Context: an optimization exercise on an open-source flow, tuned for small area, a short achievable clock period and few clock cycles. The choices shown serve that exercise and are no tape-out recipe.
At most, simulation tests tie the RTL to the original design; equivalence was not proved.
Not every run is shown, and edits may drop behaviour that the tests do not exercise.
No functional check of the RTL was part of runs 2 to 4, 7, 10 to 14 and 18.

--- design/flow/design.v ---
`timescale 1ns / 1ps
module ALU(
	input [2:0]ALUCtl,
	input [31:0]A,
	input [31:0]B,
	output reg [31:0]ALUOut,
	output Zero
    );
	assign Zero=(ALUOut==0);
	always@(*)
		case(ALUCtl)
		0:ALUOut<=A&B;
		1:ALUOut<=A|B;
		2:ALUOut<=A+B;
		6:ALUOut<=A-B;
		7:ALUOut<=A<B?1:0;
		12:ALUOut<=~(A|B);
		default:ALUOut<=0;
		endcase
endmodule
`timescale 1ns / 1ps
module Control_Unit(
	input [5:0]Op,
	input [5:0]Funct,
	output reg RegWrite,
	output reg RegDst,
	output reg ALUSrc,
	output reg [2:0]ALUControl,
	output reg Branch,
	output reg MemWrite,
	output reg MemtoReg,
	output reg Jump,
	output reg bgtz
    );
	always@(*)
	begin
		RegDst=0;
		ALUSrc=0;
		MemtoReg=0;
		RegWrite=0;
		MemWrite=0;
		Branch=0;
		ALUControl=0;
		Jump=0;
		bgtz=0;
	casex({Op,Funct})
		12'b000000_100000: begin 
		RegDst=1;
		RegWrite=1;
		ALUControl=3'b010;
		end
		12'b000000_100010: begin 
		RegDst=1;
		RegWrite=1;
		ALUControl=3'b110;
		end
		12'b000000_100100: begin 
		RegDst=1;
		RegWrite=1;
		ALUControl=3'b000;
		end
		12'b000000_100101: begin 
		RegDst=1;
		RegWrite=1;
		ALUControl=3'b001;
		end
		12'b000000_101010: begin 
		RegDst=1;
		RegWrite=1;
		ALUControl=3'b111;
		end
		12'b100011_xxxxxx: begin 
		ALUSrc=1;
		MemtoReg=1;
		RegWrite=1;
		ALUControl=3'b010;
		end
		12'b101011_xxxxxx: begin 
		ALUSrc=1;
		MemWrite=1;
		ALUControl=3'b010;
		end
		12'b000100_xxxxxx: begin 
		Branch=1;
		ALUControl=3'b110;
		end
		12'b001000_xxxxxx: begin 
		ALUSrc=1;
		RegWrite=1;
		ALUControl=3'b010;
		end
		12'b000111_xxxxxx: begin 
		bgtz=1;
		ALUControl=3'b110;
		end
		12'b000010_xxxxxx: begin 
		Jump=1;
		end
		default:;
	endcase
	end
endmodule
`timescale 1ns / 1ps
module Register_File(
	input clk,
	input [4:0]A1,
	input [4:0]A2,
	input [4:0]A3,
	input [31:0]WD3,
	input RegWrite,
	output [31:0]RD1,
	output [31:0]RD2
    );
	reg [31:0]reg_file[0:31];
	assign RD1=(A1==0) ? 0 : reg_file[A1];
	assign RD2=(A2==0) ? 0 : reg_file[A2];
	always@(posedge clk)
	if(RegWrite)
		reg_file[A3]<=WD3;
endmodule
`timescale 1ns / 1ps
module PC(
	input clk,
	input rst,
	input [31:0]pc_i,
	output [31:0]pc_o
    );
	reg [31:0]PC;
	assign pc_o=PC;
	always@(posedge clk)
		if(rst)
			PC<=0;
		else
			PC<=pc_i;
endmodule
`timescale 1ns / 1ps
module CPU(
	input clk,
	input rst,
	output [31:0]imem_addr,
	input [31:0]imem_rdata,
	output [31:0]dmem_addr,
	output [31:0]dmem_wdata,
	output dmem_we,
	input [31:0]dmem_rdata
    );
	wire [31:0]Instr;
	wire RegWrite,RegDst,ALUSrc,Branch,MemWrite,MemtoReg,Jump,bgtz;
	wire [2:0]ALUControl;
	Control_Unit CONTROL(Instr[31:26],Instr[5:0],RegWrite,RegDst,ALUSrc,ALUControl,Branch,MemWrite,MemtoReg,Jump,bgtz);
	wire PCSrc;
	wire [31:0]PCBranch,PCPlus4,PC_,PC,PCJump,PCSrcA;
	assign PCSrcA=PCSrc ? PCBranch : PCPlus4;
	assign PC_=Jump ? PCJump : PCSrcA;
	PC PC_unit(clk,rst,PC_,PC);
	assign PCPlus4=PC+4;
	assign imem_addr=PC;
	assign Instr=imem_rdata;
	wire [4:0]WriteReg;
	wire [31:0]Result,RD1,RD2;
	wire [4:0]A1,A2;
	assign A1=Instr[25:21];
	assign A2=Instr[20:16];
	Register_File reg_file(clk,A1,A2,WriteReg,Result,RegWrite,RD1,RD2);
	assign WriteReg=RegDst ? Instr[15:11] : Instr[20:16];
	wire [31:0]SignImm;
	assign SignImm[15:0] = Instr[15:0];  
   assign SignImm[31:16] = Instr[15]? 16'hffff : 16'h0000;
	assign PCJump=(Instr[25:0]<<2);
	wire [31:0]SrcA,SrcB,ALUResult;
	wire Zero;
	assign SrcA=RD1;
	assign SrcB=ALUSrc ? SignImm : RD2;
	ALU ALU_unit(ALUControl,SrcA,SrcB,ALUResult,Zero);
	assign PCSrc=(Zero & Branch) | ((~SrcA[31]) & (| SrcA[30:0]) & bgtz);
	assign PCBranch=(SignImm<<2)+PCPlus4;
	wire [31:0]WriteData,ReadData;
	assign WriteData=RD2;
	assign dmem_addr=ALUResult;
	assign dmem_wdata=WriteData;
	assign dmem_we=MemWrite;
	assign ReadData=dmem_rdata;
	assign Result=MemtoReg ? ReadData : ALUResult;
endmodule
--- design/flow/run.sh ---
#!/bin/bash
# synth_recipe.tcl (not shown) runs the flow's synth.tcl, then flattens the netlist and writes it again
# the make line also repeats each setting of config.mk as NAME=value (left out here)
make -C /OpenROAD-flow-scripts/flow DESIGN_CONFIG=/design/flow/config.mk WORK_HOME=/design/flow/orfs CLKGATE_MAP_FILE= SYNTH_SCRIPT=/design/flow/synth_recipe.tcl finish
--- design/flow/config.mk ---
export PLATFORM = sky130hd
export DESIGN_NAME = CPU
export DESIGN_NICKNAME = CPU
export VERILOG_FILES = /design/flow/design.v
export SDC_FILE = /design/flow/constraint.sdc
export NUM_CORES = 8
export LEC_CHECK = 0
export CAP_MARGIN = 20
export CORE_MARGIN = 2
export CORE_UTILIZATION = 40
export SLEW_MARGIN = 20
--- design/flow/constraint.sdc ---
create_clock -name core_clock -period 10.5 [get_ports {clk}]
set_input_delay 2.1000 -clock core_clock [delete_from_list [all_inputs] [get_ports {clk}]]
set_output_delay 2.1000 -clock core_clock [all_outputs]
set_load 0.01 [all_outputs]
Figure 1. Placement by cell class (run 1).
(1 px per µm)
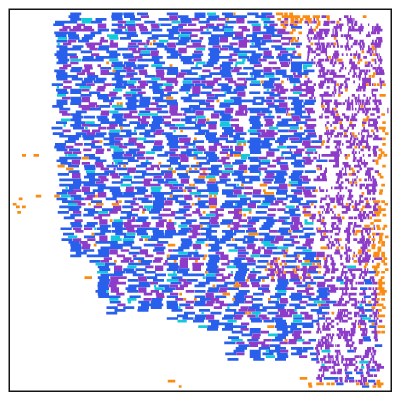
[cyan] clock drivers and dummy loads | cells: 198
[purple] combinational and other logic | cells: 2118
[blue] flops | cells: 1054
[orange] other buffers and delay cells | cells: 388

Figure 2. M1 wires (run 1).
(1 px per µm)
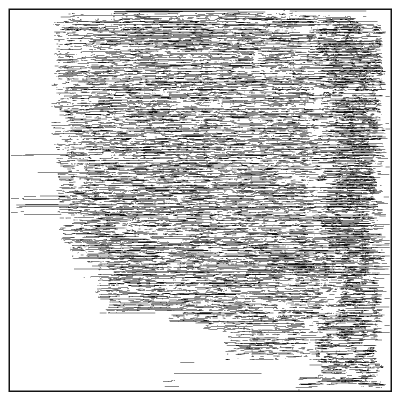
longest straight run: 146 µm
wire length on this layer: 75.3 mm
share of all routed wire: 40%
nets with wire on the layer: 3637

==> impl_metrics.ini, run 1 <==
[outcome]
status = complete, no violations

[worst_setup_path]
critical_path.endpoint = dmem_addr[31]
reg2reg_to = PC_unit.PC[23]$_SDFF_PP0_
crit_top_cell = buf_4
r2r-start = reg_file.reg_file[21][10]$_DFFE_PP_
r2r_cells = 21
max_stage_delay_ps = 590

[global_route]
top_usage_layer = met2
use_met3 = 0.04912
track_usage = 0.2573
grt_util_met2 = 0.4080
use_met1 = 0.3551

[floorplanning]
die_h_um = 380.6

[finish]
antenna_cells = 2
n_all_buffers = 388
top_register = reg_file.reg_file
clk_share = 0.05548
final_cell_mix = edfxtp_1, mux4_2, buf_4, nor2_1, clkdlybuf4s50_1

[drt]
routed_wl_mm = 187.9

[synth]
synth_commonest_cells = edfxtp_1, mux4_2, nor2_1
synthCells = 3419
ys_ff_latch = 1054
synthXorXnorAreaFrac = 0.01004

[pwr]
p_seq_mw = 4.92
p_leak_nw = 21.63

[timing]
worst_pin_slew_ps = 1181
setup_viol = 0
Testbench counts for the RTL of run 1, summed over its fixed seeds: cycles 29,473.
Figure 3. Finished layout with every layer on (run 1).
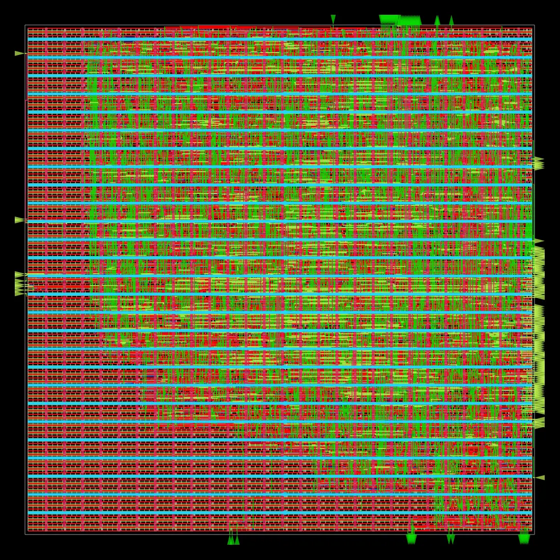
Ports: 163
Core Util, Final: 0.4641

Figure 4. The metal 3 layer (run 1).
(1 px per µm)
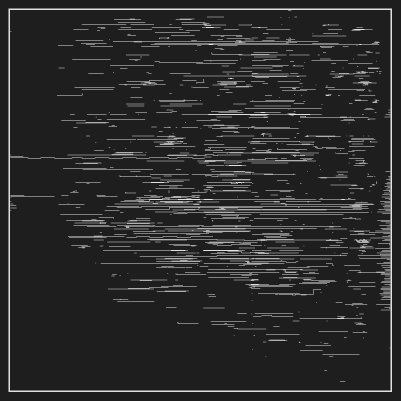

==> run 2: a larger rewrite; changed files in full <==
removed: design/flow/run.sh
==> design/flow/design.v <==
module CPU(
	input clk,
	input rst,
	output [31:0]imem_addr,
	input [31:0]imem_rdata,
	output [31:0]dmem_addr,
	output [31:0]dmem_wdata,
	output dmem_we,
	input [31:0]dmem_rdata
    );
	reg [9:0] pc;                  
	reg        id_valid;           
	reg [31:1] id_rsa, id_rsb;     
	reg        id_fwa, id_fwb;     
	reg [15:0] id_imm;             
	reg        id_useimm;
	reg        id_sub, id_and, id_or, id_slt;
	reg        id_lw, id_sw, id_beq, id_bgtz, id_pt;
	reg        id_wr;              
	reg [4:0]  id_dest;
	reg [9:0]  id_alt;             
	reg [31:0] mem_res;            
	reg [31:0] mem_sd;             
	reg        mem_we, mem_wb, mem_ld;
	reg [4:0]  mem_dest;
	reg [31:0] rf [1:31];
	wire [31:0] ins = imem_rdata;
	wire [5:0] op = ins[31:26];
	wire [5:0] fn = ins[5:0];
	wire [4:0] f_rs = ins[25:21];
	wire [4:0] f_rt = ins[20:16];
	wire [4:0] f_rd = ins[15:11];
	wire f_rtype = (op == 6'h00) & ((fn == 6'h20) | (fn == 6'h22) | (fn == 6'h24) |
	                                 (fn == 6'h25) | (fn == 6'h2a));
	wire f_addi = (op == 6'h08);
	wire f_lw   = (op == 6'h23);
	wire f_sw   = (op == 6'h2b);
	wire f_beq  = (op == 6'h04);
	wire f_bgtz = (op == 6'h07);
	wire f_j    = (op == 6'h02);
	wire f_pt   = (f_beq | f_bgtz) & ins[15];
	wire f_rdrs = f_rtype | f_addi | f_lw | f_sw | f_beq | f_bgtz;
	wire f_rdrt = f_rtype | f_sw | f_beq;
	wire [4:0] f_dest = f_rtype ? f_rd : f_rt;
	wire f_wr = (f_rtype | f_addi | f_lw) & (f_dest != 5'd0);
	wire [9:0] pc1  = pc + 10'd1;
	wire [9:0] btgt = pc1 + ins[9:0];
	wire [9:0] pred = f_j ? ins[9:0] : (f_pt ? btgt : pc1);
	wire [9:0] alt  = f_pt ? pc1 : btgt;
	wire ex_fire = id_valid;
	reg [31:0] ra, rt;
	integer i;
	always @(*) begin
		ra = {32{id_fwa}} & mem_res;
		rt = {32{id_fwb}} & mem_res;
		for (i = 1; i < 32; i = i + 1) begin
			ra = ra | ({32{id_rsa[i]}} & rf[i]);
			rt = rt | ({32{id_rsb[i]}} & rf[i]);
		end
	end
	wire [31:0] bop = id_useimm ? {{16{id_imm[15]}}, id_imm} : rt;
	wire sub = id_sub | id_slt;
	wire [32:0] sum = {1'b0, ra} + {1'b0, bop ^ {32{sub}}} + {32'd0, sub};
	wire [31:0] res = id_and ? (ra & bop) :
	                  id_or  ? (ra | bop) :
	                  id_slt ? {31'd0, ~sum[32]} : sum[31:0];
	wire eq  = (ra == rt);
	wire gtz = ~ra[31] & (|ra[30:0]);
	wire taken = (id_beq & eq) | (id_bgtz & gtz);
	wire redirect = ex_fire & (id_beq | id_bgtz) & (taken ^ id_pt);
	wire ex_wr_alu = ex_fire & id_wr & ~id_lw;
	wire ex_wr_ld  = ex_fire & id_wr & id_lw;
	wire n_fwa = ex_wr_alu & (f_rs == id_dest);
	wire n_fwb = ex_wr_alu & (f_rt == id_dest);
	wire n_stall = ex_wr_ld & ((f_rdrs & (f_rs == id_dest)) | (f_rdrt & (f_rt == id_dest)));
	always @(posedge clk) begin
		if (rst) begin
			pc <= 10'd0;
			id_valid <= 1'b0;
		end else if (redirect) begin
			pc <= id_alt;
			id_valid <= 1'b0;
		end else if (n_stall) begin
			id_valid <= 1'b0;
		end else begin
			pc <= pred;
			id_valid <= 1'b1;
		end
	end
	integer k;
	always @(posedge clk) begin
		for (k = 1; k < 32; k = k + 1) begin
			id_rsa[k] <= (f_rs == k) & ~n_fwa;
			id_rsb[k] <= (f_rt == k) & ~n_fwb;
		end
		id_fwa <= n_fwa;
		id_fwb <= n_fwb;
		id_imm <= (f_rtype | f_beq) ? 16'd0 : ins[15:0];
		id_useimm <= ~(f_rtype | f_beq);
		id_sub <= f_rtype & (fn == 6'h22);
		id_and <= f_rtype & (fn == 6'h24);
		id_or  <= f_rtype & (fn == 6'h25);
		id_slt <= f_rtype & (fn == 6'h2a);
		id_lw <= f_lw;
		id_sw <= f_sw;
		id_beq <= f_beq;
		id_bgtz <= f_bgtz;
		id_pt <= f_pt;
		id_wr <= f_wr;
		id_dest <= f_dest;
		id_alt <= alt;
	end
	always @(posedge clk) begin
		if (rst) begin
			mem_we <= 1'b0;
			mem_wb <= 1'b0;
		end else begin
			mem_we <= ex_fire & id_sw;
			mem_wb <= ex_fire & id_wr;
		end
		mem_ld <= id_lw;
		mem_dest <= id_dest;
		mem_res <= res;
		mem_sd <= rt;
	end
	assign imem_addr  = {20'd0, pc, 2'b00};
	assign dmem_addr  = mem_res;
	assign dmem_wdata = mem_sd;
	assign dmem_we    = mem_we;
	wire [31:0] wd = mem_ld ? dmem_rdata : mem_res;
	always @(posedge clk)
		if (mem_wb) rf[mem_dest] <= wd;
endmodule
==> design/flow/flow/run.sh <==
#!/bin/bash
# Standard layout, run through standard.sh.
bash standard.sh > standard.log 2>&1
==> design/flow/standard.sh <==
#!/bin/bash
# synth_recipe.tcl (not shown) runs the flow's synth.tcl, then flattens the netlist and writes it again
# the make line also repeats each setting of config.mk as NAME=value (left out here)
make -C /OpenROAD-flow-scripts/flow DESIGN_CONFIG=/design/flow/config.mk WORK_HOME=/design/flow/orfs CLKGATE_MAP_FILE= SYNTH_SCRIPT=/design/flow/synth_recipe.tcl "${@:-finish}"
Figure 5. The metal 3 layer (run 2).
(1 px per µm)
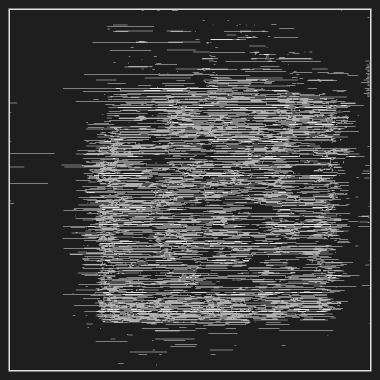
longest straight run: 178 µm
wire length on this layer: 45.1 mm
nets with wire on the layer: 818
main direction: horizontal

Figure 6. Sequential cells grouped by signal name (run 2).
(1.5 px per µm) Other sequential cells in the stronger gray, the rest of the logic in the fainter gray.
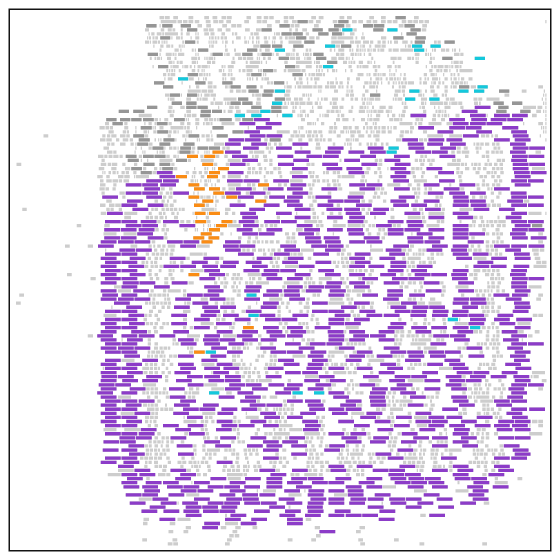
[orange] id_rsb | flops: 31
[cyan] mem_res | flops: 32
[purple] rf | flops: 992

==> impl_metrics.ini, run 2 <==
[outcome]
status = complete, no violations

[worst_setup_path]
max_stage_delay_ps = 720
cp.required_ps = 11110
r2r-start = id_rsb[16]$_DFF_P_
critical_path.endpoint = mem_res[30]$_DFF_P_
r2r_cells = 21
reg2reg_to = mem_res[30]$_DFF_P_
critPathLaunch = id_rsb[16]$_DFF_P_
start_kind = flip-flop
crit_top_cell = o21ai_0

[global_route]
use_met3 = 0.1654
grt_util_met2 = 0.5097
use_met1 = 0.4634
top_usage_layer = met2

[finish]
top_register = rf
finalInstanceArea_mm2 = 0.05819
antenna_cells = 8
clk_share = 0.06939
n_all_buffers = 251
post-route-util = 0.4628
final_nets = 3936
multiInputGateArea_mm2 = 0.01601

[floorplanning]
n_tap_cell = 1650
io_pins = 163
die_h_um = 360.0

[synth]
synth-seq-area-share = 0.6622
synth_commonest_cells = edfxtp_1, a22oi_1, dfxtp_1
synthCells = 3730
synth.largest_area_cell = edfxtp_1
ys_ff_latch = 1181
yosysTopAreaCellShare = 0.5876

[timing]
worst_pin_slew_ps = 1344
rsz0062_at_grt = no
setup_viol = 0

[pwr]
p_leak_nw = 18.83
p_seq_mw = 5.87

[drt]
drt.antenna.violating_nets = 0
routed_wl_mm = 249.0

[placed_design]
pre_cts_ws_ps = 4661
Figure 7. M1 wires (run 2).
(1 px per µm)
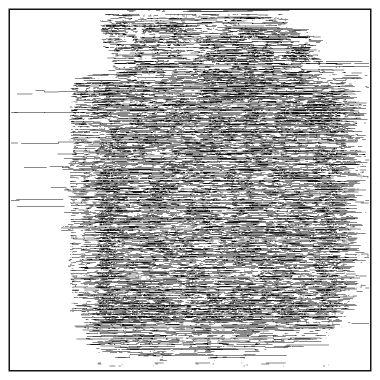

## Run 3: what changed since run 2
==> design/flow/flow/run.sh (replaced) <==
#!/bin/bash
# Standard layout with a larger setup-slack margin for timing repair.
bash standard.sh SETUP_SLACK_MARGIN=5 TNS_END_PERCENT=100 finish > standard.log 2>&1
Figure 8. M1 wires (run 3).
(1 px per µm)
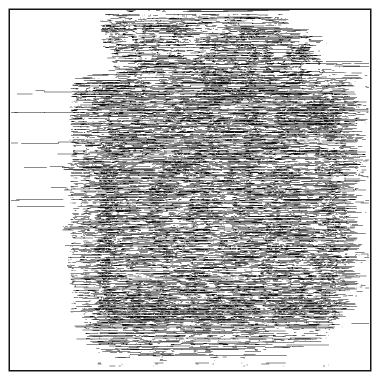
wire length on this layer: 81.2 mm
main direction: horizontal
longest straight run: 92.9 µm
nets with wire on the layer: 3702

Figure 9. Sequential cells grouped by signal name (run 3).
(1.5 px per µm) Other sequential cells in the stronger gray, the rest of the logic in the fainter gray.
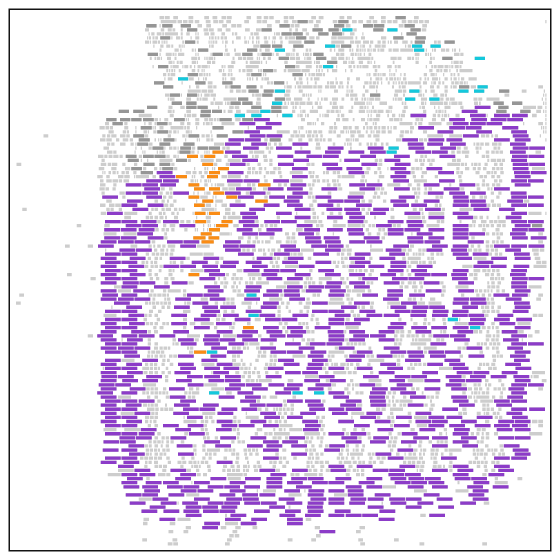
[cyan] mem_res | flops: 32
[purple] rf | flops: 992
[orange] id_rsb | flops: 31
not colored: 126

==> impl_metrics.ini, run 3 <==
[outcome]
status = complete, no violations

[worst_setup_path]
max_stage_delay_ps = 790
critical_path.endpoint = mem_res[30]$_DFF_P_
r2r-start = id_rsa[28]$_DFF_P_
crit_top_cell = nand4_1
cp.required_ps = 11100
r2r_cells = 15

[global_route]
use_met1 = 0.4609
use_met3 = 0.1690
grt_util_met2 = 0.5074
top_usage_layer = met2
track_usage = 0.3719

[finish]
antenna_cells = 6
post-route-util = 0.4656
final_nets = 3939
n_all_buffers = 254
finalInstanceArea_mm2 = 0.05855
top_register = rf
multiInputGateArea_mm2 = 0.01619
multi_input_area_share = 0.2765
final_cell_mix = edfxtp_1, a22oi_1, nand3_1, nand4_1, clkdlybuf4s50_1

[floorplanning]
die_h_um = 360.0
n_tap_cell = 1650
io_pins = 163

[drt]
routed_wl_mm = 248.4
drt.antenna.violating_nets = 0

[timing]
hold_viol = 0
rsz0062_at_grt = yes
setup_viol = 0

[synth]
synth_commonest_cells = edfxtp_1, a22oi_1, dfxtp_1
synthXorXnorAreaFrac = 0.01935
yosysTopAreaCellShare = 0.5876
synth.largest_area_cell = edfxtp_1
synthCells = 3730
synth-seq-area-share = 0.6622

[cts]
holdBufCountCts = 0

[pwr]
p_leak_nw = 18.91
p_seq_mw = 5.87
Figure 10. Placement by cell class (run 3).
(1 px per µm)
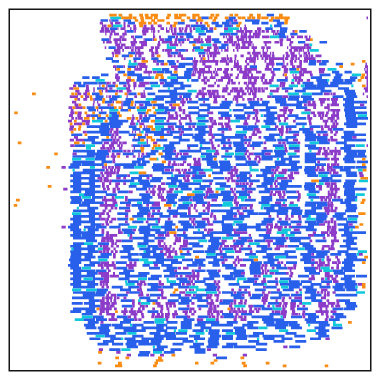

## Run 4: what changed since run 3
==> design/flow/flow/run.sh (replaced) <==
#!/bin/bash
# Standard layout with a larger setup-slack margin for timing repair.
bash standard.sh SETUP_SLACK_MARGIN=7 TNS_END_PERCENT=100 finish > standard.log 2>&1
Figure 11. Placement by cell class (run 4).
(1 px per µm)
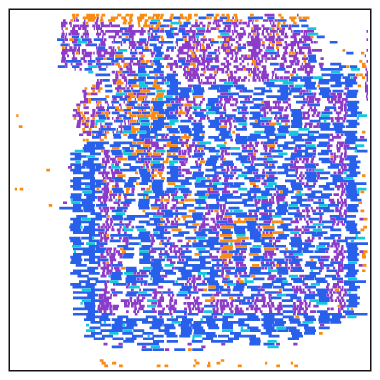
[orange] other buffers and delay cells | cells: 443
[blue] flops | cells: 1181
[purple] combinational and other logic | cells: 2280
[cyan] clock drivers and dummy loads | cells: 219

==> impl_metrics.ini, run 4 <==
[drt]
routed_wl_mm = 267.8
drt.antenna.violating_nets = 0

[finish]
clk_share = 0.06206
multiInputGateArea_mm2 = 0.01745
multi_input_area_share = 0.2804
final_nets = 4132
post-route-util = 0.4950
n_all_buffers = 443
top_register = rf
final_cell_mix = edfxtp_1, a22oi_1, buf_4, nand3_1, nand4_1
finalInstanceArea_mm2 = 0.06223
antenna_cells = 11

[worst_setup_path]
start_kind = flip-flop
crit_top_cell = nand4_1
cp.required_ps = 11090
max_stage_delay_ps = 670
r2r_cells = 20
critPathLaunch = id_rsb[19]$_DFF_P_

[global_route]
grt_util_met2 = 0.5308
use_met1 = 0.4847
track_usage = 0.3968
top_usage_layer = met2

[timing]
hold_viol = 0
setup_viol = 0
rsz0062_at_grt = yes

[synth]
synth.largest_area_cell = edfxtp_1
ys_ff_latch = 1181
synthCells = 3730
synth_commonest_cells = edfxtp_1, a22oi_1, dfxtp_1
yosysTopAreaCellShare = 0.5876
synth-seq-area-share = 0.6622

[placed_design]
pre_cts_ws_ps = 5041

[cts]
holdBufCountCts = 0

[outcome]
status = complete, no violations

[floorplanning]
die_h_um = 360.0

[pwr]
p_leak_nw = 20.61
Figure 12. The metal 3 layer (run 4).
(1 px per µm)
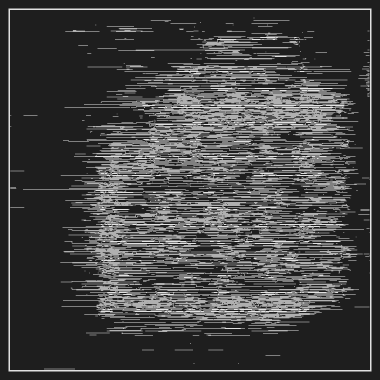
share of all routed wire: 19%
main direction: horizontal
wire length on this layer: 50.8 mm

Figure 13. M1 wires (run 4).
(1 px per µm)
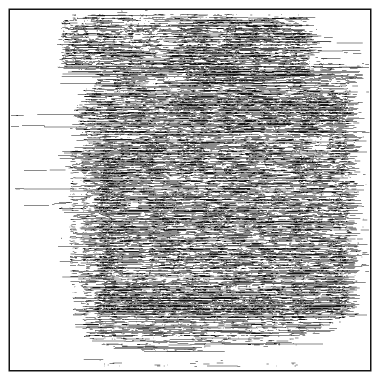

==> run 5: a larger rewrite; changed files in full <==
==> design/flow/design.v <==
module c_a22oi(input a1, input a2, input b1, input b2, output y); assign y = ~((a1 & a2) | (b1 & b2)); endmodule
module c_a221oi(input a1, input a2, input b1, input b2, input c1, output y); assign y = ~((a1 & a2) | (b1 & b2) | c1); endmodule
module c_a21oi(input a1, input a2, input b1, output y); assign y = ~((a1 & a2) | b1); endmodule
module c_o21ai(input a1, input a2, input b1, output y); assign y = ~((a1 | a2) & b1); endmodule
module c_a21o(input a1, input a2, input b1, output y); assign y = (a1 & a2) | b1; endmodule
module c_nand4(input a, input b, input c, input d, output y); assign y = ~(a & b & c & d); endmodule
module c_nand2(input a, input b, output y); assign y = ~(a & b); endmodule
module c_nor2(input a, input b, output y); assign y = ~(a | b); endmodule
module c_and2(input a, input b, output y); assign y = a & b; endmodule
module c_andn(input a, input bn, output y); assign y = a & ~bn; endmodule
module c_xnor2(input a, input b, output y); assign y = ~(a ^ b); endmodule
module ks_add(input [31:0] a, input [31:0] bn, input ci, output [31:0] p, output [32:0] cn);
	wire [31:0] g;
	wire [31:0] G0, G1n, P1n, G2, P2, G3n, P3n, G4, P4, G5n;
	genvar i;
	generate for (i = 0; i < 32; i = i + 1) begin : l
		c_xnor2 up0(.a(a[i]), .b(bn[i]), .y(p[i]));           
		c_andn ug0(.a(a[i]), .bn(bn[i]), .y(g[i]));          
		if (i == 0) begin : c0
			assign G0[i] = g[i] | (p[i] & ci);
		end else begin : c1
			assign G0[i] = g[i];
		end
		if (i >= 1) begin : a1
			c_a21oi ug(.a1(p[i]), .a2(G0[i-1]), .b1(G0[i]), .y(G1n[i]));
			c_nand2 up(.a(p[i]), .b(p[i-1]), .y(P1n[i]));
		end else begin : b1
			assign G1n[i] = ~G0[i]; assign P1n[i] = ~p[i];
		end
		if (i >= 2) begin : a2
			c_o21ai ug(.a1(P1n[i]), .a2(G1n[i-2]), .b1(G1n[i]), .y(G2[i]));
			c_nor2 up(.a(P1n[i]), .b(P1n[i-2]), .y(P2[i]));
		end else begin : b2
			assign G2[i] = ~G1n[i]; assign P2[i] = ~P1n[i];
		end
		if (i >= 4) begin : a3
			c_a21oi ug(.a1(P2[i]), .a2(G2[i-4]), .b1(G2[i]), .y(G3n[i]));
			c_nand2 up(.a(P2[i]), .b(P2[i-4]), .y(P3n[i]));
		end else begin : b3
			assign G3n[i] = ~G2[i]; assign P3n[i] = ~P2[i];
		end
		if (i >= 8) begin : a4
			c_o21ai ug(.a1(P3n[i]), .a2(G3n[i-8]), .b1(G3n[i]), .y(G4[i]));
			c_nor2 up(.a(P3n[i]), .b(P3n[i-8]), .y(P4[i]));
		end else begin : b4
			assign G4[i] = ~G3n[i]; assign P4[i] = ~P3n[i];
		end
		if (i >= 16) begin : a5
			c_a21oi ug(.a1(P4[i]), .a2(G4[i-16]), .b1(G4[i]), .y(G5n[i]));
		end else begin : b5
			assign G5n[i] = ~G4[i];
		end
	end endgenerate
	assign cn = {G5n, ~ci};
endmodule
module ex_alu(
	input [31:0] a,
	input [31:0] rt, input [31:0] rtn,
	input [31:0] imm,         
	input pos, input neg,     
	input ci,
	input sel_sum,
	input [31:0] lres,
	output [31:0] res,
	output co
    );
	wire [31:0] bn, p, sum;
	wire [32:0] cn;
	genvar i;
	generate for (i = 0; i < 32; i = i + 1) begin : b
		c_a221oi ub(.a1(rt[i]), .a2(pos), .b1(rtn[i]), .b2(neg), .c1(imm[i]), .y(bn[i]));
	end endgenerate
	ks_add add(.a(a), .bn(bn), .ci(ci), .p(p), .cn(cn));
	generate for (i = 0; i < 32; i = i + 1) begin : s
		wire sbit;
		c_xnor2 ux(.a(p[i]), .b(cn[i]), .y(sbit));
		c_a21o ur(.a1(sbit), .a2(sel_sum), .b1(lres[i]), .y(res[i]));
	end endgenerate
	assign co = ~cn[32];
endmodule
module c_xor2(input a, input b, output y); assign y = a ^ b; endmodule
module c_nor4(input a, input b, input c, input d, output y); assign y = ~(a | b | c | d); endmodule
module eq32(input [31:0] a, input [31:0] b, output eq, output ne);
	wire [31:0] d;
	wire [7:0] z;
	wire [1:0] n;
	genvar i;
	generate for (i = 0; i < 32; i = i + 1) begin : x
		c_xor2 u(.a(a[i]), .b(b[i]), .y(d[i]));
	end
	for (i = 0; i < 8; i = i + 1) begin : z4
		c_nor4 u(.a(d[4*i]), .b(d[4*i+1]), .c(d[4*i+2]), .d(d[4*i+3]), .y(z[i]));
	end endgenerate
	c_nand4 u0(.a(z[0]), .b(z[1]), .c(z[2]), .d(z[3]), .y(n[0]));
	c_nand4 u1(.a(z[4]), .b(z[5]), .c(z[6]), .d(z[7]), .y(n[1]));
	c_nor2 ue(.a(n[0]), .b(n[1]), .y(eq));
	assign ne = ~eq;
endmodule
module gtz32(input [31:0] a, output gt, output le);
	wire [7:0] z;
	wire [1:0] n;
	genvar i;
	generate for (i = 0; i < 8; i = i + 1) begin : z4
		if (i == 7) begin : top
			c_nor4 u(.a(a[28]), .b(a[29]), .c(a[30]), .d(1'b0), .y(z[i]));
		end else begin : lo
			c_nor4 u(.a(a[4*i]), .b(a[4*i+1]), .c(a[4*i+2]), .d(a[4*i+3]), .y(z[i]));
		end
	end endgenerate
	c_nand4 u0(.a(z[0]), .b(z[1]), .c(z[2]), .d(z[3]), .y(n[0]));
	c_nand4 u1(.a(z[4]), .b(z[5]), .c(z[6]), .d(z[7]), .y(n[1]));
	assign gt = (n[0] | n[1]) & ~a[31];
	assign le = ~gt;
endmodule
module rd_port(
	input [31:1] sel,
	input fsel,
	input [31:0] fwd,
	input [32*31-1:0] regs,    
	output [31:0] q,
	output [31:0] qn
    );
	genvar b, k;
	generate for (b = 0; b < 32; b = b + 1) begin : bt
		wire [31:0] d, s;
		wire [15:0] l1;
		wire [3:0] l2;
		wire [1:0] l3;
		assign d[0] = fwd[b];
		assign s[0] = fsel;
		for (k = 1; k < 32; k = k + 1) begin : t
			assign d[k] = regs[32*(k-1) + b];
			assign s[k] = sel[k];
		end
		for (k = 0; k < 16; k = k + 1) begin : a
			c_a22oi u(.a1(d[2*k]), .a2(s[2*k]), .b1(d[2*k+1]), .b2(s[2*k+1]), .y(l1[k]));
		end
		for (k = 0; k < 4; k = k + 1) begin : n
			c_nand4 u(.a(l1[4*k]), .b(l1[4*k+1]), .c(l1[4*k+2]), .d(l1[4*k+3]), .y(l2[k]));
		end
		c_nor2 o0(.a(l2[0]), .b(l2[1]), .y(l3[0]));
		c_nor2 o1(.a(l2[2]), .b(l2[3]), .y(l3[1]));
		c_nand2 oq(.a(l3[0]), .b(l3[1]), .y(q[b]));
		c_and2 oqn(.a(l3[0]), .b(l3[1]), .y(qn[b]));
	end endgenerate
endmodule
module CPU(
	input clk,
	input rst,
	output [31:0]imem_addr,
	input [31:0]imem_rdata,
	output [31:0]dmem_addr,
	output [31:0]dmem_wdata,
	output dmem_we,
	input [31:0]dmem_rdata
    );
	reg [9:0] pc;                  
	reg        id_valid;           
	reg [31:1] id_rsa, id_rsb;     
	reg        id_fwa, id_fwb;     
	reg [15:0] id_imm;             
	reg        id_pos, id_neg;     
	reg        id_ci;              
	reg        id_sum;             
	reg        id_and, id_or, id_slt;
	reg        id_lw, id_sw;
	reg        id_rq, id_rn, id_rg, id_rl;    
	reg        id_wr;              
	reg [4:0]  id_dest;
	reg [9:0]  id_alt;             
	reg [31:0] mem_res;            
	reg [31:0] mem_sd;             
	reg        mem_we, mem_wb, mem_ld;
	reg [4:0]  mem_dest;
	reg [31:0] rf [1:31];
	wire [31:0] ins = imem_rdata;
	wire [5:0] op = ins[31:26];
	wire [5:0] fn = ins[5:0];
	wire [4:0] f_rs = ins[25:21];
	wire [4:0] f_rt = ins[20:16];
	wire [4:0] f_rd = ins[15:11];
	wire f_r0   = (op == 6'h00);
	wire f_add  = f_r0 & (fn == 6'h20);
	wire f_sub  = f_r0 & (fn == 6'h22);
	wire f_and  = f_r0 & (fn == 6'h24);
	wire f_or   = f_r0 & (fn == 6'h25);
	wire f_slt  = f_r0 & (fn == 6'h2a);
	wire f_rtype = f_add | f_sub | f_and | f_or | f_slt;
	wire f_addi = (op == 6'h08);
	wire f_lw   = (op == 6'h23);
	wire f_sw   = (op == 6'h2b);
	wire f_beq  = (op == 6'h04);
	wire f_bgtz = (op == 6'h07);
	wire f_j    = (op == 6'h02);
	wire f_imm  = f_addi | f_lw | f_sw;
	wire f_pt   = (f_beq | f_bgtz) & ins[15];
	wire f_rdrs = f_rtype | f_imm | f_beq | f_bgtz;
	wire f_rdrt = f_rtype | f_sw | f_beq;
	wire [4:0] f_dest = f_rtype ? f_rd : f_rt;
	wire f_wr = (f_rtype | f_addi | f_lw) & (f_dest != 5'd0);
	wire [9:0] pc1  = pc + 10'd1;
	wire [9:0] btgt = pc1 + ins[9:0];
	wire [9:0] pred = f_j ? ins[9:0] : (f_pt ? btgt : pc1);
	wire [9:0] alt  = f_pt ? pc1 : btgt;
	wire ex_fire = id_valid;
	wire [32*31-1:0] regs;
	genvar gi;
	generate for (gi = 1; gi < 32; gi = gi + 1) begin : rfw
		assign regs[32*(gi-1) +: 32] = rf[gi];
	end endgenerate
	wire [31:0] ra, ran, rt, rtn;
	rd_port porta(.sel(id_rsa), .fsel(id_fwa), .fwd(mem_res), .regs(regs), .q(ra), .qn(ran));
	rd_port portb(.sel(id_rsb), .fsel(id_fwb), .fwd(mem_res), .regs(regs), .q(rt), .qn(rtn));
	wire co;
	wire [31:0] lres = ({32{id_and}} & (ra & rt)) |
	                   ({32{id_or}}  & (ra | rt)) |
	                   {31'd0, id_slt & ~co};
	wire [31:0] res;
	ex_alu alu(.a(ra), .rt(rt), .rtn(rtn), .imm({{16{id_imm[15]}}, id_imm}),
	           .pos(id_pos), .neg(id_neg), .ci(id_ci), .sel_sum(id_sum),
	           .lres(lres), .res(res), .co(co));
	wire eq, ne, gtz, lez;
	eq32 ueq(.a(ra), .b(rt), .eq(eq), .ne(ne));
	gtz32 ugt(.a(ra), .gt(gtz), .le(lez));
	wire redirect = (id_rq & eq) | (id_rn & ne) | (id_rg & gtz) | (id_rl & lez);
	wire ex_wr_alu = ex_fire & id_wr & ~id_lw;
	wire ex_wr_ld  = ex_fire & id_wr & id_lw;
	wire n_fwa = ex_wr_alu & (f_rs == id_dest);
	wire n_fwb = ex_wr_alu & (f_rt == id_dest);
	wire n_stall = ex_wr_ld & ((f_rdrs & (f_rs == id_dest)) | (f_rdrt & (f_rt == id_dest)));
	wire n_valid = ~rst & ~redirect & ~n_stall;
	always @(posedge clk) begin
		if (rst) begin
			pc <= 10'd0;
			id_valid <= 1'b0;
		end else if (redirect) begin
			pc <= id_alt;
			id_valid <= 1'b0;
		end else if (n_stall) begin
			id_valid <= 1'b0;
		end else begin
			pc <= pred;
			id_valid <= 1'b1;
		end
	end
	integer k;
	always @(posedge clk) begin
		for (k = 1; k < 32; k = k + 1) begin
			id_rsa[k] <= (f_rs == k) & ~n_fwa;
			id_rsb[k] <= (f_rt == k) & ~n_fwb;
		end
		id_fwa <= n_fwa;
		id_fwb <= n_fwb;
		id_imm <= f_imm ? ins[15:0] : 16'd0;
		id_pos <= f_add;
		id_neg <= f_sub | f_slt;
		id_ci  <= f_sub | f_slt;
		id_sum <= f_add | f_sub | f_imm;
		id_and <= f_and;
		id_or  <= f_or;
		id_slt <= f_slt;
		id_lw <= f_lw;
		id_sw <= f_sw;
		id_rq <= n_valid & f_beq & ~f_pt;
		id_rn <= n_valid & f_beq & f_pt;
		id_rg <= n_valid & f_bgtz & ~f_pt;
		id_rl <= n_valid & f_bgtz & f_pt;
		id_wr <= f_wr;
		id_dest <= f_dest;
		id_alt <= alt;
	end
	always @(posedge clk) begin
		if (rst) begin
			mem_we <= 1'b0;
			mem_wb <= 1'b0;
		end else begin
			mem_we <= ex_fire & id_sw;
			mem_wb <= ex_fire & id_wr;
		end
		mem_ld <= id_lw;
		mem_dest <= id_dest;
		mem_res <= res;
		mem_sd <= rt;
	end
	assign imem_addr  = {20'd0, pc, 2'b00};
	assign dmem_addr  = mem_res;
	assign dmem_wdata = mem_sd;
	assign dmem_we    = mem_we;
	wire [31:0] wd = mem_ld ? dmem_rdata : mem_res;
	always @(posedge clk)
		if (mem_wb) rf[mem_dest] <= wd;
endmodule
==> design/flow/flow/run.sh <==
#!/bin/bash
# Layout flow: the standard synthesis, then the ORFS flow with
#  - combinational cells reset to drive strength 1 before floorplanning,
#  - timing repair aimed at a tighter setup target (SETUP_SLACK_MARGIN),
#  - port buffers of a plain buffer cell.
# Each tool's log goes to the ORFS logs folder; make's output to *.log here.
set -e
F=$(pwd)/flow
bash standard.sh synth > synth.log 2>&1
bash standard.sh \
  SETUP_SLACK_MARGIN=7 TNS_END_PERCENT=100 \
  "BUFFER_PORTS_ARGS=-buffer_cell sky130_fd_sc_hd__buf_4" \
  finish > layout.log 2>&1
==> design/flow/flow/downsize.tcl <==
# Before floorplanning: put every combinational logic cell at its smallest
# drive strength; timing repair later sizes up the cells that need it.
set db [ord::get_db]
set n 0
foreach inst [[ord::get_db_block] getInsts] {
  set m [[$inst getMaster] getName]
  if {![regexp {^sky130_fd_sc_hd__([a-z0-9]+)_([0-9]+)$} $m -> base sz]} { continue }
  if {$sz <= 1} { continue }
  if {[regexp {^(df|edf|sdf|dl|buf|inv|clk|conb|tap|fill|decap|diode|bufbuf|bufinv|probe|lpflow|macro)} $base]} { continue }
  set new [$db findMaster sky130_fd_sc_hd__${base}_1]
  if {$new eq "NULL" || $new eq ""} { continue }
  $inst swapMaster $new
  incr n
}
puts "downsize: $n cells set to drive strength 1"
==> design/flow/config.mk <==
export PLATFORM = sky130hd
export DESIGN_NAME = CPU
export DESIGN_NICKNAME = CPU
export VERILOG_FILES = /design/flow/design.v
export SDC_FILE = /design/flow/constraint.sdc
export NUM_CORES = 8
export LEC_CHECK = 0
export CAP_MARGIN = 20
export CORE_MARGIN = 2
export CORE_UTILIZATION = 40
export SLEW_MARGIN = 20
export SYNTH_HIERARCHICAL = 1
Figure 14. M1 wires (run 5).
(1 px per µm)
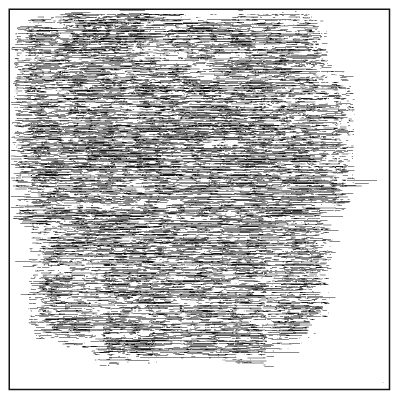
share of all routed wire: 40%
wire length on this layer: 84.3 mm
nets with wire on the layer: 4071
main direction: horizontal
longest straight run: 97.1 µm

==> impl_metrics.ini, run 5 <==
[outcome]
status = complete, no violations

[finish]
multi_input_area_share = 0.3498
clk_share = 0.06253
finalInstanceArea_mm2 = 0.06842
n_all_buffers = 380
final_nets = 4289
antenna_cells = 0

[worst_setup_path]
cp.required_ps = 11200
start_kind = flip-flop
max_stage_delay_ps = 370
r2r-start = id_rsa[24]$_DFF_P_
reg2reg_to = id_rl$_DFF_P_

[cts]
holdBufCountCts = 0

[drt]
drt.antenna.violating_nets = 0
routed_wl_mm = 208.9

[pwr]
p_seq_mw = 5.14
p_leak_nw = 21.46

[timing]
hold_viol = 0
setup_viol = 0
rsz0062_at_grt = yes
worst_pin_slew_ps = 1149

[global_route]
top_usage_layer = met2
grt_util_met2 = 0.4438

[floorplanning]
io_pins = 163
n_tap_cell = 1876
Testbench counts for the RTL of run 5, summed over its fixed seeds: cycles 33,368.
Figure 15. The metal 3 layer (run 5).
(1 px per µm)
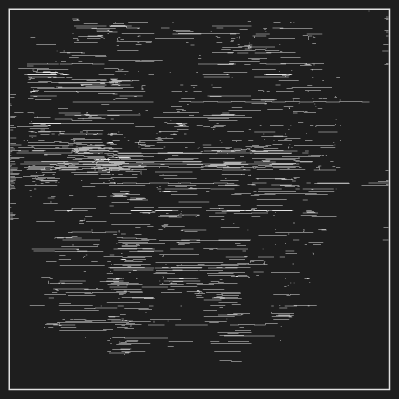
share of all routed wire: 7.9%
wire length on this layer: 16500 µm
longest straight run: 212 µm

Figure 16. Finished layout with every layer on (run 5).
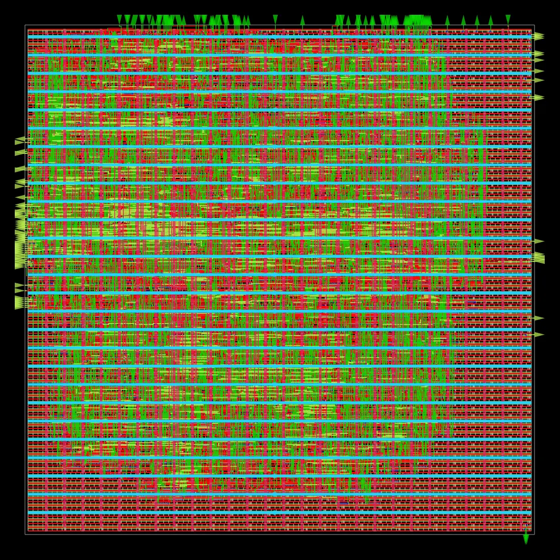

## Run 6: what changed since run 5
--- a/design/flow/flow/run.sh
+++ b/design/flow/flow/run.sh
@@ -7,7 +7,7 @@
 set -e
 F=$(pwd)/flow
 bash standard.sh synth > synth.log 2>&1
-bash standard.sh \
+bash standard.sh PRE_FLOORPLAN_TCL=$F/downsize.tcl \
   SETUP_SLACK_MARGIN=7 TNS_END_PERCENT=100 \
   "BUFFER_PORTS_ARGS=-buffer_cell sky130_fd_sc_hd__buf_4" \
   finish > layout.log 2>&1
Figure 17. Finished layout with every layer on (run 6).
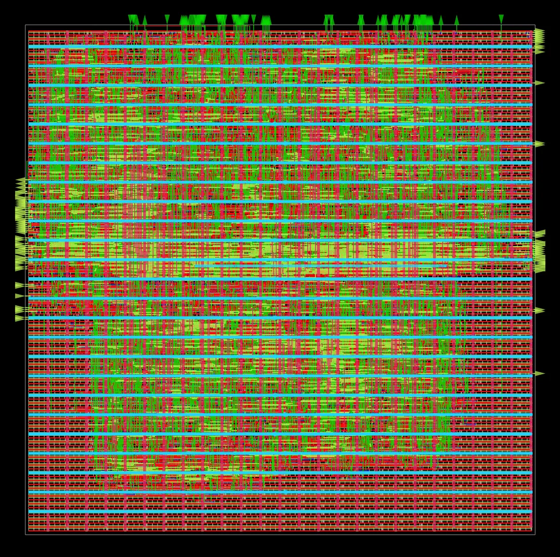
drt total wl: 198.4 mm
die area: 0.1282 mm²
Die X: 358 µm

Figure 18. M1 wires (run 6).
(1.5 px per µm)
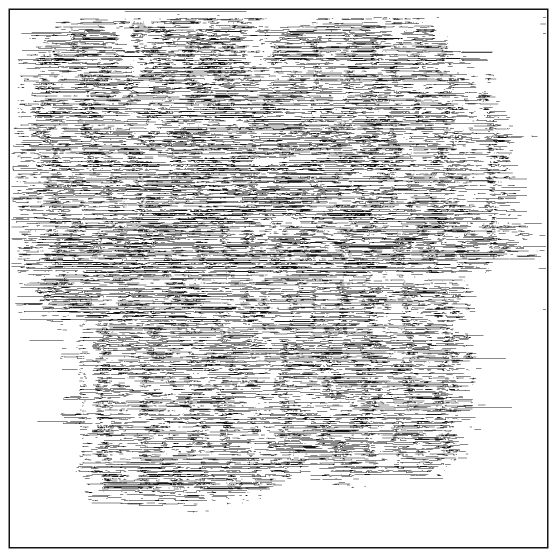
longest straight run: 87.9 µm
main direction: horizontal
share of all routed wire: 38%
wire length on this layer: 74.7 mm
nets with wire on the layer: 3992

==> impl_metrics.ini, run 6 <==
[outcome]
status = complete, no violations

[finish]
final_cell_mix = edfxtp_1, a22oi_1, nand4_1, buf_4, nor2_1
nonClkBufAreaFrac = 0.05062
antenna_cells = 3
clk_share = 0.06438
top_register = rf
n_all_buffers = 309
drive_above_1_share = 0.2385
finalInstanceArea_mm2 = 0.06184
syn2layout_area_growth_pct = 23.37
multiInputGateArea_mm2 = 0.01886
nMultiInputCombCells = 2488
multi_input_area_share = 0.3049
final_nets = 4204

[global_route]
use_met1 = 0.3870
track_usage = 0.2957
gr-total-overflow = 0
use_met3 = 0.08468
grt_util_met2 = 0.4474
top_usage_layer = met2
grt_pass1_wl_mm = 270.8

[pwr]
p_seq_mw = 5.14
powerComb_uw = 852
p_per_area_mw_per_mm2 = 167.1
p_leak_nw = 20.30

[timing]
rsz0062_at_grt = yes
setup_viol = 0
worst_pin_slew_ps = 1287
hold_viol = 0
slew_headroom = 0.1409
drv_slew = 0

[floorplanning]
n_tap_cell = 1637
io_pins = 163

[worst_setup_path]
crit_top_cell = nand4_1
max_stage_delay_ps = 320
r2r-start = id_rsa[16]$_DFF_P_
crit_type = reg -> reg
r2r_cells = 15
cp.required_ps = 11150
critical_path.endpoint = id_rq$_DFF_P_
critPathLaunch = id_rsa[16]$_DFF_P_
reg2reg_to = id_rq$_DFF_P_
crit_path_cell_trace = buf_8, a22oi_1, nand4_1, nor2_4, nand2_4, xor2_1, nor4_2, nand4_1, nor2_2, inv_2, a221oi_4, buf_6, nor2b_4, nand3_4, nor4_4
start_kind = flip-flop

[drt]
drt.antenna.violating_nets = 0
highest_layer = met5
detail_route.wl_per_cell_um = 33.80

[worst_hold_path]
hp-start = id_sw$_DFF_P_
worst_hold_path.endpoint = mem_we$_SDFF_PP0_

[run]
maxCapViolCount = 0

[placed_design]
pre_cts_ws_ps = 5905

[synth]
syn_area_mm2 = 0.05013
synthCells = 3742

[cts]
holdBufCountCts = 0
Figure 19. The metal 3 layer (run 6).
(1.5 px per µm)
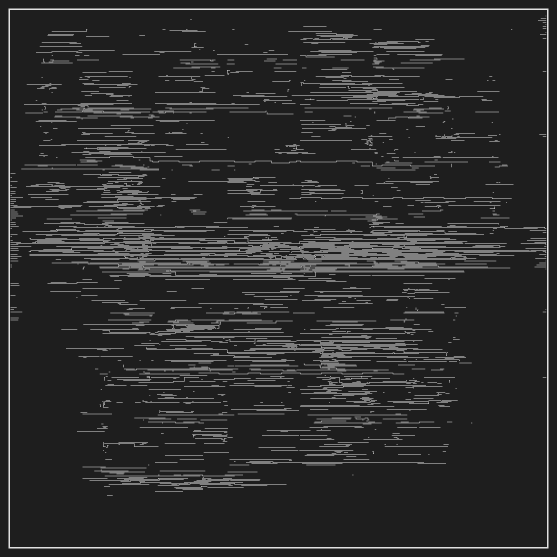

## Run 7: what changed since run 6
--- a/design/flow/design.v
+++ b/design/flow/design.v
@@ -4,6 +4,8 @@
 module c_o21ai(input a1, input a2, input b1, output y); assign y = ~((a1 | a2) & b1); endmodule
 module c_a21o(input a1, input a2, input b1, output y); assign y = (a1 & a2) | b1; endmodule
 module c_nand4(input a, input b, input c, input d, output y); assign y = ~(a & b & c & d); endmodule
+module c_nand3(input a, input b, input c, output y); assign y = ~(a & b & c); endmodule
+module c_and3(input a, input b, input c, output y); assign y = a & b & c; endmodule
 module c_nand2(input a, input b, output y); assign y = ~(a & b); endmodule
 module c_nor2(input a, input b, output y); assign y = ~(a | b); endmodule
 module c_and2(input a, input b, output y); assign y = a & b; endmodule
@@ -116,6 +118,8 @@
 	input [31:1] sel,
 	input fsel,
 	input [31:0] fwd,
+	input lsel,
+	input [31:0] ld,
 	input [32*31-1:0] regs,    
 	output [31:0] q,
 	output [31:0] qn
@@ -126,6 +130,7 @@
 		wire [15:0] l1;
 		wire [3:0] l2;
 		wire [1:0] l3;
+		wire lt;
 		assign d[0] = fwd[b];
 		assign s[0] = fsel;
 		for (k = 1; k < 32; k = k + 1) begin : t
@@ -140,8 +145,9 @@
 		end
 		c_nor2 o0(.a(l2[0]), .b(l2[1]), .y(l3[0]));
 		c_nor2 o1(.a(l2[2]), .b(l2[3]), .y(l3[1]));
-		c_nand2 oq(.a(l3[0]), .b(l3[1]), .y(q[b]));
-		c_and2 oqn(.a(l3[0]), .b(l3[1]), .y(qn[b]));
+		c_nand2 ol(.a(lsel), .b(ld[b]), .y(lt));
+		c_nand3 oq(.a(l3[0]), .b(l3[1]), .c(lt), .y(q[b]));
+		c_and3 oqn(.a(l3[0]), .b(l3[1]), .c(lt), .y(qn[b]));
 	end endgenerate
 endmodule
 module CPU(
@@ -158,6 +164,7 @@
 	reg        id_valid;           
 	reg [31:1] id_rsa, id_rsb;     
 	reg        id_fwa, id_fwb;     
+	reg        id_fla, id_flb;     
 	reg [15:0] id_imm;             
 	reg        id_pos, id_neg;     
 	reg        id_ci;              
@@ -194,8 +201,6 @@
 	wire f_j    = (op == 6'h02);
 	wire f_imm  = f_addi | f_lw | f_sw;
 	wire f_pt   = (f_beq | f_bgtz) & ins[15];
-	wire f_rdrs = f_rtype | f_imm | f_beq | f_bgtz;
-	wire f_rdrt = f_rtype | f_sw | f_beq;
 	wire [4:0] f_dest = f_rtype ? f_rd : f_rt;
 	wire f_wr = (f_rtype | f_addi | f_lw) & (f_dest != 5'd0);
 	wire [9:0] pc1  = pc + 10'd1;
@@ -209,8 +214,8 @@
 		assign regs[32*(gi-1) +: 32] = rf[gi];
 	end endgenerate
 	wire [31:0] ra, ran, rt, rtn;
-	rd_port porta(.sel(id_rsa), .fsel(id_fwa), .fwd(mem_res), .regs(regs), .q(ra), .qn(ran));
-	rd_port portb(.sel(id_rsb), .fsel(id_fwb), .fwd(mem_res), .regs(regs), .q(rt), .qn(rtn));
+	rd_port porta(.sel(id_rsa), .fsel(id_fwa), .fwd(mem_res), .lsel(id_fla), .ld(dmem_rdata), .regs(regs), .q(ra), .qn(ran));
+	rd_port portb(.sel(id_rsb), .fsel(id_fwb), .fwd(mem_res), .lsel(id_flb), .ld(dmem_rdata), .regs(regs), .q(rt), .qn(rtn));
 	wire co;
 	wire [31:0] lres = ({32{id_and}} & (ra & rt)) |
 	                   ({32{id_or}}  & (ra | rt)) |
@@ -222,35 +227,31 @@
 	wire eq, ne, gtz, lez;
 	eq32 ueq(.a(ra), .b(rt), .eq(eq), .ne(ne));
 	gtz32 ugt(.a(ra), .gt(gtz), .le(lez));
-	wire redirect = (id_rq & eq) | (id_rn & ne) | (id_rg & gtz) | (id_rl & lez);
-	wire ex_wr_alu = ex_fire & id_wr & ~id_lw;
-	wire ex_wr_ld  = ex_fire & id_wr & id_lw;
-	wire n_fwa = ex_wr_alu & (f_rs == id_dest);
-	wire n_fwb = ex_wr_alu & (f_rt == id_dest);
-	wire n_stall = ex_wr_ld & ((f_rdrs & (f_rs == id_dest)) | (f_rdrt & (f_rt == id_dest)));
-	wire n_valid = ~rst & ~redirect & ~n_stall;
+	wire redirect = id_valid & ((id_rq & eq) | (id_rn & ne) | (id_rg & gtz) | (id_rl & lez));
+	wire ex_wr = ex_fire & id_wr;
+	wire n_fxa = ex_wr & (f_rs == id_dest);
+	wire n_fxb = ex_wr & (f_rt == id_dest);
+	wire n_valid = ~rst & ~redirect;
 	always @(posedge clk) begin
 		if (rst) begin
 			pc <= 10'd0;
-			id_valid <= 1'b0;
 		end else if (redirect) begin
 			pc <= id_alt;
-			id_valid <= 1'b0;
-		end else if (n_stall) begin
-			id_valid <= 1'b0;
 		end else begin
 			pc <= pred;
-			id_valid <= 1'b1;
-		end
+		end
+		id_valid <= n_valid;
 	end
 	integer k;
 	always @(posedge clk) begin
 		for (k = 1; k < 32; k = k + 1) begin
-			id_rsa[k] <= (f_rs == k) & ~n_fwa;
-			id_rsb[k] <= (f_rt == k) & ~n_fwb;
-		end
-		id_fwa <= n_fwa;
-		id_fwb <= n_fwb;
+			id_rsa[k] <= (f_rs == k) & ~n_fxa;
+			id_rsb[k] <= (f_rt == k) & ~n_fxb;
+		end
+		id_fwa <= n_fxa & ~id_lw;
+		id_fwb <= n_fxb & ~id_lw;
+		id_fla <= n_fxa & id_lw;
+		id_flb <= n_fxb & id_lw;
 		id_imm <= f_imm ? ins[15:0] : 16'd0;
 		id_pos <= f_add;
 		id_neg <= f_sub | f_slt;
@@ -261,10 +262,10 @@
 		id_slt <= f_slt;
 		id_lw <= f_lw;
 		id_sw <= f_sw;
-		id_rq <= n_valid & f_beq & ~f_pt;
-		id_rn <= n_valid & f_beq & f_pt;
-		id_rg <= n_valid & f_bgtz & ~f_pt;
-		id_rl <= n_valid & f_bgtz & f_pt;
+		id_rq <= f_beq & ~f_pt;
+		id_rn <= f_beq & f_pt;
+		id_rg <= f_bgtz & ~f_pt;
+		id_rl <= f_bgtz & f_pt;
 		id_wr <= f_wr;
 		id_dest <= f_dest;
 		id_alt <= alt;
Figure 20. The metal 3 layer (run 7).
(1.5 px per µm)
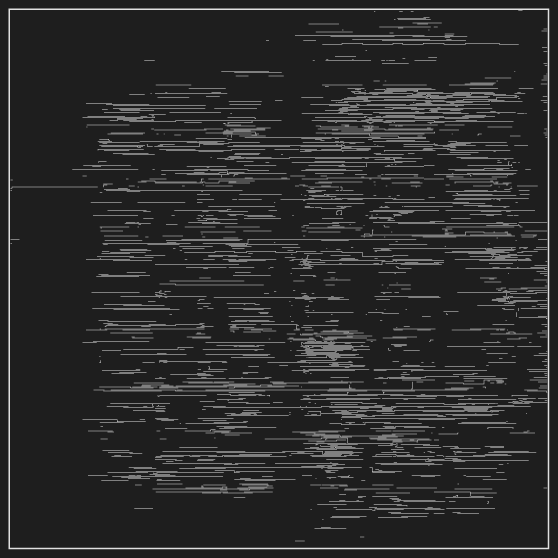
longest straight run: 174 µm
share of all routed wire: 12%
main direction: horizontal

==> impl_metrics.ini, run 7 <==
[outcome]
status = complete, no violations

[pwr]
p_seq_mw = 5.14
p_per_area_mw_per_mm2 = 168.2
power_mw = 10.38
p_leak_nw = 20.60

[finish]
syn2layout_area_growth_pct = 22.81
sh_seq_area = 0.5458
drive_above_1_share = 0.2305
nonClkBufAreaFrac = 0.04348
largestRegisters = rf: 992 flops, mem_res: 32 flops, mem_sd: 32 flops
top_register = rf
n_all_buffers = 333
final_cell_mix = a22oi_1, edfxtp_1, buf_4, nand4_1, nor2_1
nMultiInputCombCells = 2525
final_nets = 4268
clk_share = 0.06321
multi_input_area_share = 0.3120
finalNonFillerCells = 5942
antenna_cells = 2
multiInputGateArea_mm2 = 0.01926

[worst_hold_path]
worst_hold_path.endpoint = mem_ld$_DFF_P_
hp-start = id_lw$_DFF_P_

[placed_design]
gp_congestion = 1.036
pre_cts_ws_ps = 4951

[drt]
dr_wl_met3_mm = 24.06
highest_layer = met5
drt.antenna.violating_nets = 0
routed_wl_mm = 198.5

[worst_setup_path]
max_stage_delay_ps = 400
crit_path_cell_trace = buf_4, a22oi_1, nand4_1, nor2_1, nand3_2, xor2_1, nor4_2, nand4_1, nor2_2, inv_1, a22oi_2, nand2_2, and2_4, or3_1, o21ai_1, a211oi_1
crit_top_cell = nand4_1
critical_path.endpoint = pc[8]$_SDFF_PP0_
start_kind = flip-flop
r2r-start = id_rsa[22]$_DFF_P_
crit_type = reg -> reg
cp.required_ps = 11110
critPathLaunch = id_rsa[22]$_DFF_P_
cp.arrival_ps = 4690

[floorplanning]
die_x_um = 358.5
io_pins = 163
n_tap_cell = 1650
dieArea_mm2 = 0.1285

[synth]
synthCells = 3776
syn_area_mm2 = 0.05026

[global_route]
use_met1 = 0.3978
grt_max_degree = 36
grt_util_met2 = 0.4636
top_usage_layer = met2
use_met3 = 0.06371

[run]
maxCapViolCount = 0

[cts]
holdBufCountCts = 0
cts_resized = 313

[timing]
slew_headroom = 0.2299
rsz0062_at_grt = yes
setup_viol = 0
hold_viol = 0
worst_pin_slew_ps = 1155
Figure 21. Finished layout with every layer on (run 7).
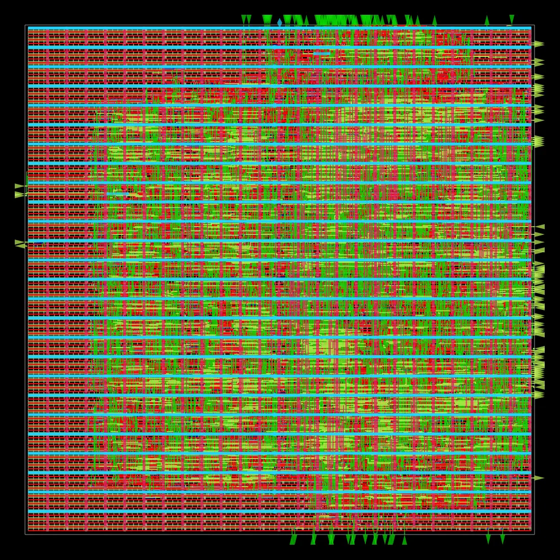
die height: 358.5 µm
post-route cell area: 0.06172 mm²

Figure 22. Sequential cells grouped by signal name (run 7).
(1.5 px per µm) Other sequential cells in the stronger gray, the rest of the logic in the fainter gray.
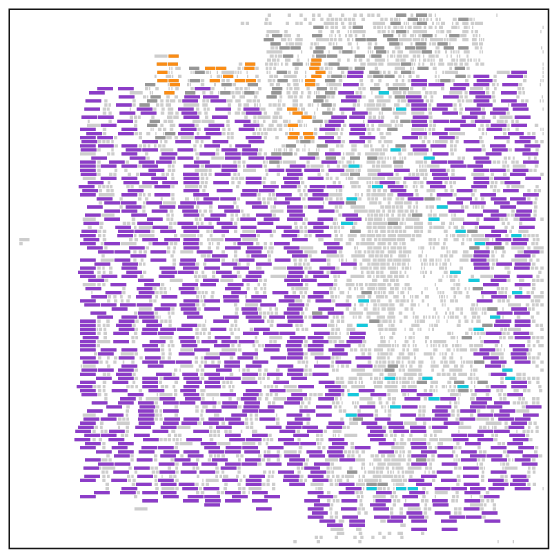

## Run 8: what changed since run 7
--- a/design/flow/design.v
+++ b/design/flow/design.v
@@ -84,36 +84,84 @@
 module c_nor4(input a, input b, input c, input d, output y); assign y = ~(a | b | c | d); endmodule
 module eq32(input [31:0] a, input [31:0] b, output eq, output ne);
 	wire [31:0] d;
-	wire [7:0] z;
-	wire [1:0] n;
+	wire [15:0] z;
+	wire [3:0] n;
+	wire [1:0] m;
 	genvar i;
 	generate for (i = 0; i < 32; i = i + 1) begin : x
 		c_xor2 u(.a(a[i]), .b(b[i]), .y(d[i]));
 	end
-	for (i = 0; i < 8; i = i + 1) begin : z4
-		c_nor4 u(.a(d[4*i]), .b(d[4*i+1]), .c(d[4*i+2]), .d(d[4*i+3]), .y(z[i]));
+	for (i = 0; i < 16; i = i + 1) begin : z2
+		c_nor2 u(.a(d[2*i]), .b(d[2*i+1]), .y(z[i]));
+	end
+	for (i = 0; i < 4; i = i + 1) begin : n4
+		c_nand4 u(.a(z[4*i]), .b(z[4*i+1]), .c(z[4*i+2]), .d(z[4*i+3]), .y(n[i]));
 	end endgenerate
-	c_nand4 u0(.a(z[0]), .b(z[1]), .c(z[2]), .d(z[3]), .y(n[0]));
-	c_nand4 u1(.a(z[4]), .b(z[5]), .c(z[6]), .d(z[7]), .y(n[1]));
-	c_nor2 ue(.a(n[0]), .b(n[1]), .y(eq));
-	assign ne = ~eq;
+	c_nor2 um0(.a(n[0]), .b(n[1]), .y(m[0]));
+	c_nor2 um1(.a(n[2]), .b(n[3]), .y(m[1]));
+	c_and2 ue(.a(m[0]), .b(m[1]), .y(eq));
+	c_nand2 un(.a(m[0]), .b(m[1]), .y(ne));
 endmodule
 module gtz32(input [31:0] a, output gt, output le);
-	wire [7:0] z;
-	wire [1:0] n;
+	wire [15:0] z;
+	wire [3:0] n;
+	wire [1:0] m;
 	genvar i;
-	generate for (i = 0; i < 8; i = i + 1) begin : z4
-		if (i == 7) begin : top
-			c_nor4 u(.a(a[28]), .b(a[29]), .c(a[30]), .d(1'b0), .y(z[i]));
+	generate for (i = 0; i < 16; i = i + 1) begin : z2
+		if (i == 15) begin : top
+			c_inv u(.a(a[30]), .y(z[i]));
 		end else begin : lo
-			c_nor4 u(.a(a[4*i]), .b(a[4*i+1]), .c(a[4*i+2]), .d(a[4*i+3]), .y(z[i]));
+			c_nor2 u(.a(a[2*i]), .b(a[2*i+1]), .y(z[i]));
 		end
+	end
+	for (i = 0; i < 4; i = i + 1) begin : n4
+		c_nand4 u(.a(z[4*i]), .b(z[4*i+1]), .c(z[4*i+2]), .d(z[4*i+3]), .y(n[i]));
 	end endgenerate
-	c_nand4 u0(.a(z[0]), .b(z[1]), .c(z[2]), .d(z[3]), .y(n[0]));
-	c_nand4 u1(.a(z[4]), .b(z[5]), .c(z[6]), .d(z[7]), .y(n[1]));
-	assign gt = (n[0] | n[1]) & ~a[31];
+	c_nor2 um0(.a(n[0]), .b(n[1]), .y(m[0]));
+	c_nor2 um1(.a(n[2]), .b(n[3]), .y(m[1]));
+	c_a21oi ug(.a1(m[0]), .a2(m[1]), .b1(a[31]), .y(gt));
 	assign le = ~gt;
 endmodule
+module c_inv(input a, output y); assign y = ~a; endmodule
+module c_mux2i(input a0, input a1, input s, output y); assign y = ~(s ? a1 : a0); endmodule
+module c_a222oi(input a1, input a2, input b1, input b2, input c1, input c2, output y); assign y = ~((a1 & a2) | (b1 & b2) | (c1 & c2)); endmodule
+module ks10(input [9:0] a, input [9:0] b, output [9:0] s);
+	wire [9:0] p, g, G0, G1n, P1n, G2, P2, G3n, P3n, G4;
+	genvar i;
+	generate for (i = 0; i < 10; i = i + 1) begin : l
+		c_xor2 up0(.a(a[i]), .b(b[i]), .y(p[i]));
+		if (i == 0) begin : c0
+			assign G0[i] = a[i] | b[i];       
+		end else begin : c1
+			c_and2 ug0(.a(a[i]), .b(b[i]), .y(g[i]));
+			assign G0[i] = g[i];
+		end
+		if (i >= 1) begin : a1
+			c_a21oi ug(.a1(p[i]), .a2(G0[i-1]), .b1(G0[i]), .y(G1n[i]));
+			c_nand2 up(.a(p[i]), .b(p[i-1]), .y(P1n[i]));
+		end else begin : b1
+			assign G1n[i] = ~G0[i]; assign P1n[i] = ~p[i];
+		end
+		if (i >= 2) begin : a2
+			c_o21ai ug(.a1(P1n[i]), .a2(G1n[i-2]), .b1(G1n[i]), .y(G2[i]));
+			c_nor2 up(.a(P1n[i]), .b(P1n[i-2]), .y(P2[i]));
+		end else begin : b2
+			assign G2[i] = ~G1n[i]; assign P2[i] = ~P1n[i];
+		end
+		if (i >= 4) begin : a3
+			c_a21oi ug(.a1(P2[i]), .a2(G2[i-4]), .b1(G2[i]), .y(G3n[i]));
+			c_nand2 up(.a(P2[i]), .b(P2[i-4]), .y(P3n[i]));
+		end else begin : b3
+			assign G3n[i] = ~G2[i]; assign P3n[i] = ~P2[i];
+		end
+		if (i >= 8) begin : a4
+			c_o21ai ug(.a1(P3n[i]), .a2(G3n[i-8]), .b1(G3n[i]), .y(G4[i]));
+		end else begin : b4
+			assign G4[i] = ~G3n[i];
+		end
+	end endgenerate
+	assign s = p ^ {G4[8:0], 1'b1};
+endmodule
 module rd_port(
 	input [31:1] sel,
 	input fsel,
@@ -162,6 +210,9 @@
     );
 	reg [9:0] pc;                  
 	reg        id_valid;           
+	reg        id_vn;              
+	reg [1:0]  id_bix;             
+	reg [1:0]  bht [0:3];          
 	reg [31:1] id_rsa, id_rsb;     
 	reg        id_fwa, id_fwb;     
 	reg        id_fla, id_flb;     
@@ -180,6 +231,7 @@
 	reg        mem_we, mem_wb, mem_ld;
 	reg [4:0]  mem_dest;
 	reg [31:0] rf [1:31];
+	wire bht_p = bht[pc[1:0]][1];
 	wire [31:0] ins = imem_rdata;
 	wire [5:0] op = ins[31:26];
 	wire [5:0] fn = ins[5:0];
@@ -200,13 +252,24 @@
 	wire f_bgtz = (op == 6'h07);
 	wire f_j    = (op == 6'h02);
 	wire f_imm  = f_addi | f_lw | f_sw;
-	wire f_pt   = (f_beq | f_bgtz) & ins[15];
+	wire f_pt   = (f_beq | f_bgtz) & bht_p;    
 	wire [4:0] f_dest = f_rtype ? f_rd : f_rt;
 	wire f_wr = (f_rtype | f_addi | f_lw) & (f_dest != 5'd0);
 	wire [9:0] pc1  = pc + 10'd1;
-	wire [9:0] btgt = pc1 + ins[9:0];
-	wire [9:0] pred = f_j ? ins[9:0] : (f_pt ? btgt : pc1);
+	wire [9:0] btgt;
+	ks10 uadd(.a(pc), .b(ins[9:0]), .s(btgt));
 	wire [9:0] alt  = f_pt ? pc1 : btgt;
+	wire s_j = f_j & ~rst;
+	wire s_t = f_pt & ~rst;
+	wire s_s = ~f_j & ~f_pt & ~rst;
+	wire [9:0] predn;
+	wire [9:0] altn = ~(id_alt & {10{~rst}});
+	wire [9:0] pc_d;
+	genvar gp;
+	generate for (gp = 0; gp < 10; gp = gp + 1) begin : npc
+		c_a222oi up(.a1(ins[gp]), .a2(s_j), .b1(btgt[gp]), .b2(s_t), .c1(pc1[gp]), .c2(s_s), .y(predn[gp]));
+		c_mux2i um(.a0(predn[gp]), .a1(altn[gp]), .s(redirect), .y(pc_d[gp]));
+	end endgenerate
 	wire ex_fire = id_valid;
 	wire [32*31-1:0] regs;
 	genvar gi;
@@ -227,22 +290,29 @@
 	wire eq, ne, gtz, lez;
 	eq32 ueq(.a(ra), .b(rt), .eq(eq), .ne(ne));
 	gtz32 ugt(.a(ra), .gt(gtz), .le(lez));
-	wire redirect = id_valid & ((id_rq & eq) | (id_rn & ne) | (id_rg & gtz) | (id_rl & lez));
+	wire x1, x2, redirect;
+	c_a22oi ur1(.a1(id_rq), .a2(eq), .b1(id_rn), .b2(ne), .y(x1));
+	c_a22oi ur2(.a1(id_rg), .a2(gtz), .b1(id_rl), .b2(lez), .y(x2));
+	c_a21oi ur3(.a1(x1), .a2(x2), .b1(id_vn), .y(redirect));
+	wire taken = ((id_rq | id_rn) & eq) | ((id_rg | id_rl) & gtz);
+	wire ex_br = id_valid & (id_rq | id_rn | id_rg | id_rl);
 	wire ex_wr = ex_fire & id_wr;
 	wire n_fxa = ex_wr & (f_rs == id_dest);
 	wire n_fxb = ex_wr & (f_rt == id_dest);
 	wire n_valid = ~rst & ~redirect;
+	integer k;
 	always @(posedge clk) begin
-		if (rst) begin
-			pc <= 10'd0;
-		end else if (redirect) begin
-			pc <= id_alt;
-		end else begin
-			pc <= pred;
-		end
+		pc <= pc_d;
 		id_valid <= n_valid;
+		id_vn <= ~n_valid;
+		id_bix <= pc[1:0];
+		for (k = 0; k < 4; k = k + 1)
+			if (rst) bht[k] <= 2'b01;
+			else if (ex_br && id_bix == k) begin
+				if (taken && bht[k] != 2'b11) bht[k] <= bht[k] + 2'd1;
+				else if (!taken && bht[k] != 2'b00) bht[k] <= bht[k] - 2'd1;
+			end
 	end
-	integer k;
 	always @(posedge clk) begin
 		for (k = 1; k < 32; k = k + 1) begin
 			id_rsa[k] <= (f_rs == k) & ~n_fxa;
--- a/design/flow/flow/run.sh
+++ b/design/flow/flow/run.sh
@@ -8,6 +8,6 @@
 F=$(pwd)/flow
 bash standard.sh synth > synth.log 2>&1
 bash standard.sh PRE_FLOORPLAN_TCL=$F/downsize.tcl \
-  SETUP_SLACK_MARGIN=7 TNS_END_PERCENT=100 \
+  SETUP_SLACK_MARGIN=7.4 TNS_END_PERCENT=100 \
   "BUFFER_PORTS_ARGS=-buffer_cell sky130_fd_sc_hd__buf_4" \
   finish > layout.log 2>&1
Figure 23. Sequential cells grouped by signal name (run 8).
(1.5 px per µm) Other sequential cells in the stronger gray, the rest of the logic in the fainter gray.
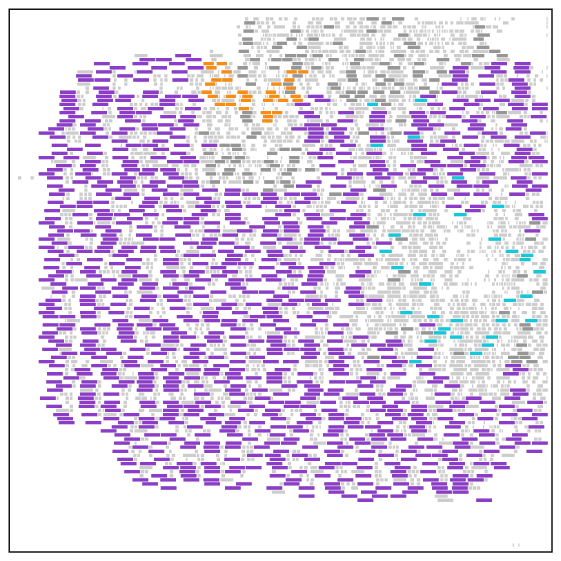
[orange] id_rsb | flops: 31 | where: north
[purple] rf | flops: 992 | where: spread over the die
[cyan] mem_res | flops: 32 | where: east
not colored: 141

==> impl_metrics.ini, run 8 <==
[cts]
holdBufCountCts = 0

[finish]
sh_seq_area = 0.5347
multi_input_area_share = 0.3166
final_cell_mix = a22oi_1, edfxtp_1, buf_4, nand4_1, nor2_1
clk_share = 0.06461
antenna_cells = 0
nMultiInputCombCells = 2586
top_register = rf
syn2layout_area_growth_pct = 25.22

[floorplanning]
n_tap_cell = 1650
die_x_um = 360.8
io_pins = 163

[drt]
dr_wl_met3_mm = 30.28
highest_layer = met5

[global_route]
track_usage = 0.3032
grt_max_degree = 36
grt_util_met2 = 0.4359
grt_pass1_wl_mm = 284.3

[timing]
slew_headroom = 0.2038

[worst_hold_path]
hp-start = id_lw$_DFF_P_
worst_hold_path.endpoint = mem_ld$_DFF_P_

[pwr]
p_leak_nw = 21.31

[worst_setup_path]
r2r-start = id_rsa[22]$_DFF_P_
crit_path_cell_trace = buf_4, nand2_1, nand3_4, xor2_1, nor2_1, nand4_1, nor2_4, and2_4, o21ai_4, and2_4, and3_1, o31ai_1
cp.required_ps = 11150
max_stage_delay_ps = 290

[outcome]
status = complete, no violations
Testbench counts for the RTL of run 8, summed over its fixed seeds: cycles 30,406.
Figure 24. The metal 3 layer (run 8).
(1 px per µm)
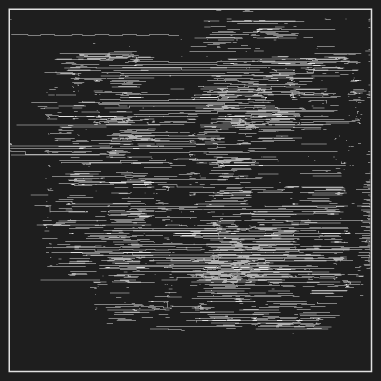
nets with wire on the layer: 737
wire length on this layer: 30.3 mm
longest straight run: 198 µm
share of all routed wire: 15%

Figure 25. Finished layout with every layer on (run 8).
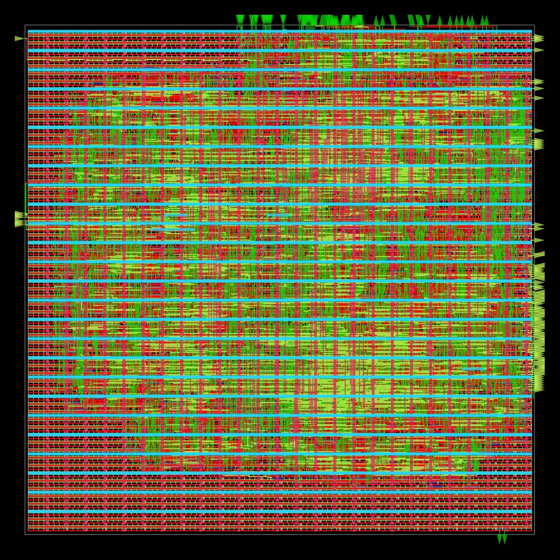

## Run 9: what changed since run 8
--- a/design/flow/flow/run.sh
+++ b/design/flow/flow/run.sh
@@ -8,6 +8,6 @@
 F=$(pwd)/flow
 bash standard.sh synth > synth.log 2>&1
 bash standard.sh PRE_FLOORPLAN_TCL=$F/downsize.tcl \
-  SETUP_SLACK_MARGIN=7.4 TNS_END_PERCENT=100 \
+  SETUP_SLACK_MARGIN=7 TNS_END_PERCENT=100 \
   "BUFFER_PORTS_ARGS=-buffer_cell sky130_fd_sc_hd__buf_4" \
   finish > layout.log 2>&1
Figure 26. Finished layout with every layer on (run 9).
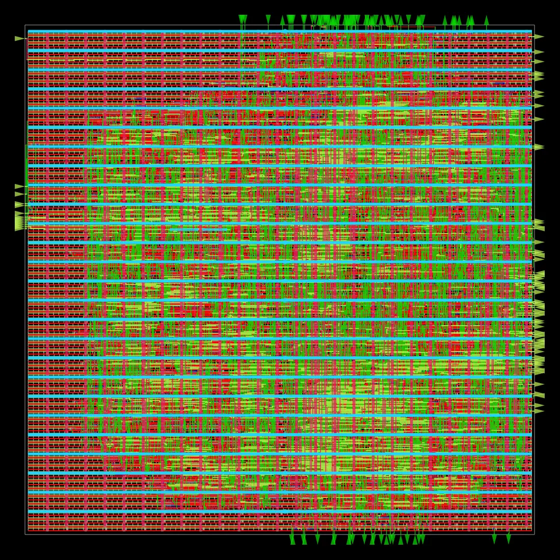
Die X: 360.8 µm
final cell count without fillers: 6028
die area: 0.1302 mm²

Figure 27. Placement by cell class (run 9).
(1 px per µm)
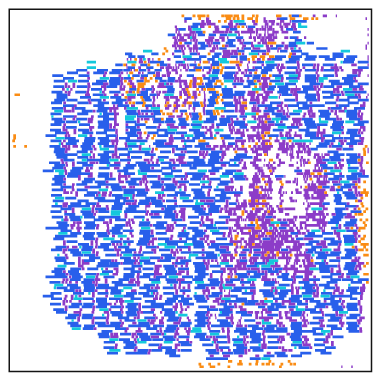
[blue] flops | cells: 1196
[cyan] clock drivers and dummy loads | cells: 227
[purple] combinational and other logic | cells: 2621
[orange] other buffers and delay cells | cells: 330

==> impl_metrics.ini, run 9 <==
[worst_setup_path]
max_stage_delay_ps = 310
crit_type = in -> reg
crit_path_cell_trace = buf_4, nand2_1, nand3_4, xor2_1, nor2_1, nand4_1, nor2_2, and2_4, o21ai_4, and2_4, and3_1, o31ai_1
r2r-start = id_rsa[20]$_DFF_P_
r2r_cells = 15
cp.arrival_ps = 4340
crit_top_cell = and2_4
cp.required_ps = 11130
reg2reg_to = id_vn$_DFF_P_
r2r_setup_slack_ps = 6830
start_kind = input pin

[pwr]
p_leak_nw = 21.05
power_mw = 10.50
p_per_area_mw_per_mm2 = 166.5
p_seq_mw = 5.18
powerComb_uw = 944

[outcome]
status = complete, no violations

[finish]
n_all_buffers = 330
drive_above_1_share = 0.2369
final_nets = 4338
antenna_cells = 4
finalInstanceArea_mm2 = 0.06306
sh_seq_area = 0.5377
clk_share = 0.06365
syn2layout_area_growth_pct = 23.83

[global_route]
top_usage_layer = met2
gr-total-overflow = 0
track_usage = 0.2951
grt_max_degree = 36
use_met1 = 0.3900
grt_pass1_wl_mm = 276.1
grt_util_met2 = 0.4518

[timing]
slew_headroom = 0.2031
rsz0062_at_grt = yes
drv_slew = 0
worst_pin_slew_ps = 1195

[floorplanning]
io_pins = 163
n_tap_cell = 1650

[worst_hold_path]
worst_hold_path.endpoint = mem_ld$_DFF_P_
hp-start = id_lw$_DFF_P_

[placed_design]
gp_congestion = 0.9808
pre_cts_ws_ps = 5520
place_hpwl_mm = 117.6

[cts]
cts_resized = 306
holdBufCountCts = 0

[drt]
routed_wl_mm = 201.5
drt.antenna.violating_nets = 0
dr_wl_met3_mm = 25.11
highest_layer = met5
detail_route.wl_per_cell_um = 33.43

[synth]
synthCells = 3854
syn_area_mm2 = 0.05093
Figure 28. The metal 3 layer (run 9).
(1 px per µm)
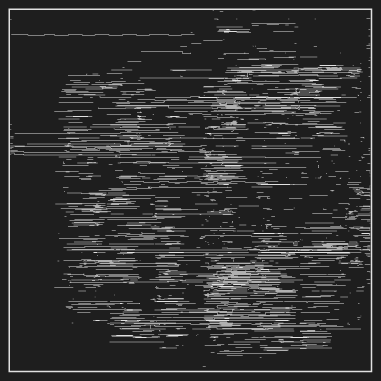

## Run 10: what changed since run 9
--- a/design/flow/design.v
+++ b/design/flow/design.v
@@ -162,23 +162,19 @@
 	end endgenerate
 	assign s = p ^ {G4[8:0], 1'b1};
 endmodule
-module rd_port(
+module rd_tree(
 	input [31:1] sel,
 	input fsel,
 	input [31:0] fwd,
-	input lsel,
-	input [31:0] ld,
 	input [32*31-1:0] regs,    
-	output [31:0] q,
-	output [31:0] qn
+	output [31:0] h0,          
+	output [31:0] h1
     );
 	genvar b, k;
 	generate for (b = 0; b < 32; b = b + 1) begin : bt
 		wire [31:0] d, s;
 		wire [15:0] l1;
 		wire [3:0] l2;
-		wire [1:0] l3;
-		wire lt;
 		assign d[0] = fwd[b];
 		assign s[0] = fsel;
 		for (k = 1; k < 32; k = k + 1) begin : t
@@ -191,11 +187,39 @@
 		for (k = 0; k < 4; k = k + 1) begin : n
 			c_nand4 u(.a(l1[4*k]), .b(l1[4*k+1]), .c(l1[4*k+2]), .d(l1[4*k+3]), .y(l2[k]));
 		end
-		c_nor2 o0(.a(l2[0]), .b(l2[1]), .y(l3[0]));
-		c_nor2 o1(.a(l2[2]), .b(l2[3]), .y(l3[1]));
+		c_nor2 o0(.a(l2[0]), .b(l2[1]), .y(h0[b]));
+		c_nor2 o1(.a(l2[2]), .b(l2[3]), .y(h1[b]));
+	end endgenerate
+endmodule
+module rd_port_a(
+	input [31:1] sel, input fsel, input [31:0] fwd,
+	input lsel, input [31:0] ld,
+	input [32*31-1:0] regs,
+	output [31:0] q,           
+	output [31:0] q0           
+    );
+	wire [31:0] h0, h1;
+	rd_tree t(.sel(sel), .fsel(fsel), .fwd(fwd), .regs(regs), .h0(h0), .h1(h1));
+	genvar b;
+	generate for (b = 0; b < 32; b = b + 1) begin : bt
+		wire lt;
 		c_nand2 ol(.a(lsel), .b(ld[b]), .y(lt));
-		c_nand3 oq(.a(l3[0]), .b(l3[1]), .c(lt), .y(q[b]));
-		c_and3 oqn(.a(l3[0]), .b(l3[1]), .c(lt), .y(qn[b]));
+		c_nand3 oq(.a(h0[b]), .b(h1[b]), .c(lt), .y(q[b]));
+		c_nand2 o0(.a(h0[b]), .b(h1[b]), .y(q0[b]));
+	end endgenerate
+endmodule
+module rd_port_b(
+	input [31:1] sel, input fsel, input [31:0] fwd,
+	input [32*31-1:0] regs,
+	output [31:0] q,
+	output [31:0] qn
+    );
+	wire [31:0] h0, h1;
+	rd_tree t(.sel(sel), .fsel(fsel), .fwd(fwd), .regs(regs), .h0(h0), .h1(h1));
+	genvar b;
+	generate for (b = 0; b < 32; b = b + 1) begin : bt
+		c_nand2 oq(.a(h0[b]), .b(h1[b]), .y(q[b]));
+		c_and2 on(.a(h0[b]), .b(h1[b]), .y(qn[b]));
 	end endgenerate
 endmodule
 module CPU(
@@ -215,12 +239,13 @@
 	reg [1:0]  bht [0:3];          
 	reg [31:1] id_rsa, id_rsb;     
 	reg        id_fwa, id_fwb;     
-	reg        id_fla, id_flb;     
+	reg        id_fla;             
+	reg        id_sdl;             
 	reg [15:0] id_imm;             
 	reg        id_pos, id_neg;     
 	reg        id_ci;              
 	reg        id_sum;             
-	reg        id_and, id_or, id_slt;
+	reg        id_and, id_or, id_slt, id_sltw;
 	reg        id_lw, id_sw;
 	reg        id_rq, id_rn, id_rg, id_rl;    
 	reg        id_wr;              
@@ -260,14 +285,15 @@
 	ks10 uadd(.a(pc), .b(ins[9:0]), .s(btgt));
 	wire [9:0] alt  = f_pt ? pc1 : btgt;
 	wire s_j = f_j & ~rst;
-	wire s_t = f_pt & ~rst;
-	wire s_s = ~f_j & ~f_pt & ~rst;
+	wire s_t = f_pt & ~n_stall & ~rst;
+	wire s_s = ((~f_j & ~f_pt) | n_stall) & ~rst;
+	wire [9:0] pcs = n_stall ? pc : pc1;
 	wire [9:0] predn;
 	wire [9:0] altn = ~(id_alt & {10{~rst}});
 	wire [9:0] pc_d;
 	genvar gp;
 	generate for (gp = 0; gp < 10; gp = gp + 1) begin : npc
-		c_a222oi up(.a1(ins[gp]), .a2(s_j), .b1(btgt[gp]), .b2(s_t), .c1(pc1[gp]), .c2(s_s), .y(predn[gp]));
+		c_a222oi up(.a1(ins[gp]), .a2(s_j), .b1(btgt[gp]), .b2(s_t), .c1(pcs[gp]), .c2(s_s), .y(predn[gp]));
 		c_mux2i um(.a0(predn[gp]), .a1(altn[gp]), .s(redirect), .y(pc_d[gp]));
 	end endgenerate
 	wire ex_fire = id_valid;
@@ -276,20 +302,20 @@
 	generate for (gi = 1; gi < 32; gi = gi + 1) begin : rfw
 		assign regs[32*(gi-1) +: 32] = rf[gi];
 	end endgenerate
-	wire [31:0] ra, ran, rt, rtn;
-	rd_port porta(.sel(id_rsa), .fsel(id_fwa), .fwd(mem_res), .lsel(id_fla), .ld(dmem_rdata), .regs(regs), .q(ra), .qn(ran));
-	rd_port portb(.sel(id_rsb), .fsel(id_fwb), .fwd(mem_res), .lsel(id_flb), .ld(dmem_rdata), .regs(regs), .q(rt), .qn(rtn));
+	wire [31:0] ra, ra0, rt, rtn;
+	rd_port_a porta(.sel(id_rsa), .fsel(id_fwa), .fwd(mem_res), .lsel(id_fla), .ld(dmem_rdata), .regs(regs), .q(ra), .q0(ra0));
+	rd_port_b portb(.sel(id_rsb), .fsel(id_fwb), .fwd(mem_res), .regs(regs), .q(rt), .qn(rtn));
 	wire co;
 	wire [31:0] lres = ({32{id_and}} & (ra & rt)) |
 	                   ({32{id_or}}  & (ra | rt)) |
-	                   {31'd0, id_slt & ~co};
+	                   {31'd0, (id_slt & ~co) | (id_sltw & co)};
 	wire [31:0] res;
 	ex_alu alu(.a(ra), .rt(rt), .rtn(rtn), .imm({{16{id_imm[15]}}, id_imm}),
 	           .pos(id_pos), .neg(id_neg), .ci(id_ci), .sel_sum(id_sum),
 	           .lres(lres), .res(res), .co(co));
 	wire eq, ne, gtz, lez;
-	eq32 ueq(.a(ra), .b(rt), .eq(eq), .ne(ne));
-	gtz32 ugt(.a(ra), .gt(gtz), .le(lez));
+	eq32 ueq(.a(ra0), .b(rt), .eq(eq), .ne(ne));
+	gtz32 ugt(.a(ra0), .gt(gtz), .le(lez));
 	wire x1, x2, redirect;
 	c_a22oi ur1(.a1(id_rq), .a2(eq), .b1(id_rn), .b2(ne), .y(x1));
 	c_a22oi ur2(.a1(id_rg), .a2(gtz), .b1(id_rl), .b2(lez), .y(x2));
@@ -297,9 +323,19 @@
 	wire taken = ((id_rq | id_rn) & eq) | ((id_rg | id_rl) & gtz);
 	wire ex_br = id_valid & (id_rq | id_rn | id_rg | id_rl);
 	wire ex_wr = ex_fire & id_wr;
-	wire n_fxa = ex_wr & (f_rs == id_dest);
-	wire n_fxb = ex_wr & (f_rt == id_dest);
-	wire n_valid = ~rst & ~redirect;
+	wire m_rs = ex_wr & (f_rs == id_dest);
+	wire m_rt = ex_wr & (f_rt == id_dest);
+	wire l_rs = m_rs & id_lw;
+	wire l_rt = m_rt & id_lw;
+	wire f_comm = f_add | f_and | f_or | f_slt;    
+	wire n_stall = ((f_beq | f_bgtz) & l_rs) | (f_beq & l_rt) |
+	               (f_rtype & l_rt & (~f_comm | l_rs));
+	wire swap = f_comm & l_rt & ~l_rs;
+	wire [4:0] ea = swap ? f_rt : f_rs;
+	wire [4:0] eb = swap ? f_rs : f_rt;
+	wire ma = swap ? m_rt : m_rs;
+	wire mb = swap ? m_rs : m_rt;
+	wire n_valid = ~rst & ~redirect & ~n_stall;
 	integer k;
 	always @(posedge clk) begin
 		pc <= pc_d;
@@ -315,21 +351,22 @@
 	end
 	always @(posedge clk) begin
 		for (k = 1; k < 32; k = k + 1) begin
-			id_rsa[k] <= (f_rs == k) & ~n_fxa;
-			id_rsb[k] <= (f_rt == k) & ~n_fxb;
+			id_rsa[k] <= (ea == k) & ~ma;
+			id_rsb[k] <= (eb == k) & ~mb;
 		end
-		id_fwa <= n_fxa & ~id_lw;
-		id_fwb <= n_fxb & ~id_lw;
-		id_fla <= n_fxa & id_lw;
-		id_flb <= n_fxb & id_lw;
+		id_fwa <= ma & ~id_lw;
+		id_fwb <= mb & ~id_lw;
+		id_fla <= ma & id_lw;
+		id_sdl <= mb & id_lw;
 		id_imm <= f_imm ? ins[15:0] : 16'd0;
 		id_pos <= f_add;
 		id_neg <= f_sub | f_slt;
-		id_ci  <= f_sub | f_slt;
+		id_ci  <= f_sub | (f_slt & ~swap);
 		id_sum <= f_add | f_sub | f_imm;
 		id_and <= f_and;
 		id_or  <= f_or;
-		id_slt <= f_slt;
+		id_slt <= f_slt & ~swap;
+		id_sltw <= f_slt & swap;
 		id_lw <= f_lw;
 		id_sw <= f_sw;
 		id_rq <= f_beq & ~f_pt;
@@ -351,7 +388,7 @@
 		mem_ld <= id_lw;
 		mem_dest <= id_dest;
 		mem_res <= res;
-		mem_sd <= rt;
+		mem_sd <= id_sdl ? dmem_rdata : rt;
 	end
 	assign imem_addr  = {20'd0, pc, 2'b00};
 	assign dmem_addr  = mem_res;
Figure 29. The metal 3 layer (run 10).
(1 px per µm)
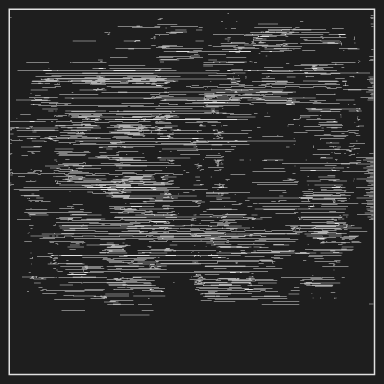
wire length on this layer: 27.1 mm
nets with wire on the layer: 699
longest straight run: 194 µm
share of all routed wire: 13%

==> impl_metrics.ini, run 10 <==
[outcome]
status = complete, no violations

[worst_setup_path]
r2r_cells = 17
r2r-start = id_rsb[22]$_DFF_P_
crit_type = in -> reg
path_depth = 10
max_stage_delay_ps = 390
critPathLaunch = imem_rdata[25]
crit_path_cell_trace = buf_12, xor2_4, nor4_4, a311oi_4, buf_4, o311a_4, nor3b_4, buf_6, a222oi_1, mux2i_1
start_kind = input pin
cp.arrival_ps = 4250
r2r_setup_slack_ps = 6910
cp.required_ps = 11110

[drt]
highest_layer = met5
detail_route.wl_per_cell_um = 33.74
routed_wl_mm = 209.2
drc = 0

[finish]
finalInstanceArea_mm2 = 0.06361
nMultiInputCombCells = 2682
sh_seq_area = 0.5344
top_register = rf
final_nets = 4425
largestRegisters = rf: 992 flops, mem_res: 32 flops, mem_sd: 32 flops
drive_above_1_share = 0.2190
final_cell_mix = a22oi_1, edfxtp_1, nand4_1, buf_4, nor2_1
multi_input_area_share = 0.3213
post-route-util = 0.4932
multiInputGateArea_mm2 = 0.02044
antenna_cells = 5
nonClkBufAreaFrac = 0.04762
finalNonFillerCells = 6200

[timing]
rsz0062_at_grt = yes
setup_viol = 0
worst_pin_slew_ps = 1198
hold_viol = 0
drv_slew = 0

[pwr]
power_mw = 10.38
p_seq_mw = 5.19
p_per_area_mw_per_mm2 = 163.1
powerComb_uw = 946
p_leak_nw = 21.25

[placed_design]
gp_congestion = 1.001
pre_cts_ws_ps = 4982
place_hpwl_mm = 123.0

[floorplanning]
dieArea_mm2 = 0.1324
n_tap_cell = 1742

[worst_hold_path]
hp-start = id_sw$_DFF_P_
worst_hold_path.endpoint = mem_we$_SDFF_PP0_

[run]
maxCapViolCount = 0

[global_route]
grt_max_degree = 59
use_met3 = 0.08874
grt_pass1_wl_mm = 286.1
grt_util_met2 = 0.4511
top_usage_layer = met2
gr-total-overflow = 0
use_met1 = 0.4125

[cts]
cts_resized = 310
holdBufCountCts = 0
Figure 30. Placement by cell class (run 10).
(1 px per µm)
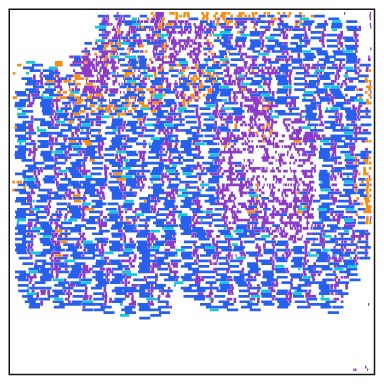
[blue] flops | cells: 1198
[purple] combinational and other logic | cells: 2715
[cyan] clock drivers and dummy loads | cells: 219
[orange] other buffers and delay cells | cells: 321

Figure 31. M1 wires (run 10).
(1 px per µm)
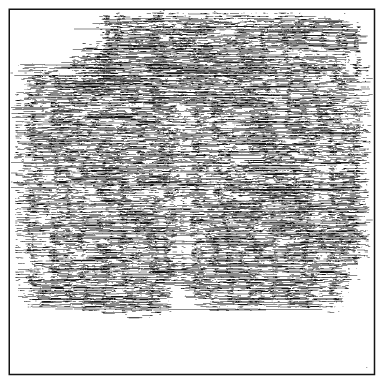

## Run 11: what changed since run 10
--- a/design/flow/config.mk
+++ b/design/flow/config.mk
@@ -8,5 +8,7 @@
 export CAP_MARGIN = 20
 export CORE_MARGIN = 2
 export CORE_UTILIZATION = 40
+export CTS_BUF_LIST = sky130_fd_sc_hd__clkbuf_8
+export CTS_CLUSTER_SIZE = 30
 export SLEW_MARGIN = 20
 export SYNTH_HIERARCHICAL = 1
Figure 32. M1 wires (run 11).
(1 px per µm)
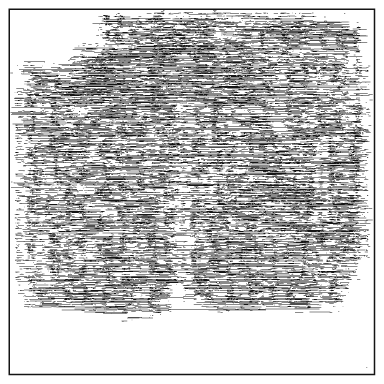
share of all routed wire: 38%
nets with wire on the layer: 4320
wire length on this layer: 80.7 mm
main direction: horizontal

==> impl_metrics.ini, run 11 <==
[worst_setup_path]
start_kind = flip-flop
cp.required_ps = 11280
critical_path.endpoint = id_vn$_DFF_P_
r2r-start = id_fwa$_DFF_P_
crit_path_cell_trace = buf_4, a22oi_1, nand4_1, nor2_1, nand2_1, xor2_1, nor2_1, nand4_1, nor2_4, buf_4, nand2_1, a22oi_1, a21oi_2, or3b_1
reg2reg_to = id_vn$_DFF_P_
critPathLaunch = id_fwa$_DFF_P_
path_depth = 14

[global_route]
gr-total-overflow = 0
use_met3 = 0.09060
top_usage_layer = met2

[outcome]
status = complete, no violations

[drt]
detail_route.wl_per_cell_um = 33.08
dr_wl_met3_mm = 28.56
drt.antenna.violating_nets = 0

[timing]
hold_viol = 0

[finish]
multi_input_area_share = 0.3192
final_nets = 4526
antenna_cells = 10
multiInputGateArea_mm2 = 0.02047
finalNonFillerCells = 6368
largestRegisters = rf: 992 flops, mem_res: 32 flops, mem_sd: 32 flops
post-route-util = 0.4971

[worst_hold_path]
worst_hold_path.endpoint = mem_we$_SDFF_PP0_

[floorplanning]
io_pins = 163

[cts]
holdBufCountCts = 0

[pwr]
p_per_area_mw_per_mm2 = 157.3
Figure 33. The metal 3 layer (run 11).
(1 px per µm)
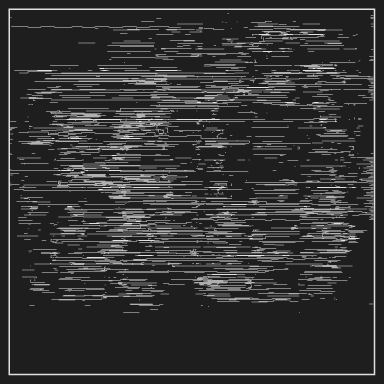
main direction: horizontal
longest straight run: 164 µm

Figure 34. Placement by cell class (run 11).
(1 px per µm)
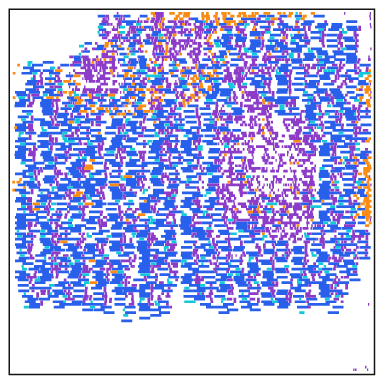

## Run 12: what changed since run 11
--- a/design/flow/design.v
+++ b/design/flow/design.v
@@ -235,6 +235,8 @@
 	reg [9:0] pc;                  
 	reg        id_valid;           
 	reg        id_vn;              
+	reg        rp;                 
+	reg [9:0]  rpc;
 	reg [1:0]  id_bix;             
 	reg [1:0]  bht [0:3];          
 	reg [31:1] id_rsa, id_rsb;     
@@ -284,10 +286,10 @@
 	wire [9:0] btgt;
 	ks10 uadd(.a(pc), .b(ins[9:0]), .s(btgt));
 	wire [9:0] alt  = f_pt ? pc1 : btgt;
-	wire s_j = f_j & ~rst;
-	wire s_t = f_pt & ~n_stall & ~rst;
-	wire s_s = ((~f_j & ~f_pt) | n_stall) & ~rst;
-	wire [9:0] pcs = n_stall ? pc : pc1;
+	wire s_j = f_j & ~rp & ~rst;
+	wire s_t = f_pt & ~rp & ~rst;
+	wire s_s = ((~f_j & ~f_pt) | rp) & ~rst;
+	wire [9:0] pcs = rp ? rpc : pc1;
 	wire [9:0] predn;
 	wire [9:0] altn = ~(id_alt & {10{~rst}});
 	wire [9:0] pc_d;
@@ -335,12 +337,14 @@
 	wire [4:0] eb = swap ? f_rs : f_rt;
 	wire ma = swap ? m_rt : m_rs;
 	wire mb = swap ? m_rs : m_rt;
-	wire n_valid = ~rst & ~redirect & ~n_stall;
+	wire n_valid = ~rst & ~redirect & ~n_stall & ~rp;
 	integer k;
 	always @(posedge clk) begin
 		pc <= pc_d;
 		id_valid <= n_valid;
 		id_vn <= ~n_valid;
+		rp <= ~rst & n_stall & ~redirect;
+		rpc <= pc;
 		id_bix <= pc[1:0];
 		for (k = 0; k < 4; k = k + 1)
 			if (rst) bht[k] <= 2'b01;
--- a/design/flow/flow/run.sh
+++ b/design/flow/flow/run.sh
@@ -9,5 +9,5 @@
 bash standard.sh synth > synth.log 2>&1
 bash standard.sh PRE_FLOORPLAN_TCL=$F/downsize.tcl \
   SETUP_SLACK_MARGIN=7 TNS_END_PERCENT=100 \
-  "BUFFER_PORTS_ARGS=-buffer_cell sky130_fd_sc_hd__buf_4" \
+  "BUFFER_PORTS_ARGS=-buffer_cell sky130_fd_sc_hd__buf_2" \
   finish > layout.log 2>&1
Figure 35. Placement by cell class (run 12).
(1 px per µm)
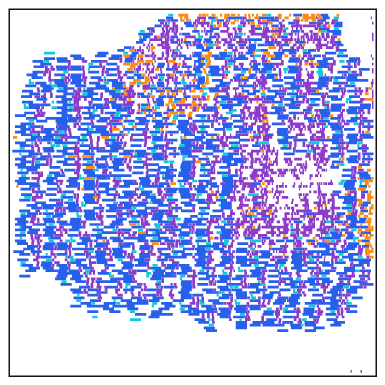
[cyan] clock drivers and dummy loads | cells: 358
[blue] flops | cells: 1207
[orange] other buffers and delay cells | cells: 330
[purple] combinational and other logic | cells: 2745

Figure 36. Finished layout with every layer on (run 12).
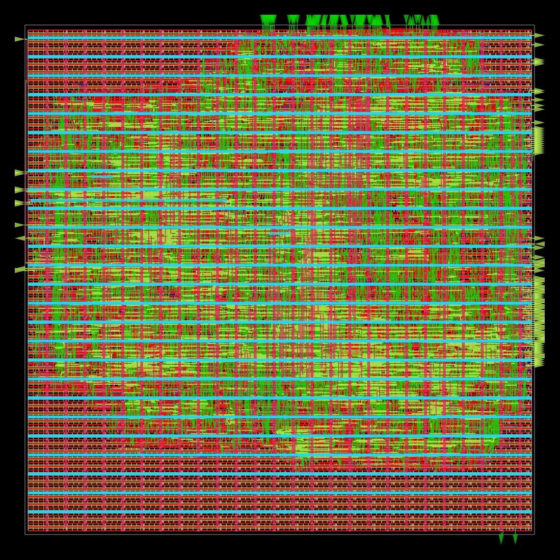
final cell count without fillers: 6392
post-route cell area: 0.06359 mm²
Core Util, Final: 0.4905
Die X: 365.5 µm
num rows: 132

==> impl_metrics.ini, run 12 <==
[drt]
drt.antenna.violating_nets = 0
detail_route.wl_per_cell_um = 33.34
routed_wl_mm = 213.1
highest_layer = met5
drc = 0

[global_route]
use_met1 = 0.4241
use_met3 = 0.09669
grt_pass1_wl_mm = 290.7
top_usage_layer = met2
track_usage = 0.3078
gr-total-overflow = 0

[worst_setup_path]
critPathLaunch = id_rsb[22]$_DFF_P_
cp.required_ps = 11360
r2r-start = id_rsb[22]$_DFF_P_
cp.arrival_ps = 4570
r2r_cells = 15
path_depth = 15
max_stage_delay_ps = 410
crit_type = reg -> reg

[timing]
rsz0062_at_grt = yes
hold_viol = 0
slew_headroom = 0.1970
worst_pin_slew_ps = 1204

[finish]
antenna_cells = 10
sh_seq_area = 0.5394
nonClkBufAreaFrac = 0.04726
multiInputGateArea_mm2 = 0.02020
largestRegisters = rf: 992 flops, mem_res: 32 flops, mem_sd: 32 flops
multi_input_area_share = 0.3176
final_nets = 4546
final_cell_mix = a22oi_1, edfxtp_1, nand4_1, clkbuf_8, nor2_1

[placed_design]
pre_cts_ws_ps = 5792
gp_congestion = 1.009

[pwr]
powerComb_uw = 928
power_mw = 10.13
p_leak_nw = 21.54

[run]
maxCapViolCount = 0

[cts]
cts_resized = 412

[outcome]
status = complete, no violations

[worst_hold_path]
worst_hold_path.endpoint = mem_dest[3]$_DFF_P_
Figure 37. The metal 3 layer (run 12).
(1 px per µm)
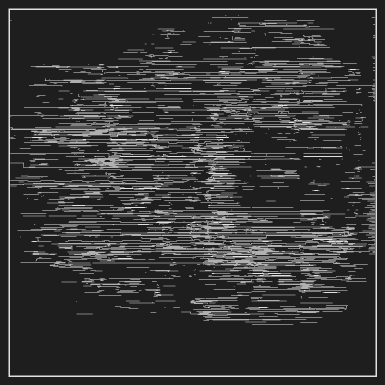

## Run 13: what changed since run 12
--- a/design/flow/config.mk
+++ b/design/flow/config.mk
@@ -8,7 +8,8 @@
 export CAP_MARGIN = 20
 export CORE_MARGIN = 2
 export CORE_UTILIZATION = 40
-export CTS_BUF_LIST = sky130_fd_sc_hd__clkbuf_8
+export CTS_BUF_LIST = sky130_fd_sc_hd__clkbuf_16
+export CTS_CLUSTER_DIAMETER = 60
 export CTS_CLUSTER_SIZE = 30
 export SLEW_MARGIN = 20
 export SYNTH_HIERARCHICAL = 1
Figure 38. The metal 3 layer (run 13).
(1 px per µm)
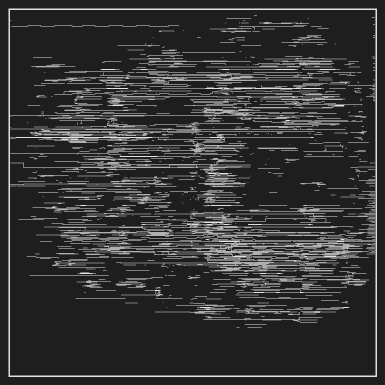
longest straight run: 193 µm
nets with wire on the layer: 759
share of all routed wire: 14%
main direction: horizontal

==> impl_metrics.ini, run 13 <==
[run]
maxCapViolCount = 0

[finish]
final_nets = 4403
post-route-util = 0.4819
largestRegisters = rf: 992 flops, mem_res: 32 flops, mem_sd: 32 flops
drive_above_1_share = 0.2029
nMultiInputCombCells = 2713

[worst_setup_path]
start_kind = flip-flop
r2r-start = id_rsb[22]$_DFF_P_
r2r_cells = 16
reg2reg_to = mem_res[0]$_DFF_P_
r2r_setup_slack_ps = 6800
path_depth = 16

[pwr]
powerComb_uw = 892
p_per_area_mw_per_mm2 = 162.9
p_leak_nw = 20.75

[timing]
slew_headroom = 0.1949
worst_pin_slew_ps = 1208

[global_route]
track_usage = 0.3033
grt_util_met2 = 0.4410
grt_pass1_wl_mm = 287.4
use_met3 = 0.09142
gr-total-overflow = 0
top_usage_layer = met2

[outcome]
status = complete, no violations

[drt]
routed_wl_mm = 209.2
highest_layer = met5
drt.antenna.violating_nets = 0

[cts]
holdBufCountCts = 0

[floorplanning]
n_tap_cell = 1742

[placed_design]
pre_cts_ws_ps = 5792
Figure 39. Sequential cells grouped by signal name (run 13).
(1.5 px per µm) Other sequential cells in the stronger gray, the rest of the logic in the fainter gray.
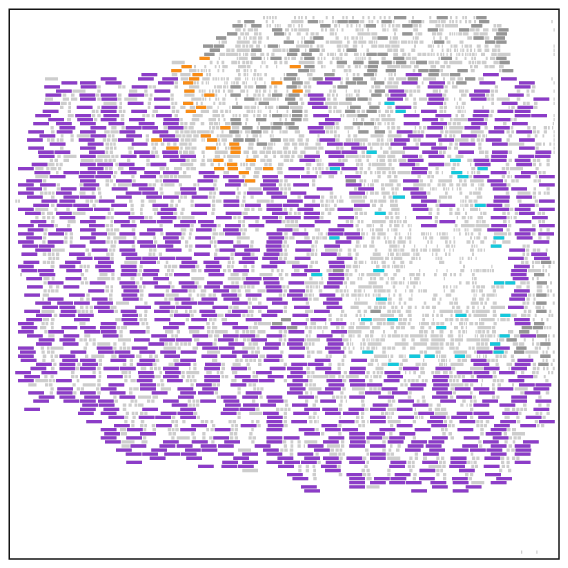
[orange] id_rsb | flops: 31
[purple] rf | flops: 992
[cyan] mem_res | flops: 32 | where: east
not colored: 152

Figure 40. Placement by cell class (run 13).
(1 px per µm)
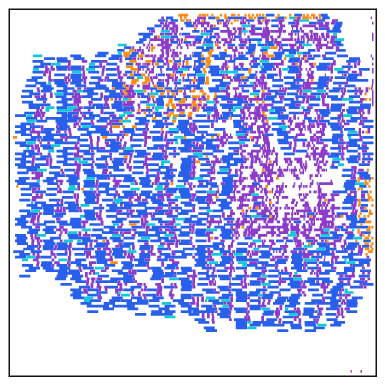

## Run 14: what changed since run 13
--- a/design/flow/config.mk
+++ b/design/flow/config.mk
@@ -8,8 +8,8 @@
 export CAP_MARGIN = 20
 export CORE_MARGIN = 2
 export CORE_UTILIZATION = 40
-export CTS_BUF_LIST = sky130_fd_sc_hd__clkbuf_16
-export CTS_CLUSTER_DIAMETER = 60
-export CTS_CLUSTER_SIZE = 30
+export CTS_BUF_LIST = sky130_fd_sc_hd__clkbuf_8
+export CTS_CLUSTER_DIAMETER = 50
+export CTS_CLUSTER_SIZE = 20
 export SLEW_MARGIN = 20
 export SYNTH_HIERARCHICAL = 1
Figure 41. Placement by cell class (run 14).
(1 px per µm)
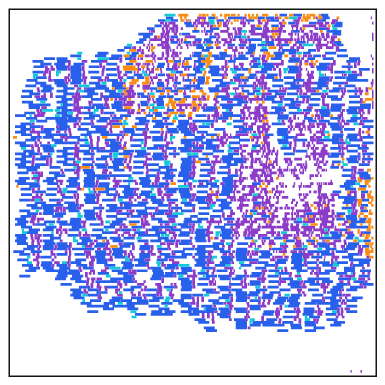
[orange] other buffers and delay cells | cells: 333
[cyan] clock drivers and dummy loads | cells: 218
[blue] flops | cells: 1207
[purple] combinational and other logic | cells: 2745

Figure 42. Sequential cells grouped by signal name (run 14).
(1.5 px per µm) Other sequential cells in the stronger gray, the rest of the logic in the fainter gray.
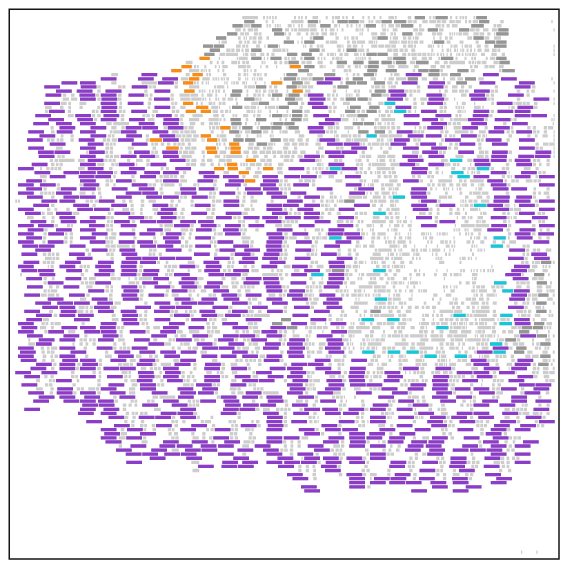
[purple] rf | flops: 992
[orange] id_rsb | flops: 31
[cyan] mem_res | flops: 32 | where: east

==> impl_metrics.ini, run 14 <==
[outcome]
status = complete, no violations

[pwr]
powerComb_uw = 917
power_mw = 9.437
p_leak_nw = 20.74

[cts]
holdBufCountCts = 0

[finish]
finalNonFillerCells = 6255
largestRegisters = rf: 992 flops, mem_res: 32 flops, mem_sd: 32 flops
sh_seq_area = 0.5488
antenna_cells = 10
post-route-util = 0.4819
multiInputGateArea_mm2 = 0.02027
final_nets = 4472
top_register = rf

[worst_setup_path]
max_stage_delay_ps = 410
reg2reg_to = mem_res[10]$_DFF_P_
r2r_cells = 14
cp.required_ps = 11290
crit_top_cell = nand2_1
critPathLaunch = id_rsb[16]$_DFF_P_

[floorplanning]
row_count = 132
die_x_um = 365.5
dieArea_mm2 = 0.1336
die_h_um = 365.5
n_tap_cell = 1742

[timing]
setup_viol = 0
rsz0062_at_grt = yes
worst_pin_slew_ps = 1228

[drt]
highest_layer = met5
drc = 0
routed_wl_mm = 210.0
detail_route.wl_per_cell_um = 33.58

[placed_design]
place_hpwl_mm = 124.5

[synth]
synthCells = 4001

[worst_hold_path]
worst_hold_path.endpoint = mem_dest[3]$_DFF_P_
Figure 43. M1 wires (run 14).
(1 px per µm)
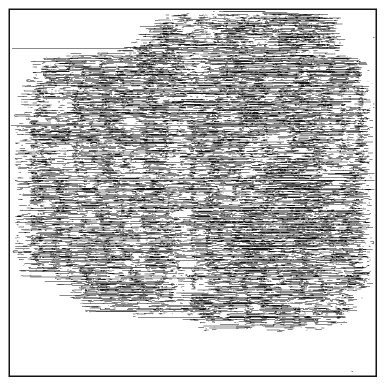

## Run 15: what changed since run 14
--- a/design/flow/design.v
+++ b/design/flow/design.v
@@ -9,6 +9,7 @@
 module c_nand2(input a, input b, output y); assign y = ~(a & b); endmodule
 module c_nor2(input a, input b, output y); assign y = ~(a | b); endmodule
 module c_and2(input a, input b, output y); assign y = a & b; endmodule
+module c_majn(input a, input bn, input c, output y); assign y = (a & ~bn) | (c & (a | ~bn)); endmodule
 module c_andn(input a, input bn, output y); assign y = a & ~bn; endmodule
 module c_xnor2(input a, input b, output y); assign y = ~(a ^ b); endmodule
 module ks_add(input [31:0] a, input [31:0] bn, input ci, output [31:0] p, output [32:0] cn);
@@ -19,7 +20,7 @@
 		c_xnor2 up0(.a(a[i]), .b(bn[i]), .y(p[i]));           
 		c_andn ug0(.a(a[i]), .bn(bn[i]), .y(g[i]));          
 		if (i == 0) begin : c0
-			assign G0[i] = g[i] | (p[i] & ci);
+			c_majn um(.a(a[i]), .bn(bn[i]), .c(ci), .y(G0[i]));    
 		end else begin : c1
 			assign G0[i] = g[i];
 		end
--- a/design/flow/config.mk
+++ b/design/flow/config.mk
@@ -7,7 +7,7 @@
 export LEC_CHECK = 0
 export CAP_MARGIN = 20
 export CORE_MARGIN = 2
-export CORE_UTILIZATION = 40
+export CORE_UTILIZATION = 65
 export CTS_BUF_LIST = sky130_fd_sc_hd__clkbuf_8
 export CTS_CLUSTER_DIAMETER = 50
 export CTS_CLUSTER_SIZE = 20
Figure 44. M1 wires (run 15).
(1.5 px per µm)
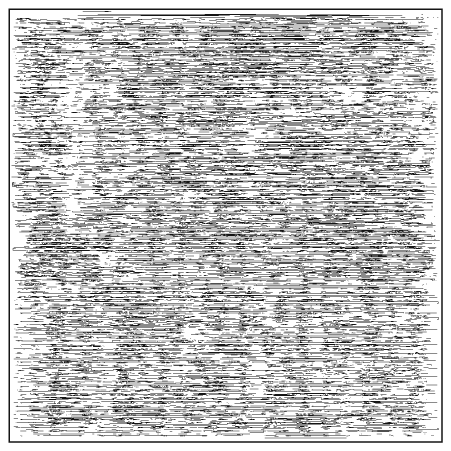
main direction: horizontal
longest straight run: 130 µm
wire length on this layer: 66.1 mm
share of all routed wire: 33%
nets with wire on the layer: 4208

Figure 45. Placement by cell class (run 15).
(1.5 px per µm)
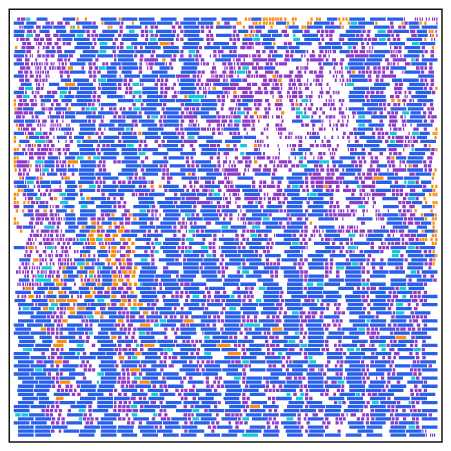
[cyan] clock drivers and dummy loads | cells: 205
[purple] combinational and other logic | cells: 2744
[blue] flops | cells: 1207
[orange] other buffers and delay cells | cells: 287

==> impl_metrics.ini, run 15 <==
[cts]
cts_resized = 247
holdBufCountCts = 0

[global_route]
top_usage_layer = met2
use_met3 = 0.1894
track_usage = 0.4742
grt_util_met2 = 0.6556
grt_pass1_wl_mm = 278.4
grt_max_degree = 58

[synth]
synthCells = 4001

[pwr]
power_mw = 9.210
p_per_area_mw_per_mm2 = 152.6
p_leak_nw = 20.30
p_seq_mw = 5.21

[floorplanning]
row_count = 103
dieArea_mm2 = 0.08269
die_h_um = 287.6
die_x_um = 287.6

[worst_setup_path]
reg2reg_to = mem_res[0]$_DFF_P_
critPathLaunch = id_rsb[6]$_DFF_P_
crit_type = reg -> reg
critical_path.endpoint = mem_res[0]$_DFF_P_
r2r_cells = 16
r2r_setup_slack_ps = 6810

[finish]
final_nets = 4419
antenna_cells = 3
finalInstanceArea_mm2 = 0.06037
largestRegisters = rf: 992 flops, mem_res: 32 flops, mem_sd: 32 flops
sh_seq_area = 0.5664
drive_above_1_share = 0.1969
nMultiInputCombCells = 2709
n_all_buffers = 287

[drt]
drc = 0
drt.antenna.violating_nets = 0
dr_wl_met3_mm = 36.19
routed_wl_mm = 201.1

[timing]
slew_headroom = 0.1741
worst_pin_slew_ps = 1239
drv_slew = 0
hold_viol = 0

[outcome]
status = complete, no violations

[placed_design]
gp_congestion = 1.011
place_hpwl_mm = 116.6

[run]
maxCapViolCount = 0
Testbench counts for the RTL of run 15, summed over its fixed seeds: cycles 30,486.
Figure 46. The metal 3 layer (run 15).
(1.5 px per µm)
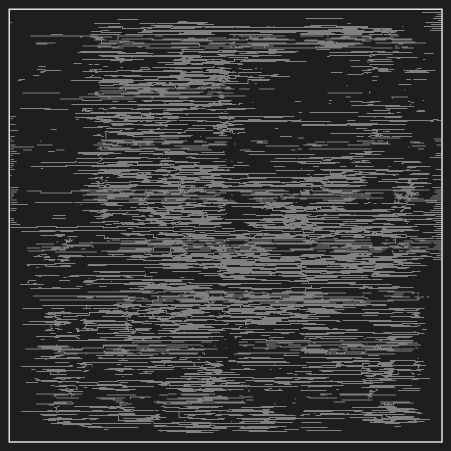

## Run 16: what changed since run 15
--- a/design/flow/config.mk
+++ b/design/flow/config.mk
@@ -7,7 +7,7 @@
 export LEC_CHECK = 0
 export CAP_MARGIN = 20
 export CORE_MARGIN = 2
-export CORE_UTILIZATION = 65
+export CORE_UTILIZATION = 40
 export CTS_BUF_LIST = sky130_fd_sc_hd__clkbuf_8
 export CTS_CLUSTER_DIAMETER = 50
 export CTS_CLUSTER_SIZE = 20
Figure 47. The metal 3 layer (run 16).
(1 px per µm)
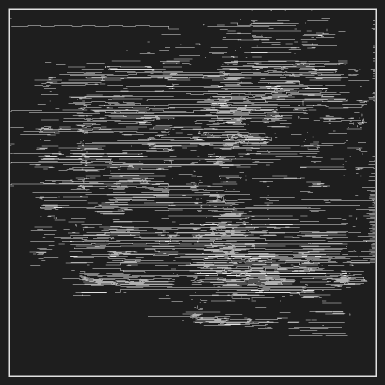
share of all routed wire: 14%
wire length on this layer: 30.7 mm

Figure 48. Sequential cells grouped by signal name (run 16).
(1.5 px per µm) Other sequential cells in the stronger gray, the rest of the logic in the fainter gray.
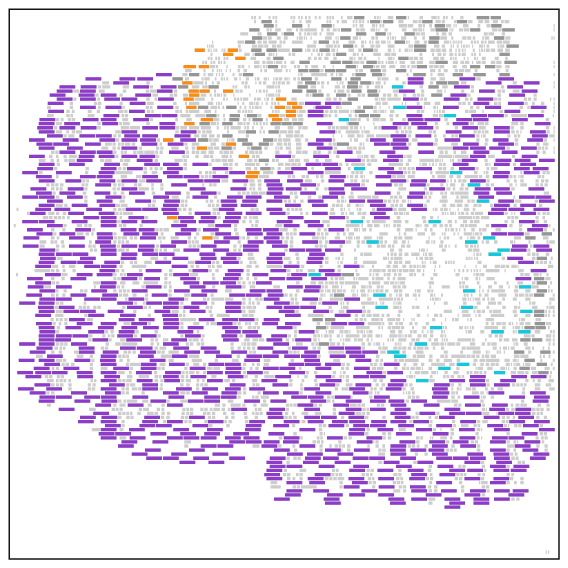
[cyan] mem_res | flops: 32 | where: east
[orange] id_rsb | flops: 31 | where: north
[purple] rf | flops: 992
not colored: 152

==> impl_metrics.ini, run 16 <==
[outcome]
status = complete, no violations

[finish]
final_nets = 4523
nMultiInputCombCells = 2710
largestRegisters = rf: 992 flops, mem_res: 32 flops, mem_sd: 32 flops
nonClkBufAreaFrac = 0.05407
multi_input_area_share = 0.3211
antenna_cells = 13
sh_seq_area = 0.5417
top_register = rf
finalInstanceArea_mm2 = 0.06327
clk_share = 0.04600
drive_above_1_share = 0.2350
final_cell_mix = a22oi_1, edfxtp_1, nand4_1, buf_4, nor2_1
n_all_buffers = 381

[timing]
worst_pin_slew_ps = 1176
slew_headroom = 0.2157
setup_viol = 0
hold_viol = 0
drv_slew = 0
rsz0062_at_grt = yes

[placed_design]
gp_congestion = 0.9914
pre_cts_ws_ps = 5764

[worst_setup_path]
r2r_setup_slack_ps = 6830
critical_path.endpoint = mem_res[0]$_DFF_P_
crit_path_cell_trace = buf_12, a22oi_1, nand4_1, nor2_4, nand2_4, a221oi_4, xnor2_2, a21oi_2, o21ai_4, a21oi_1, o21ai_1, a21oi_2, inv_2, a221oi_2, o21ai_1, a21o_1
cp.arrival_ps = 4440
r2r-start = id_rsb[22]$_DFF_P_
cp.required_ps = 11260
critPathLaunch = id_rsb[22]$_DFF_P_
crit_type = reg -> reg

[pwr]
powerComb_uw = 964
p_seq_mw = 5.20
p_leak_nw = 21.14
p_per_area_mw_per_mm2 = 152.4

[drt]
routed_wl_mm = 211.9
dr_wl_met3_mm = 30.73
detail_route.wl_per_cell_um = 33.57
drc = 0
highest_layer = met5
drt.antenna.violating_nets = 0

[floorplanning]
die_h_um = 365.5
die_x_um = 365.5
io_pins = 163
dieArea_mm2 = 0.1336
n_tap_cell = 1742

[worst_hold_path]
worst_hold_path.endpoint = mem_dest[0]$_DFF_P_
hp-start = id_dest[0]$_DFF_P_

[global_route]
track_usage = 0.3066
gr-total-overflow = 0
grt_util_met2 = 0.4420
grt_max_degree = 58
use_met3 = 0.1062

[run]
maxCapViolCount = 0

[cts]
holdBufCountCts = 0
cts_resized = 488

[synth]
synthCells = 4001
Figure 49. Finished layout with every layer on (run 16).
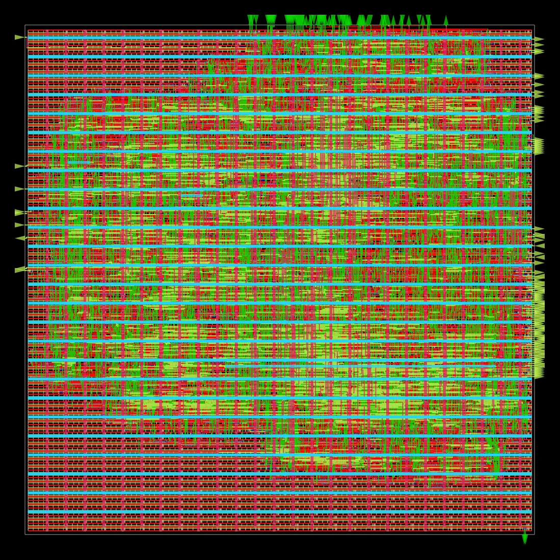

## Run 17: what changed since run 16
--- a/design/flow/config.mk
+++ b/design/flow/config.mk
@@ -7,7 +7,7 @@
 export LEC_CHECK = 0
 export CAP_MARGIN = 20
 export CORE_MARGIN = 2
-export CORE_UTILIZATION = 40
+export CORE_UTILIZATION = 55
 export CTS_BUF_LIST = sky130_fd_sc_hd__clkbuf_8
 export CTS_CLUSTER_DIAMETER = 50
 export CTS_CLUSTER_SIZE = 20
Figure 50. Finished layout with every layer on (run 17).
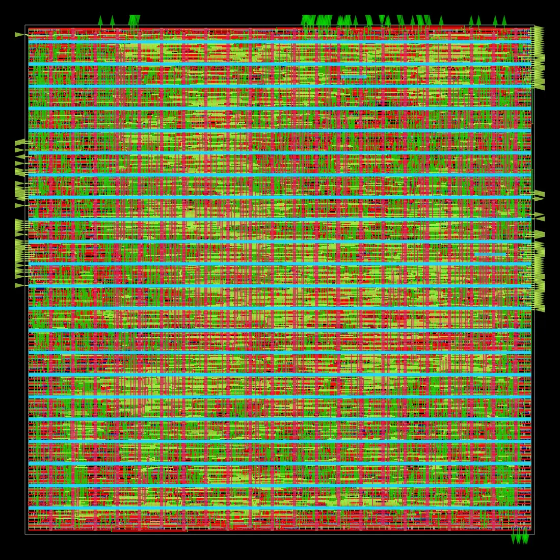
post-route cell area: 0.06170 mm²
drt total wl: 209.4 mm
die height: 312.3 µm
Core Util, Final: 0.6523
final cell count without fillers: 5798

Figure 51. Placement by cell class (run 17).
(1.5 px per µm)
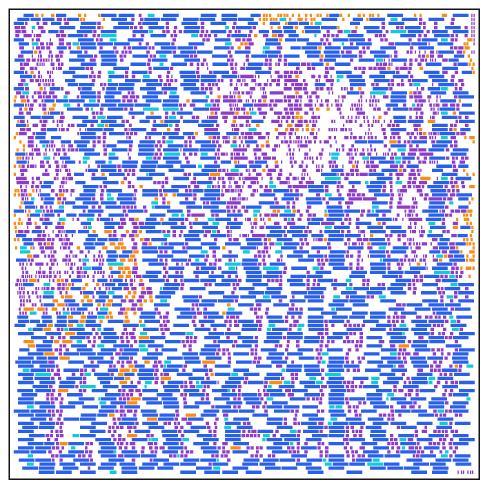
[blue] flops | cells: 1207
[cyan] clock drivers and dummy loads | cells: 230
[orange] other buffers and delay cells | cells: 348
[purple] combinational and other logic | cells: 2744

==> impl_metrics.ini, run 17 <==
[outcome]
status = complete, no violations

[worst_setup_path]
critical_path.endpoint = mem_res[30]$_DFF_P_
crit_path_cell_trace = buf_6, a22oi_1, nand4_1, nor2_4, and2_1, a221oi_4, inv_1, maj3_2, a21oi_4, buf_4, inv_1, a21oi_4, o21ai_2, a21oi_2, xnor2_1, a21o_1
start_kind = flip-flop
max_stage_delay_ps = 410
reg2reg_to = mem_res[30]$_DFF_P_
path_depth = 16
cp.arrival_ps = 4350
r2r_cells = 16
r2r-start = id_rsb[8]$_DFF_P_
critPathLaunch = id_rsb[8]$_DFF_P_

[finish]
multi_input_area_share = 0.3227
antenna_cells = 4
multiInputGateArea_mm2 = 0.01991
n_all_buffers = 348
clk_share = 0.04772
drive_above_1_share = 0.2173
largestRegisters = rf: 992 flops, mem_res: 32 flops, mem_sd: 32 flops
top_register = rf
sh_seq_area = 0.5555
final_nets = 4492
final_cell_mix = a22oi_1, edfxtp_1, nand4_1, nor2_1, nand2_1

[timing]
worst_pin_slew_ps = 1251
rsz0062_at_grt = yes
slew_headroom = 0.1660
drv_slew = 0
hold_viol = 0

[drt]
highest_layer = met5
dr_wl_met3_mm = 30.97

[cts]
cts_resized = 346
holdBufCountCts = 0

[global_route]
use_met3 = 0.1346
grt_max_degree = 58
grt_util_met2 = 0.5952
top_usage_layer = met2
track_usage = 0.4168
use_met1 = 0.5580

[run]
maxCapViolCount = 0

[placed_design]
gp_congestion = 1.022

[floorplanning]
io_pins = 163
n_tap_cell = 1265
die_x_um = 312.3

[pwr]
p_seq_mw = 5.20
power_mw = 9.583

[worst_hold_path]
worst_hold_path.endpoint = mem_dest[1]$_DFF_P_
hp-start = id_dest[1]$_DFF_P_
Figure 52. The metal 3 layer (run 17).
(1.5 px per µm)
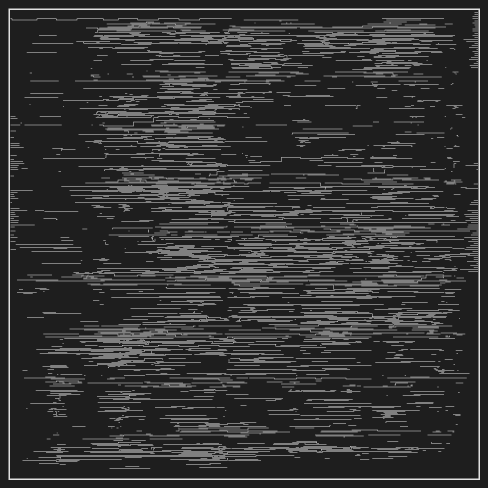

## Run 18: what changed since run 17
--- a/design/flow/design.v
+++ b/design/flow/design.v
@@ -240,6 +240,8 @@
 	reg [9:0]  rpc;
 	reg [1:0]  id_bix;             
 	reg [1:0]  bht [0:3];          
+	reg        up_v, up_t;         
+	reg [1:0]  up_ix;
 	reg [31:1] id_rsa, id_rsb;     
 	reg        id_fwa, id_fwb;     
 	reg        id_fla;             
@@ -347,11 +349,14 @@
 		rp <= ~rst & n_stall & ~redirect;
 		rpc <= pc;
 		id_bix <= pc[1:0];
+		up_v <= ex_br & ~rst;
+		up_t <= taken;
+		up_ix <= id_bix;
 		for (k = 0; k < 4; k = k + 1)
 			if (rst) bht[k] <= 2'b01;
-			else if (ex_br && id_bix == k) begin
-				if (taken && bht[k] != 2'b11) bht[k] <= bht[k] + 2'd1;
-				else if (!taken && bht[k] != 2'b00) bht[k] <= bht[k] - 2'd1;
+			else if (up_v && up_ix == k) begin
+				if (up_t && bht[k] != 2'b11) bht[k] <= bht[k] + 2'd1;
+				else if (!up_t && bht[k] != 2'b00) bht[k] <= bht[k] - 2'd1;
 			end
 	end
 	always @(posedge clk) begin
--- a/design/flow/config.mk
+++ b/design/flow/config.mk
@@ -7,7 +7,7 @@
 export LEC_CHECK = 0
 export CAP_MARGIN = 20
 export CORE_MARGIN = 2
-export CORE_UTILIZATION = 55
+export CORE_UTILIZATION = 50
 export CTS_BUF_LIST = sky130_fd_sc_hd__clkbuf_8
 export CTS_CLUSTER_DIAMETER = 50
 export CTS_CLUSTER_SIZE = 20
Figure 53. The metal 3 layer (run 18).
(1.5 px per µm)
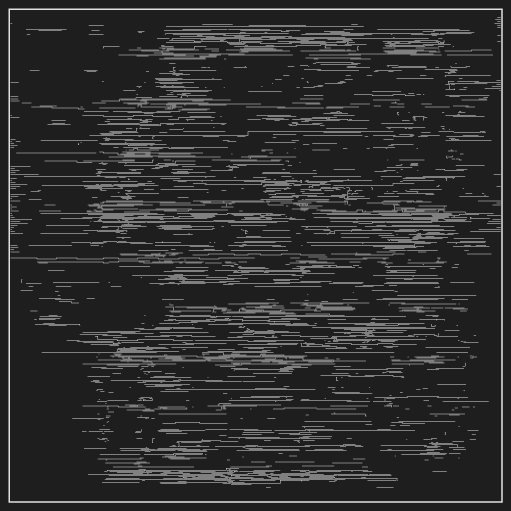
share of all routed wire: 13%
longest straight run: 132 µm
main direction: horizontal
wire length on this layer: 25.6 mm
nets with wire on the layer: 688

==> impl_metrics.ini, run 18 <==
[timing]
worst_pin_slew_ps = 1145
hold_viol = 0
slew_headroom = 0.2364
rsz0062_at_grt = yes

[worst_setup_path]
cp.required_ps = 11230
crit_path_cell_trace = buf_6, a22oi_1, nand4_1, nor2_4, nand2_1, a221oi_4, buf_4, xnor2_4, nand2_1, nor2_1, nand2_1, o21ai_2, a21oi_2, xnor2_1, a21o_1
cp.arrival_ps = 4320
r2r_cells = 15
critPathLaunch = id_rsb[30]$_DFF_P_
reg2reg_to = mem_res[26]$_DFF_P_
crit_top_cell = nand2_1
r2r_setup_slack_ps = 6910
critical_path.endpoint = mem_res[26]$_DFF_P_
path_depth = 15
crit_type = reg -> reg
r2r-start = id_rsb[30]$_DFF_P_
max_stage_delay_ps = 320

[finish]
clk_share = 0.04718
finalNonFillerCells = 5883
finalInstanceArea_mm2 = 0.06176
nonClkBufAreaFrac = 0.04001
n_all_buffers = 309
drive_above_1_share = 0.2118
post-route-util = 0.5959
top_register = rf
largestRegisters = rf: 992 flops, mem_res: 32 flops, mem_sd: 32 flops
multiInputGateArea_mm2 = 0.02018
antenna_cells = 3
sh_seq_area = 0.5557

[placed_design]
pre_cts_ws_ps = 5809
place_hpwl_mm = 116.3

[pwr]
p_per_area_mw_per_mm2 = 154.4
p_leak_nw = 20.71
p_seq_mw = 5.21
powerComb_uw = 879
power_mw = 9.533

[drt]
drt.antenna.violating_nets = 0
drc = 0
detail_route.wl_per_cell_um = 34.71
dr_wl_met3_mm = 25.57
highest_layer = met5
routed_wl_mm = 204.2

[cts]
cts_resized = 332
holdBufCountCts = 0

[worst_hold_path]
hp-start = id_bix[0]$_DFF_P_
worst_hold_path.endpoint = up_ix[0]$_DFF_P_

[floorplanning]
die_h_um = 327.5
die_x_um = 327.5
n_tap_cell = 1380
dieArea_mm2 = 0.1073
io_pins = 163
row_count = 118

[global_route]
grt_pass1_wl_mm = 282.3
use_met3 = 0.09283
track_usage = 0.3703
grt_util_met2 = 0.5362

[synth]
synthCells = 4008

[outcome]
status = complete, no violations
Figure 54. M1 wires (run 18).
(1.5 px per µm)
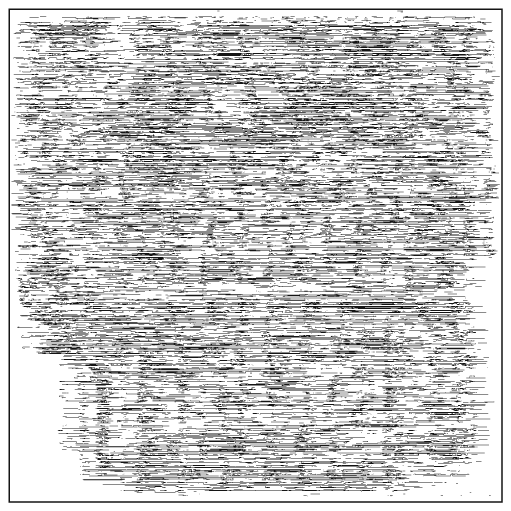
nets with wire on the layer: 4261
longest straight run: 86.5 µm
share of all routed wire: 38%

-- static timing again, ports no longer ideal --
In the flow no input, the clock included, has a driving cell. The finished layouts below were timed again as built, in two steps. Step 1 assumes that a clkbuf_16 drives the clock port and a buf_2 every other input. Step 2 times the ports against the registers' clock, not the clock port: input delays grow and output delays shrink by t, the midpoint of the rising clock arrivals with the driver on. a / b / c = ideal / step 1 / step 2; a / b = the first two.
run	t, ns	slack for setup (ns)	worst setup path at the end	worst slew at a driven data input, ns
run 1	0.782	0.257 / 0.181 / 0.181	input to output	0.08
run 2	0.819	4.314 / 4.314 / 4.314	register to register	0.07
run 3	0.819	5.031 / 5.031 / 4.719	input to register	0.08
run 4	0.812	5.552 / 5.552 / 5.552	register to register	0.09
run 5	0.853	6.612 / 6.612 / 6.087	input to register	0.06
run 6	0.807	6.848 / 6.848 / 6.265	input to register	0.06
run 7	0.803	6.419 / 6.419 / 5.681	input to register	0.13
run 8	0.805	6.807 / 6.774 / 5.968	input to register	0.18
run 9	0.797	6.787 / 6.797 / 6.000	input to register	0.17
run 10	0.827	6.859 / 6.849 / 6.022	input to register	0.12
run 11	1.000	6.948 / 6.890 / 6.009	input to register	0.13
run 12	1.012	6.796 / 6.796 / 6.140	input to register	0.21
run 13	0.798	6.801 / 6.801 / 6.092	input to register	0.19
run 14	0.949	6.880 / 6.819 / 6.147	input to register	0.20
run 15	0.853	6.807 / 6.807 / 6.065	input to register	0.11
run 16	0.929	6.826 / 6.826 / 6.107	input to register	0.16
run 17	0.930	6.874 / 6.874 / 6.157	input to register	0.04
run 18	0.916	6.911 / 6.911 / 6.126	input to register	0.05
After both steps every run listed still meets setup and hold. For run 11, which loses most, drivers alone change the setup slack by -0.058 ns; drivers and shift together by -0.939 ns.
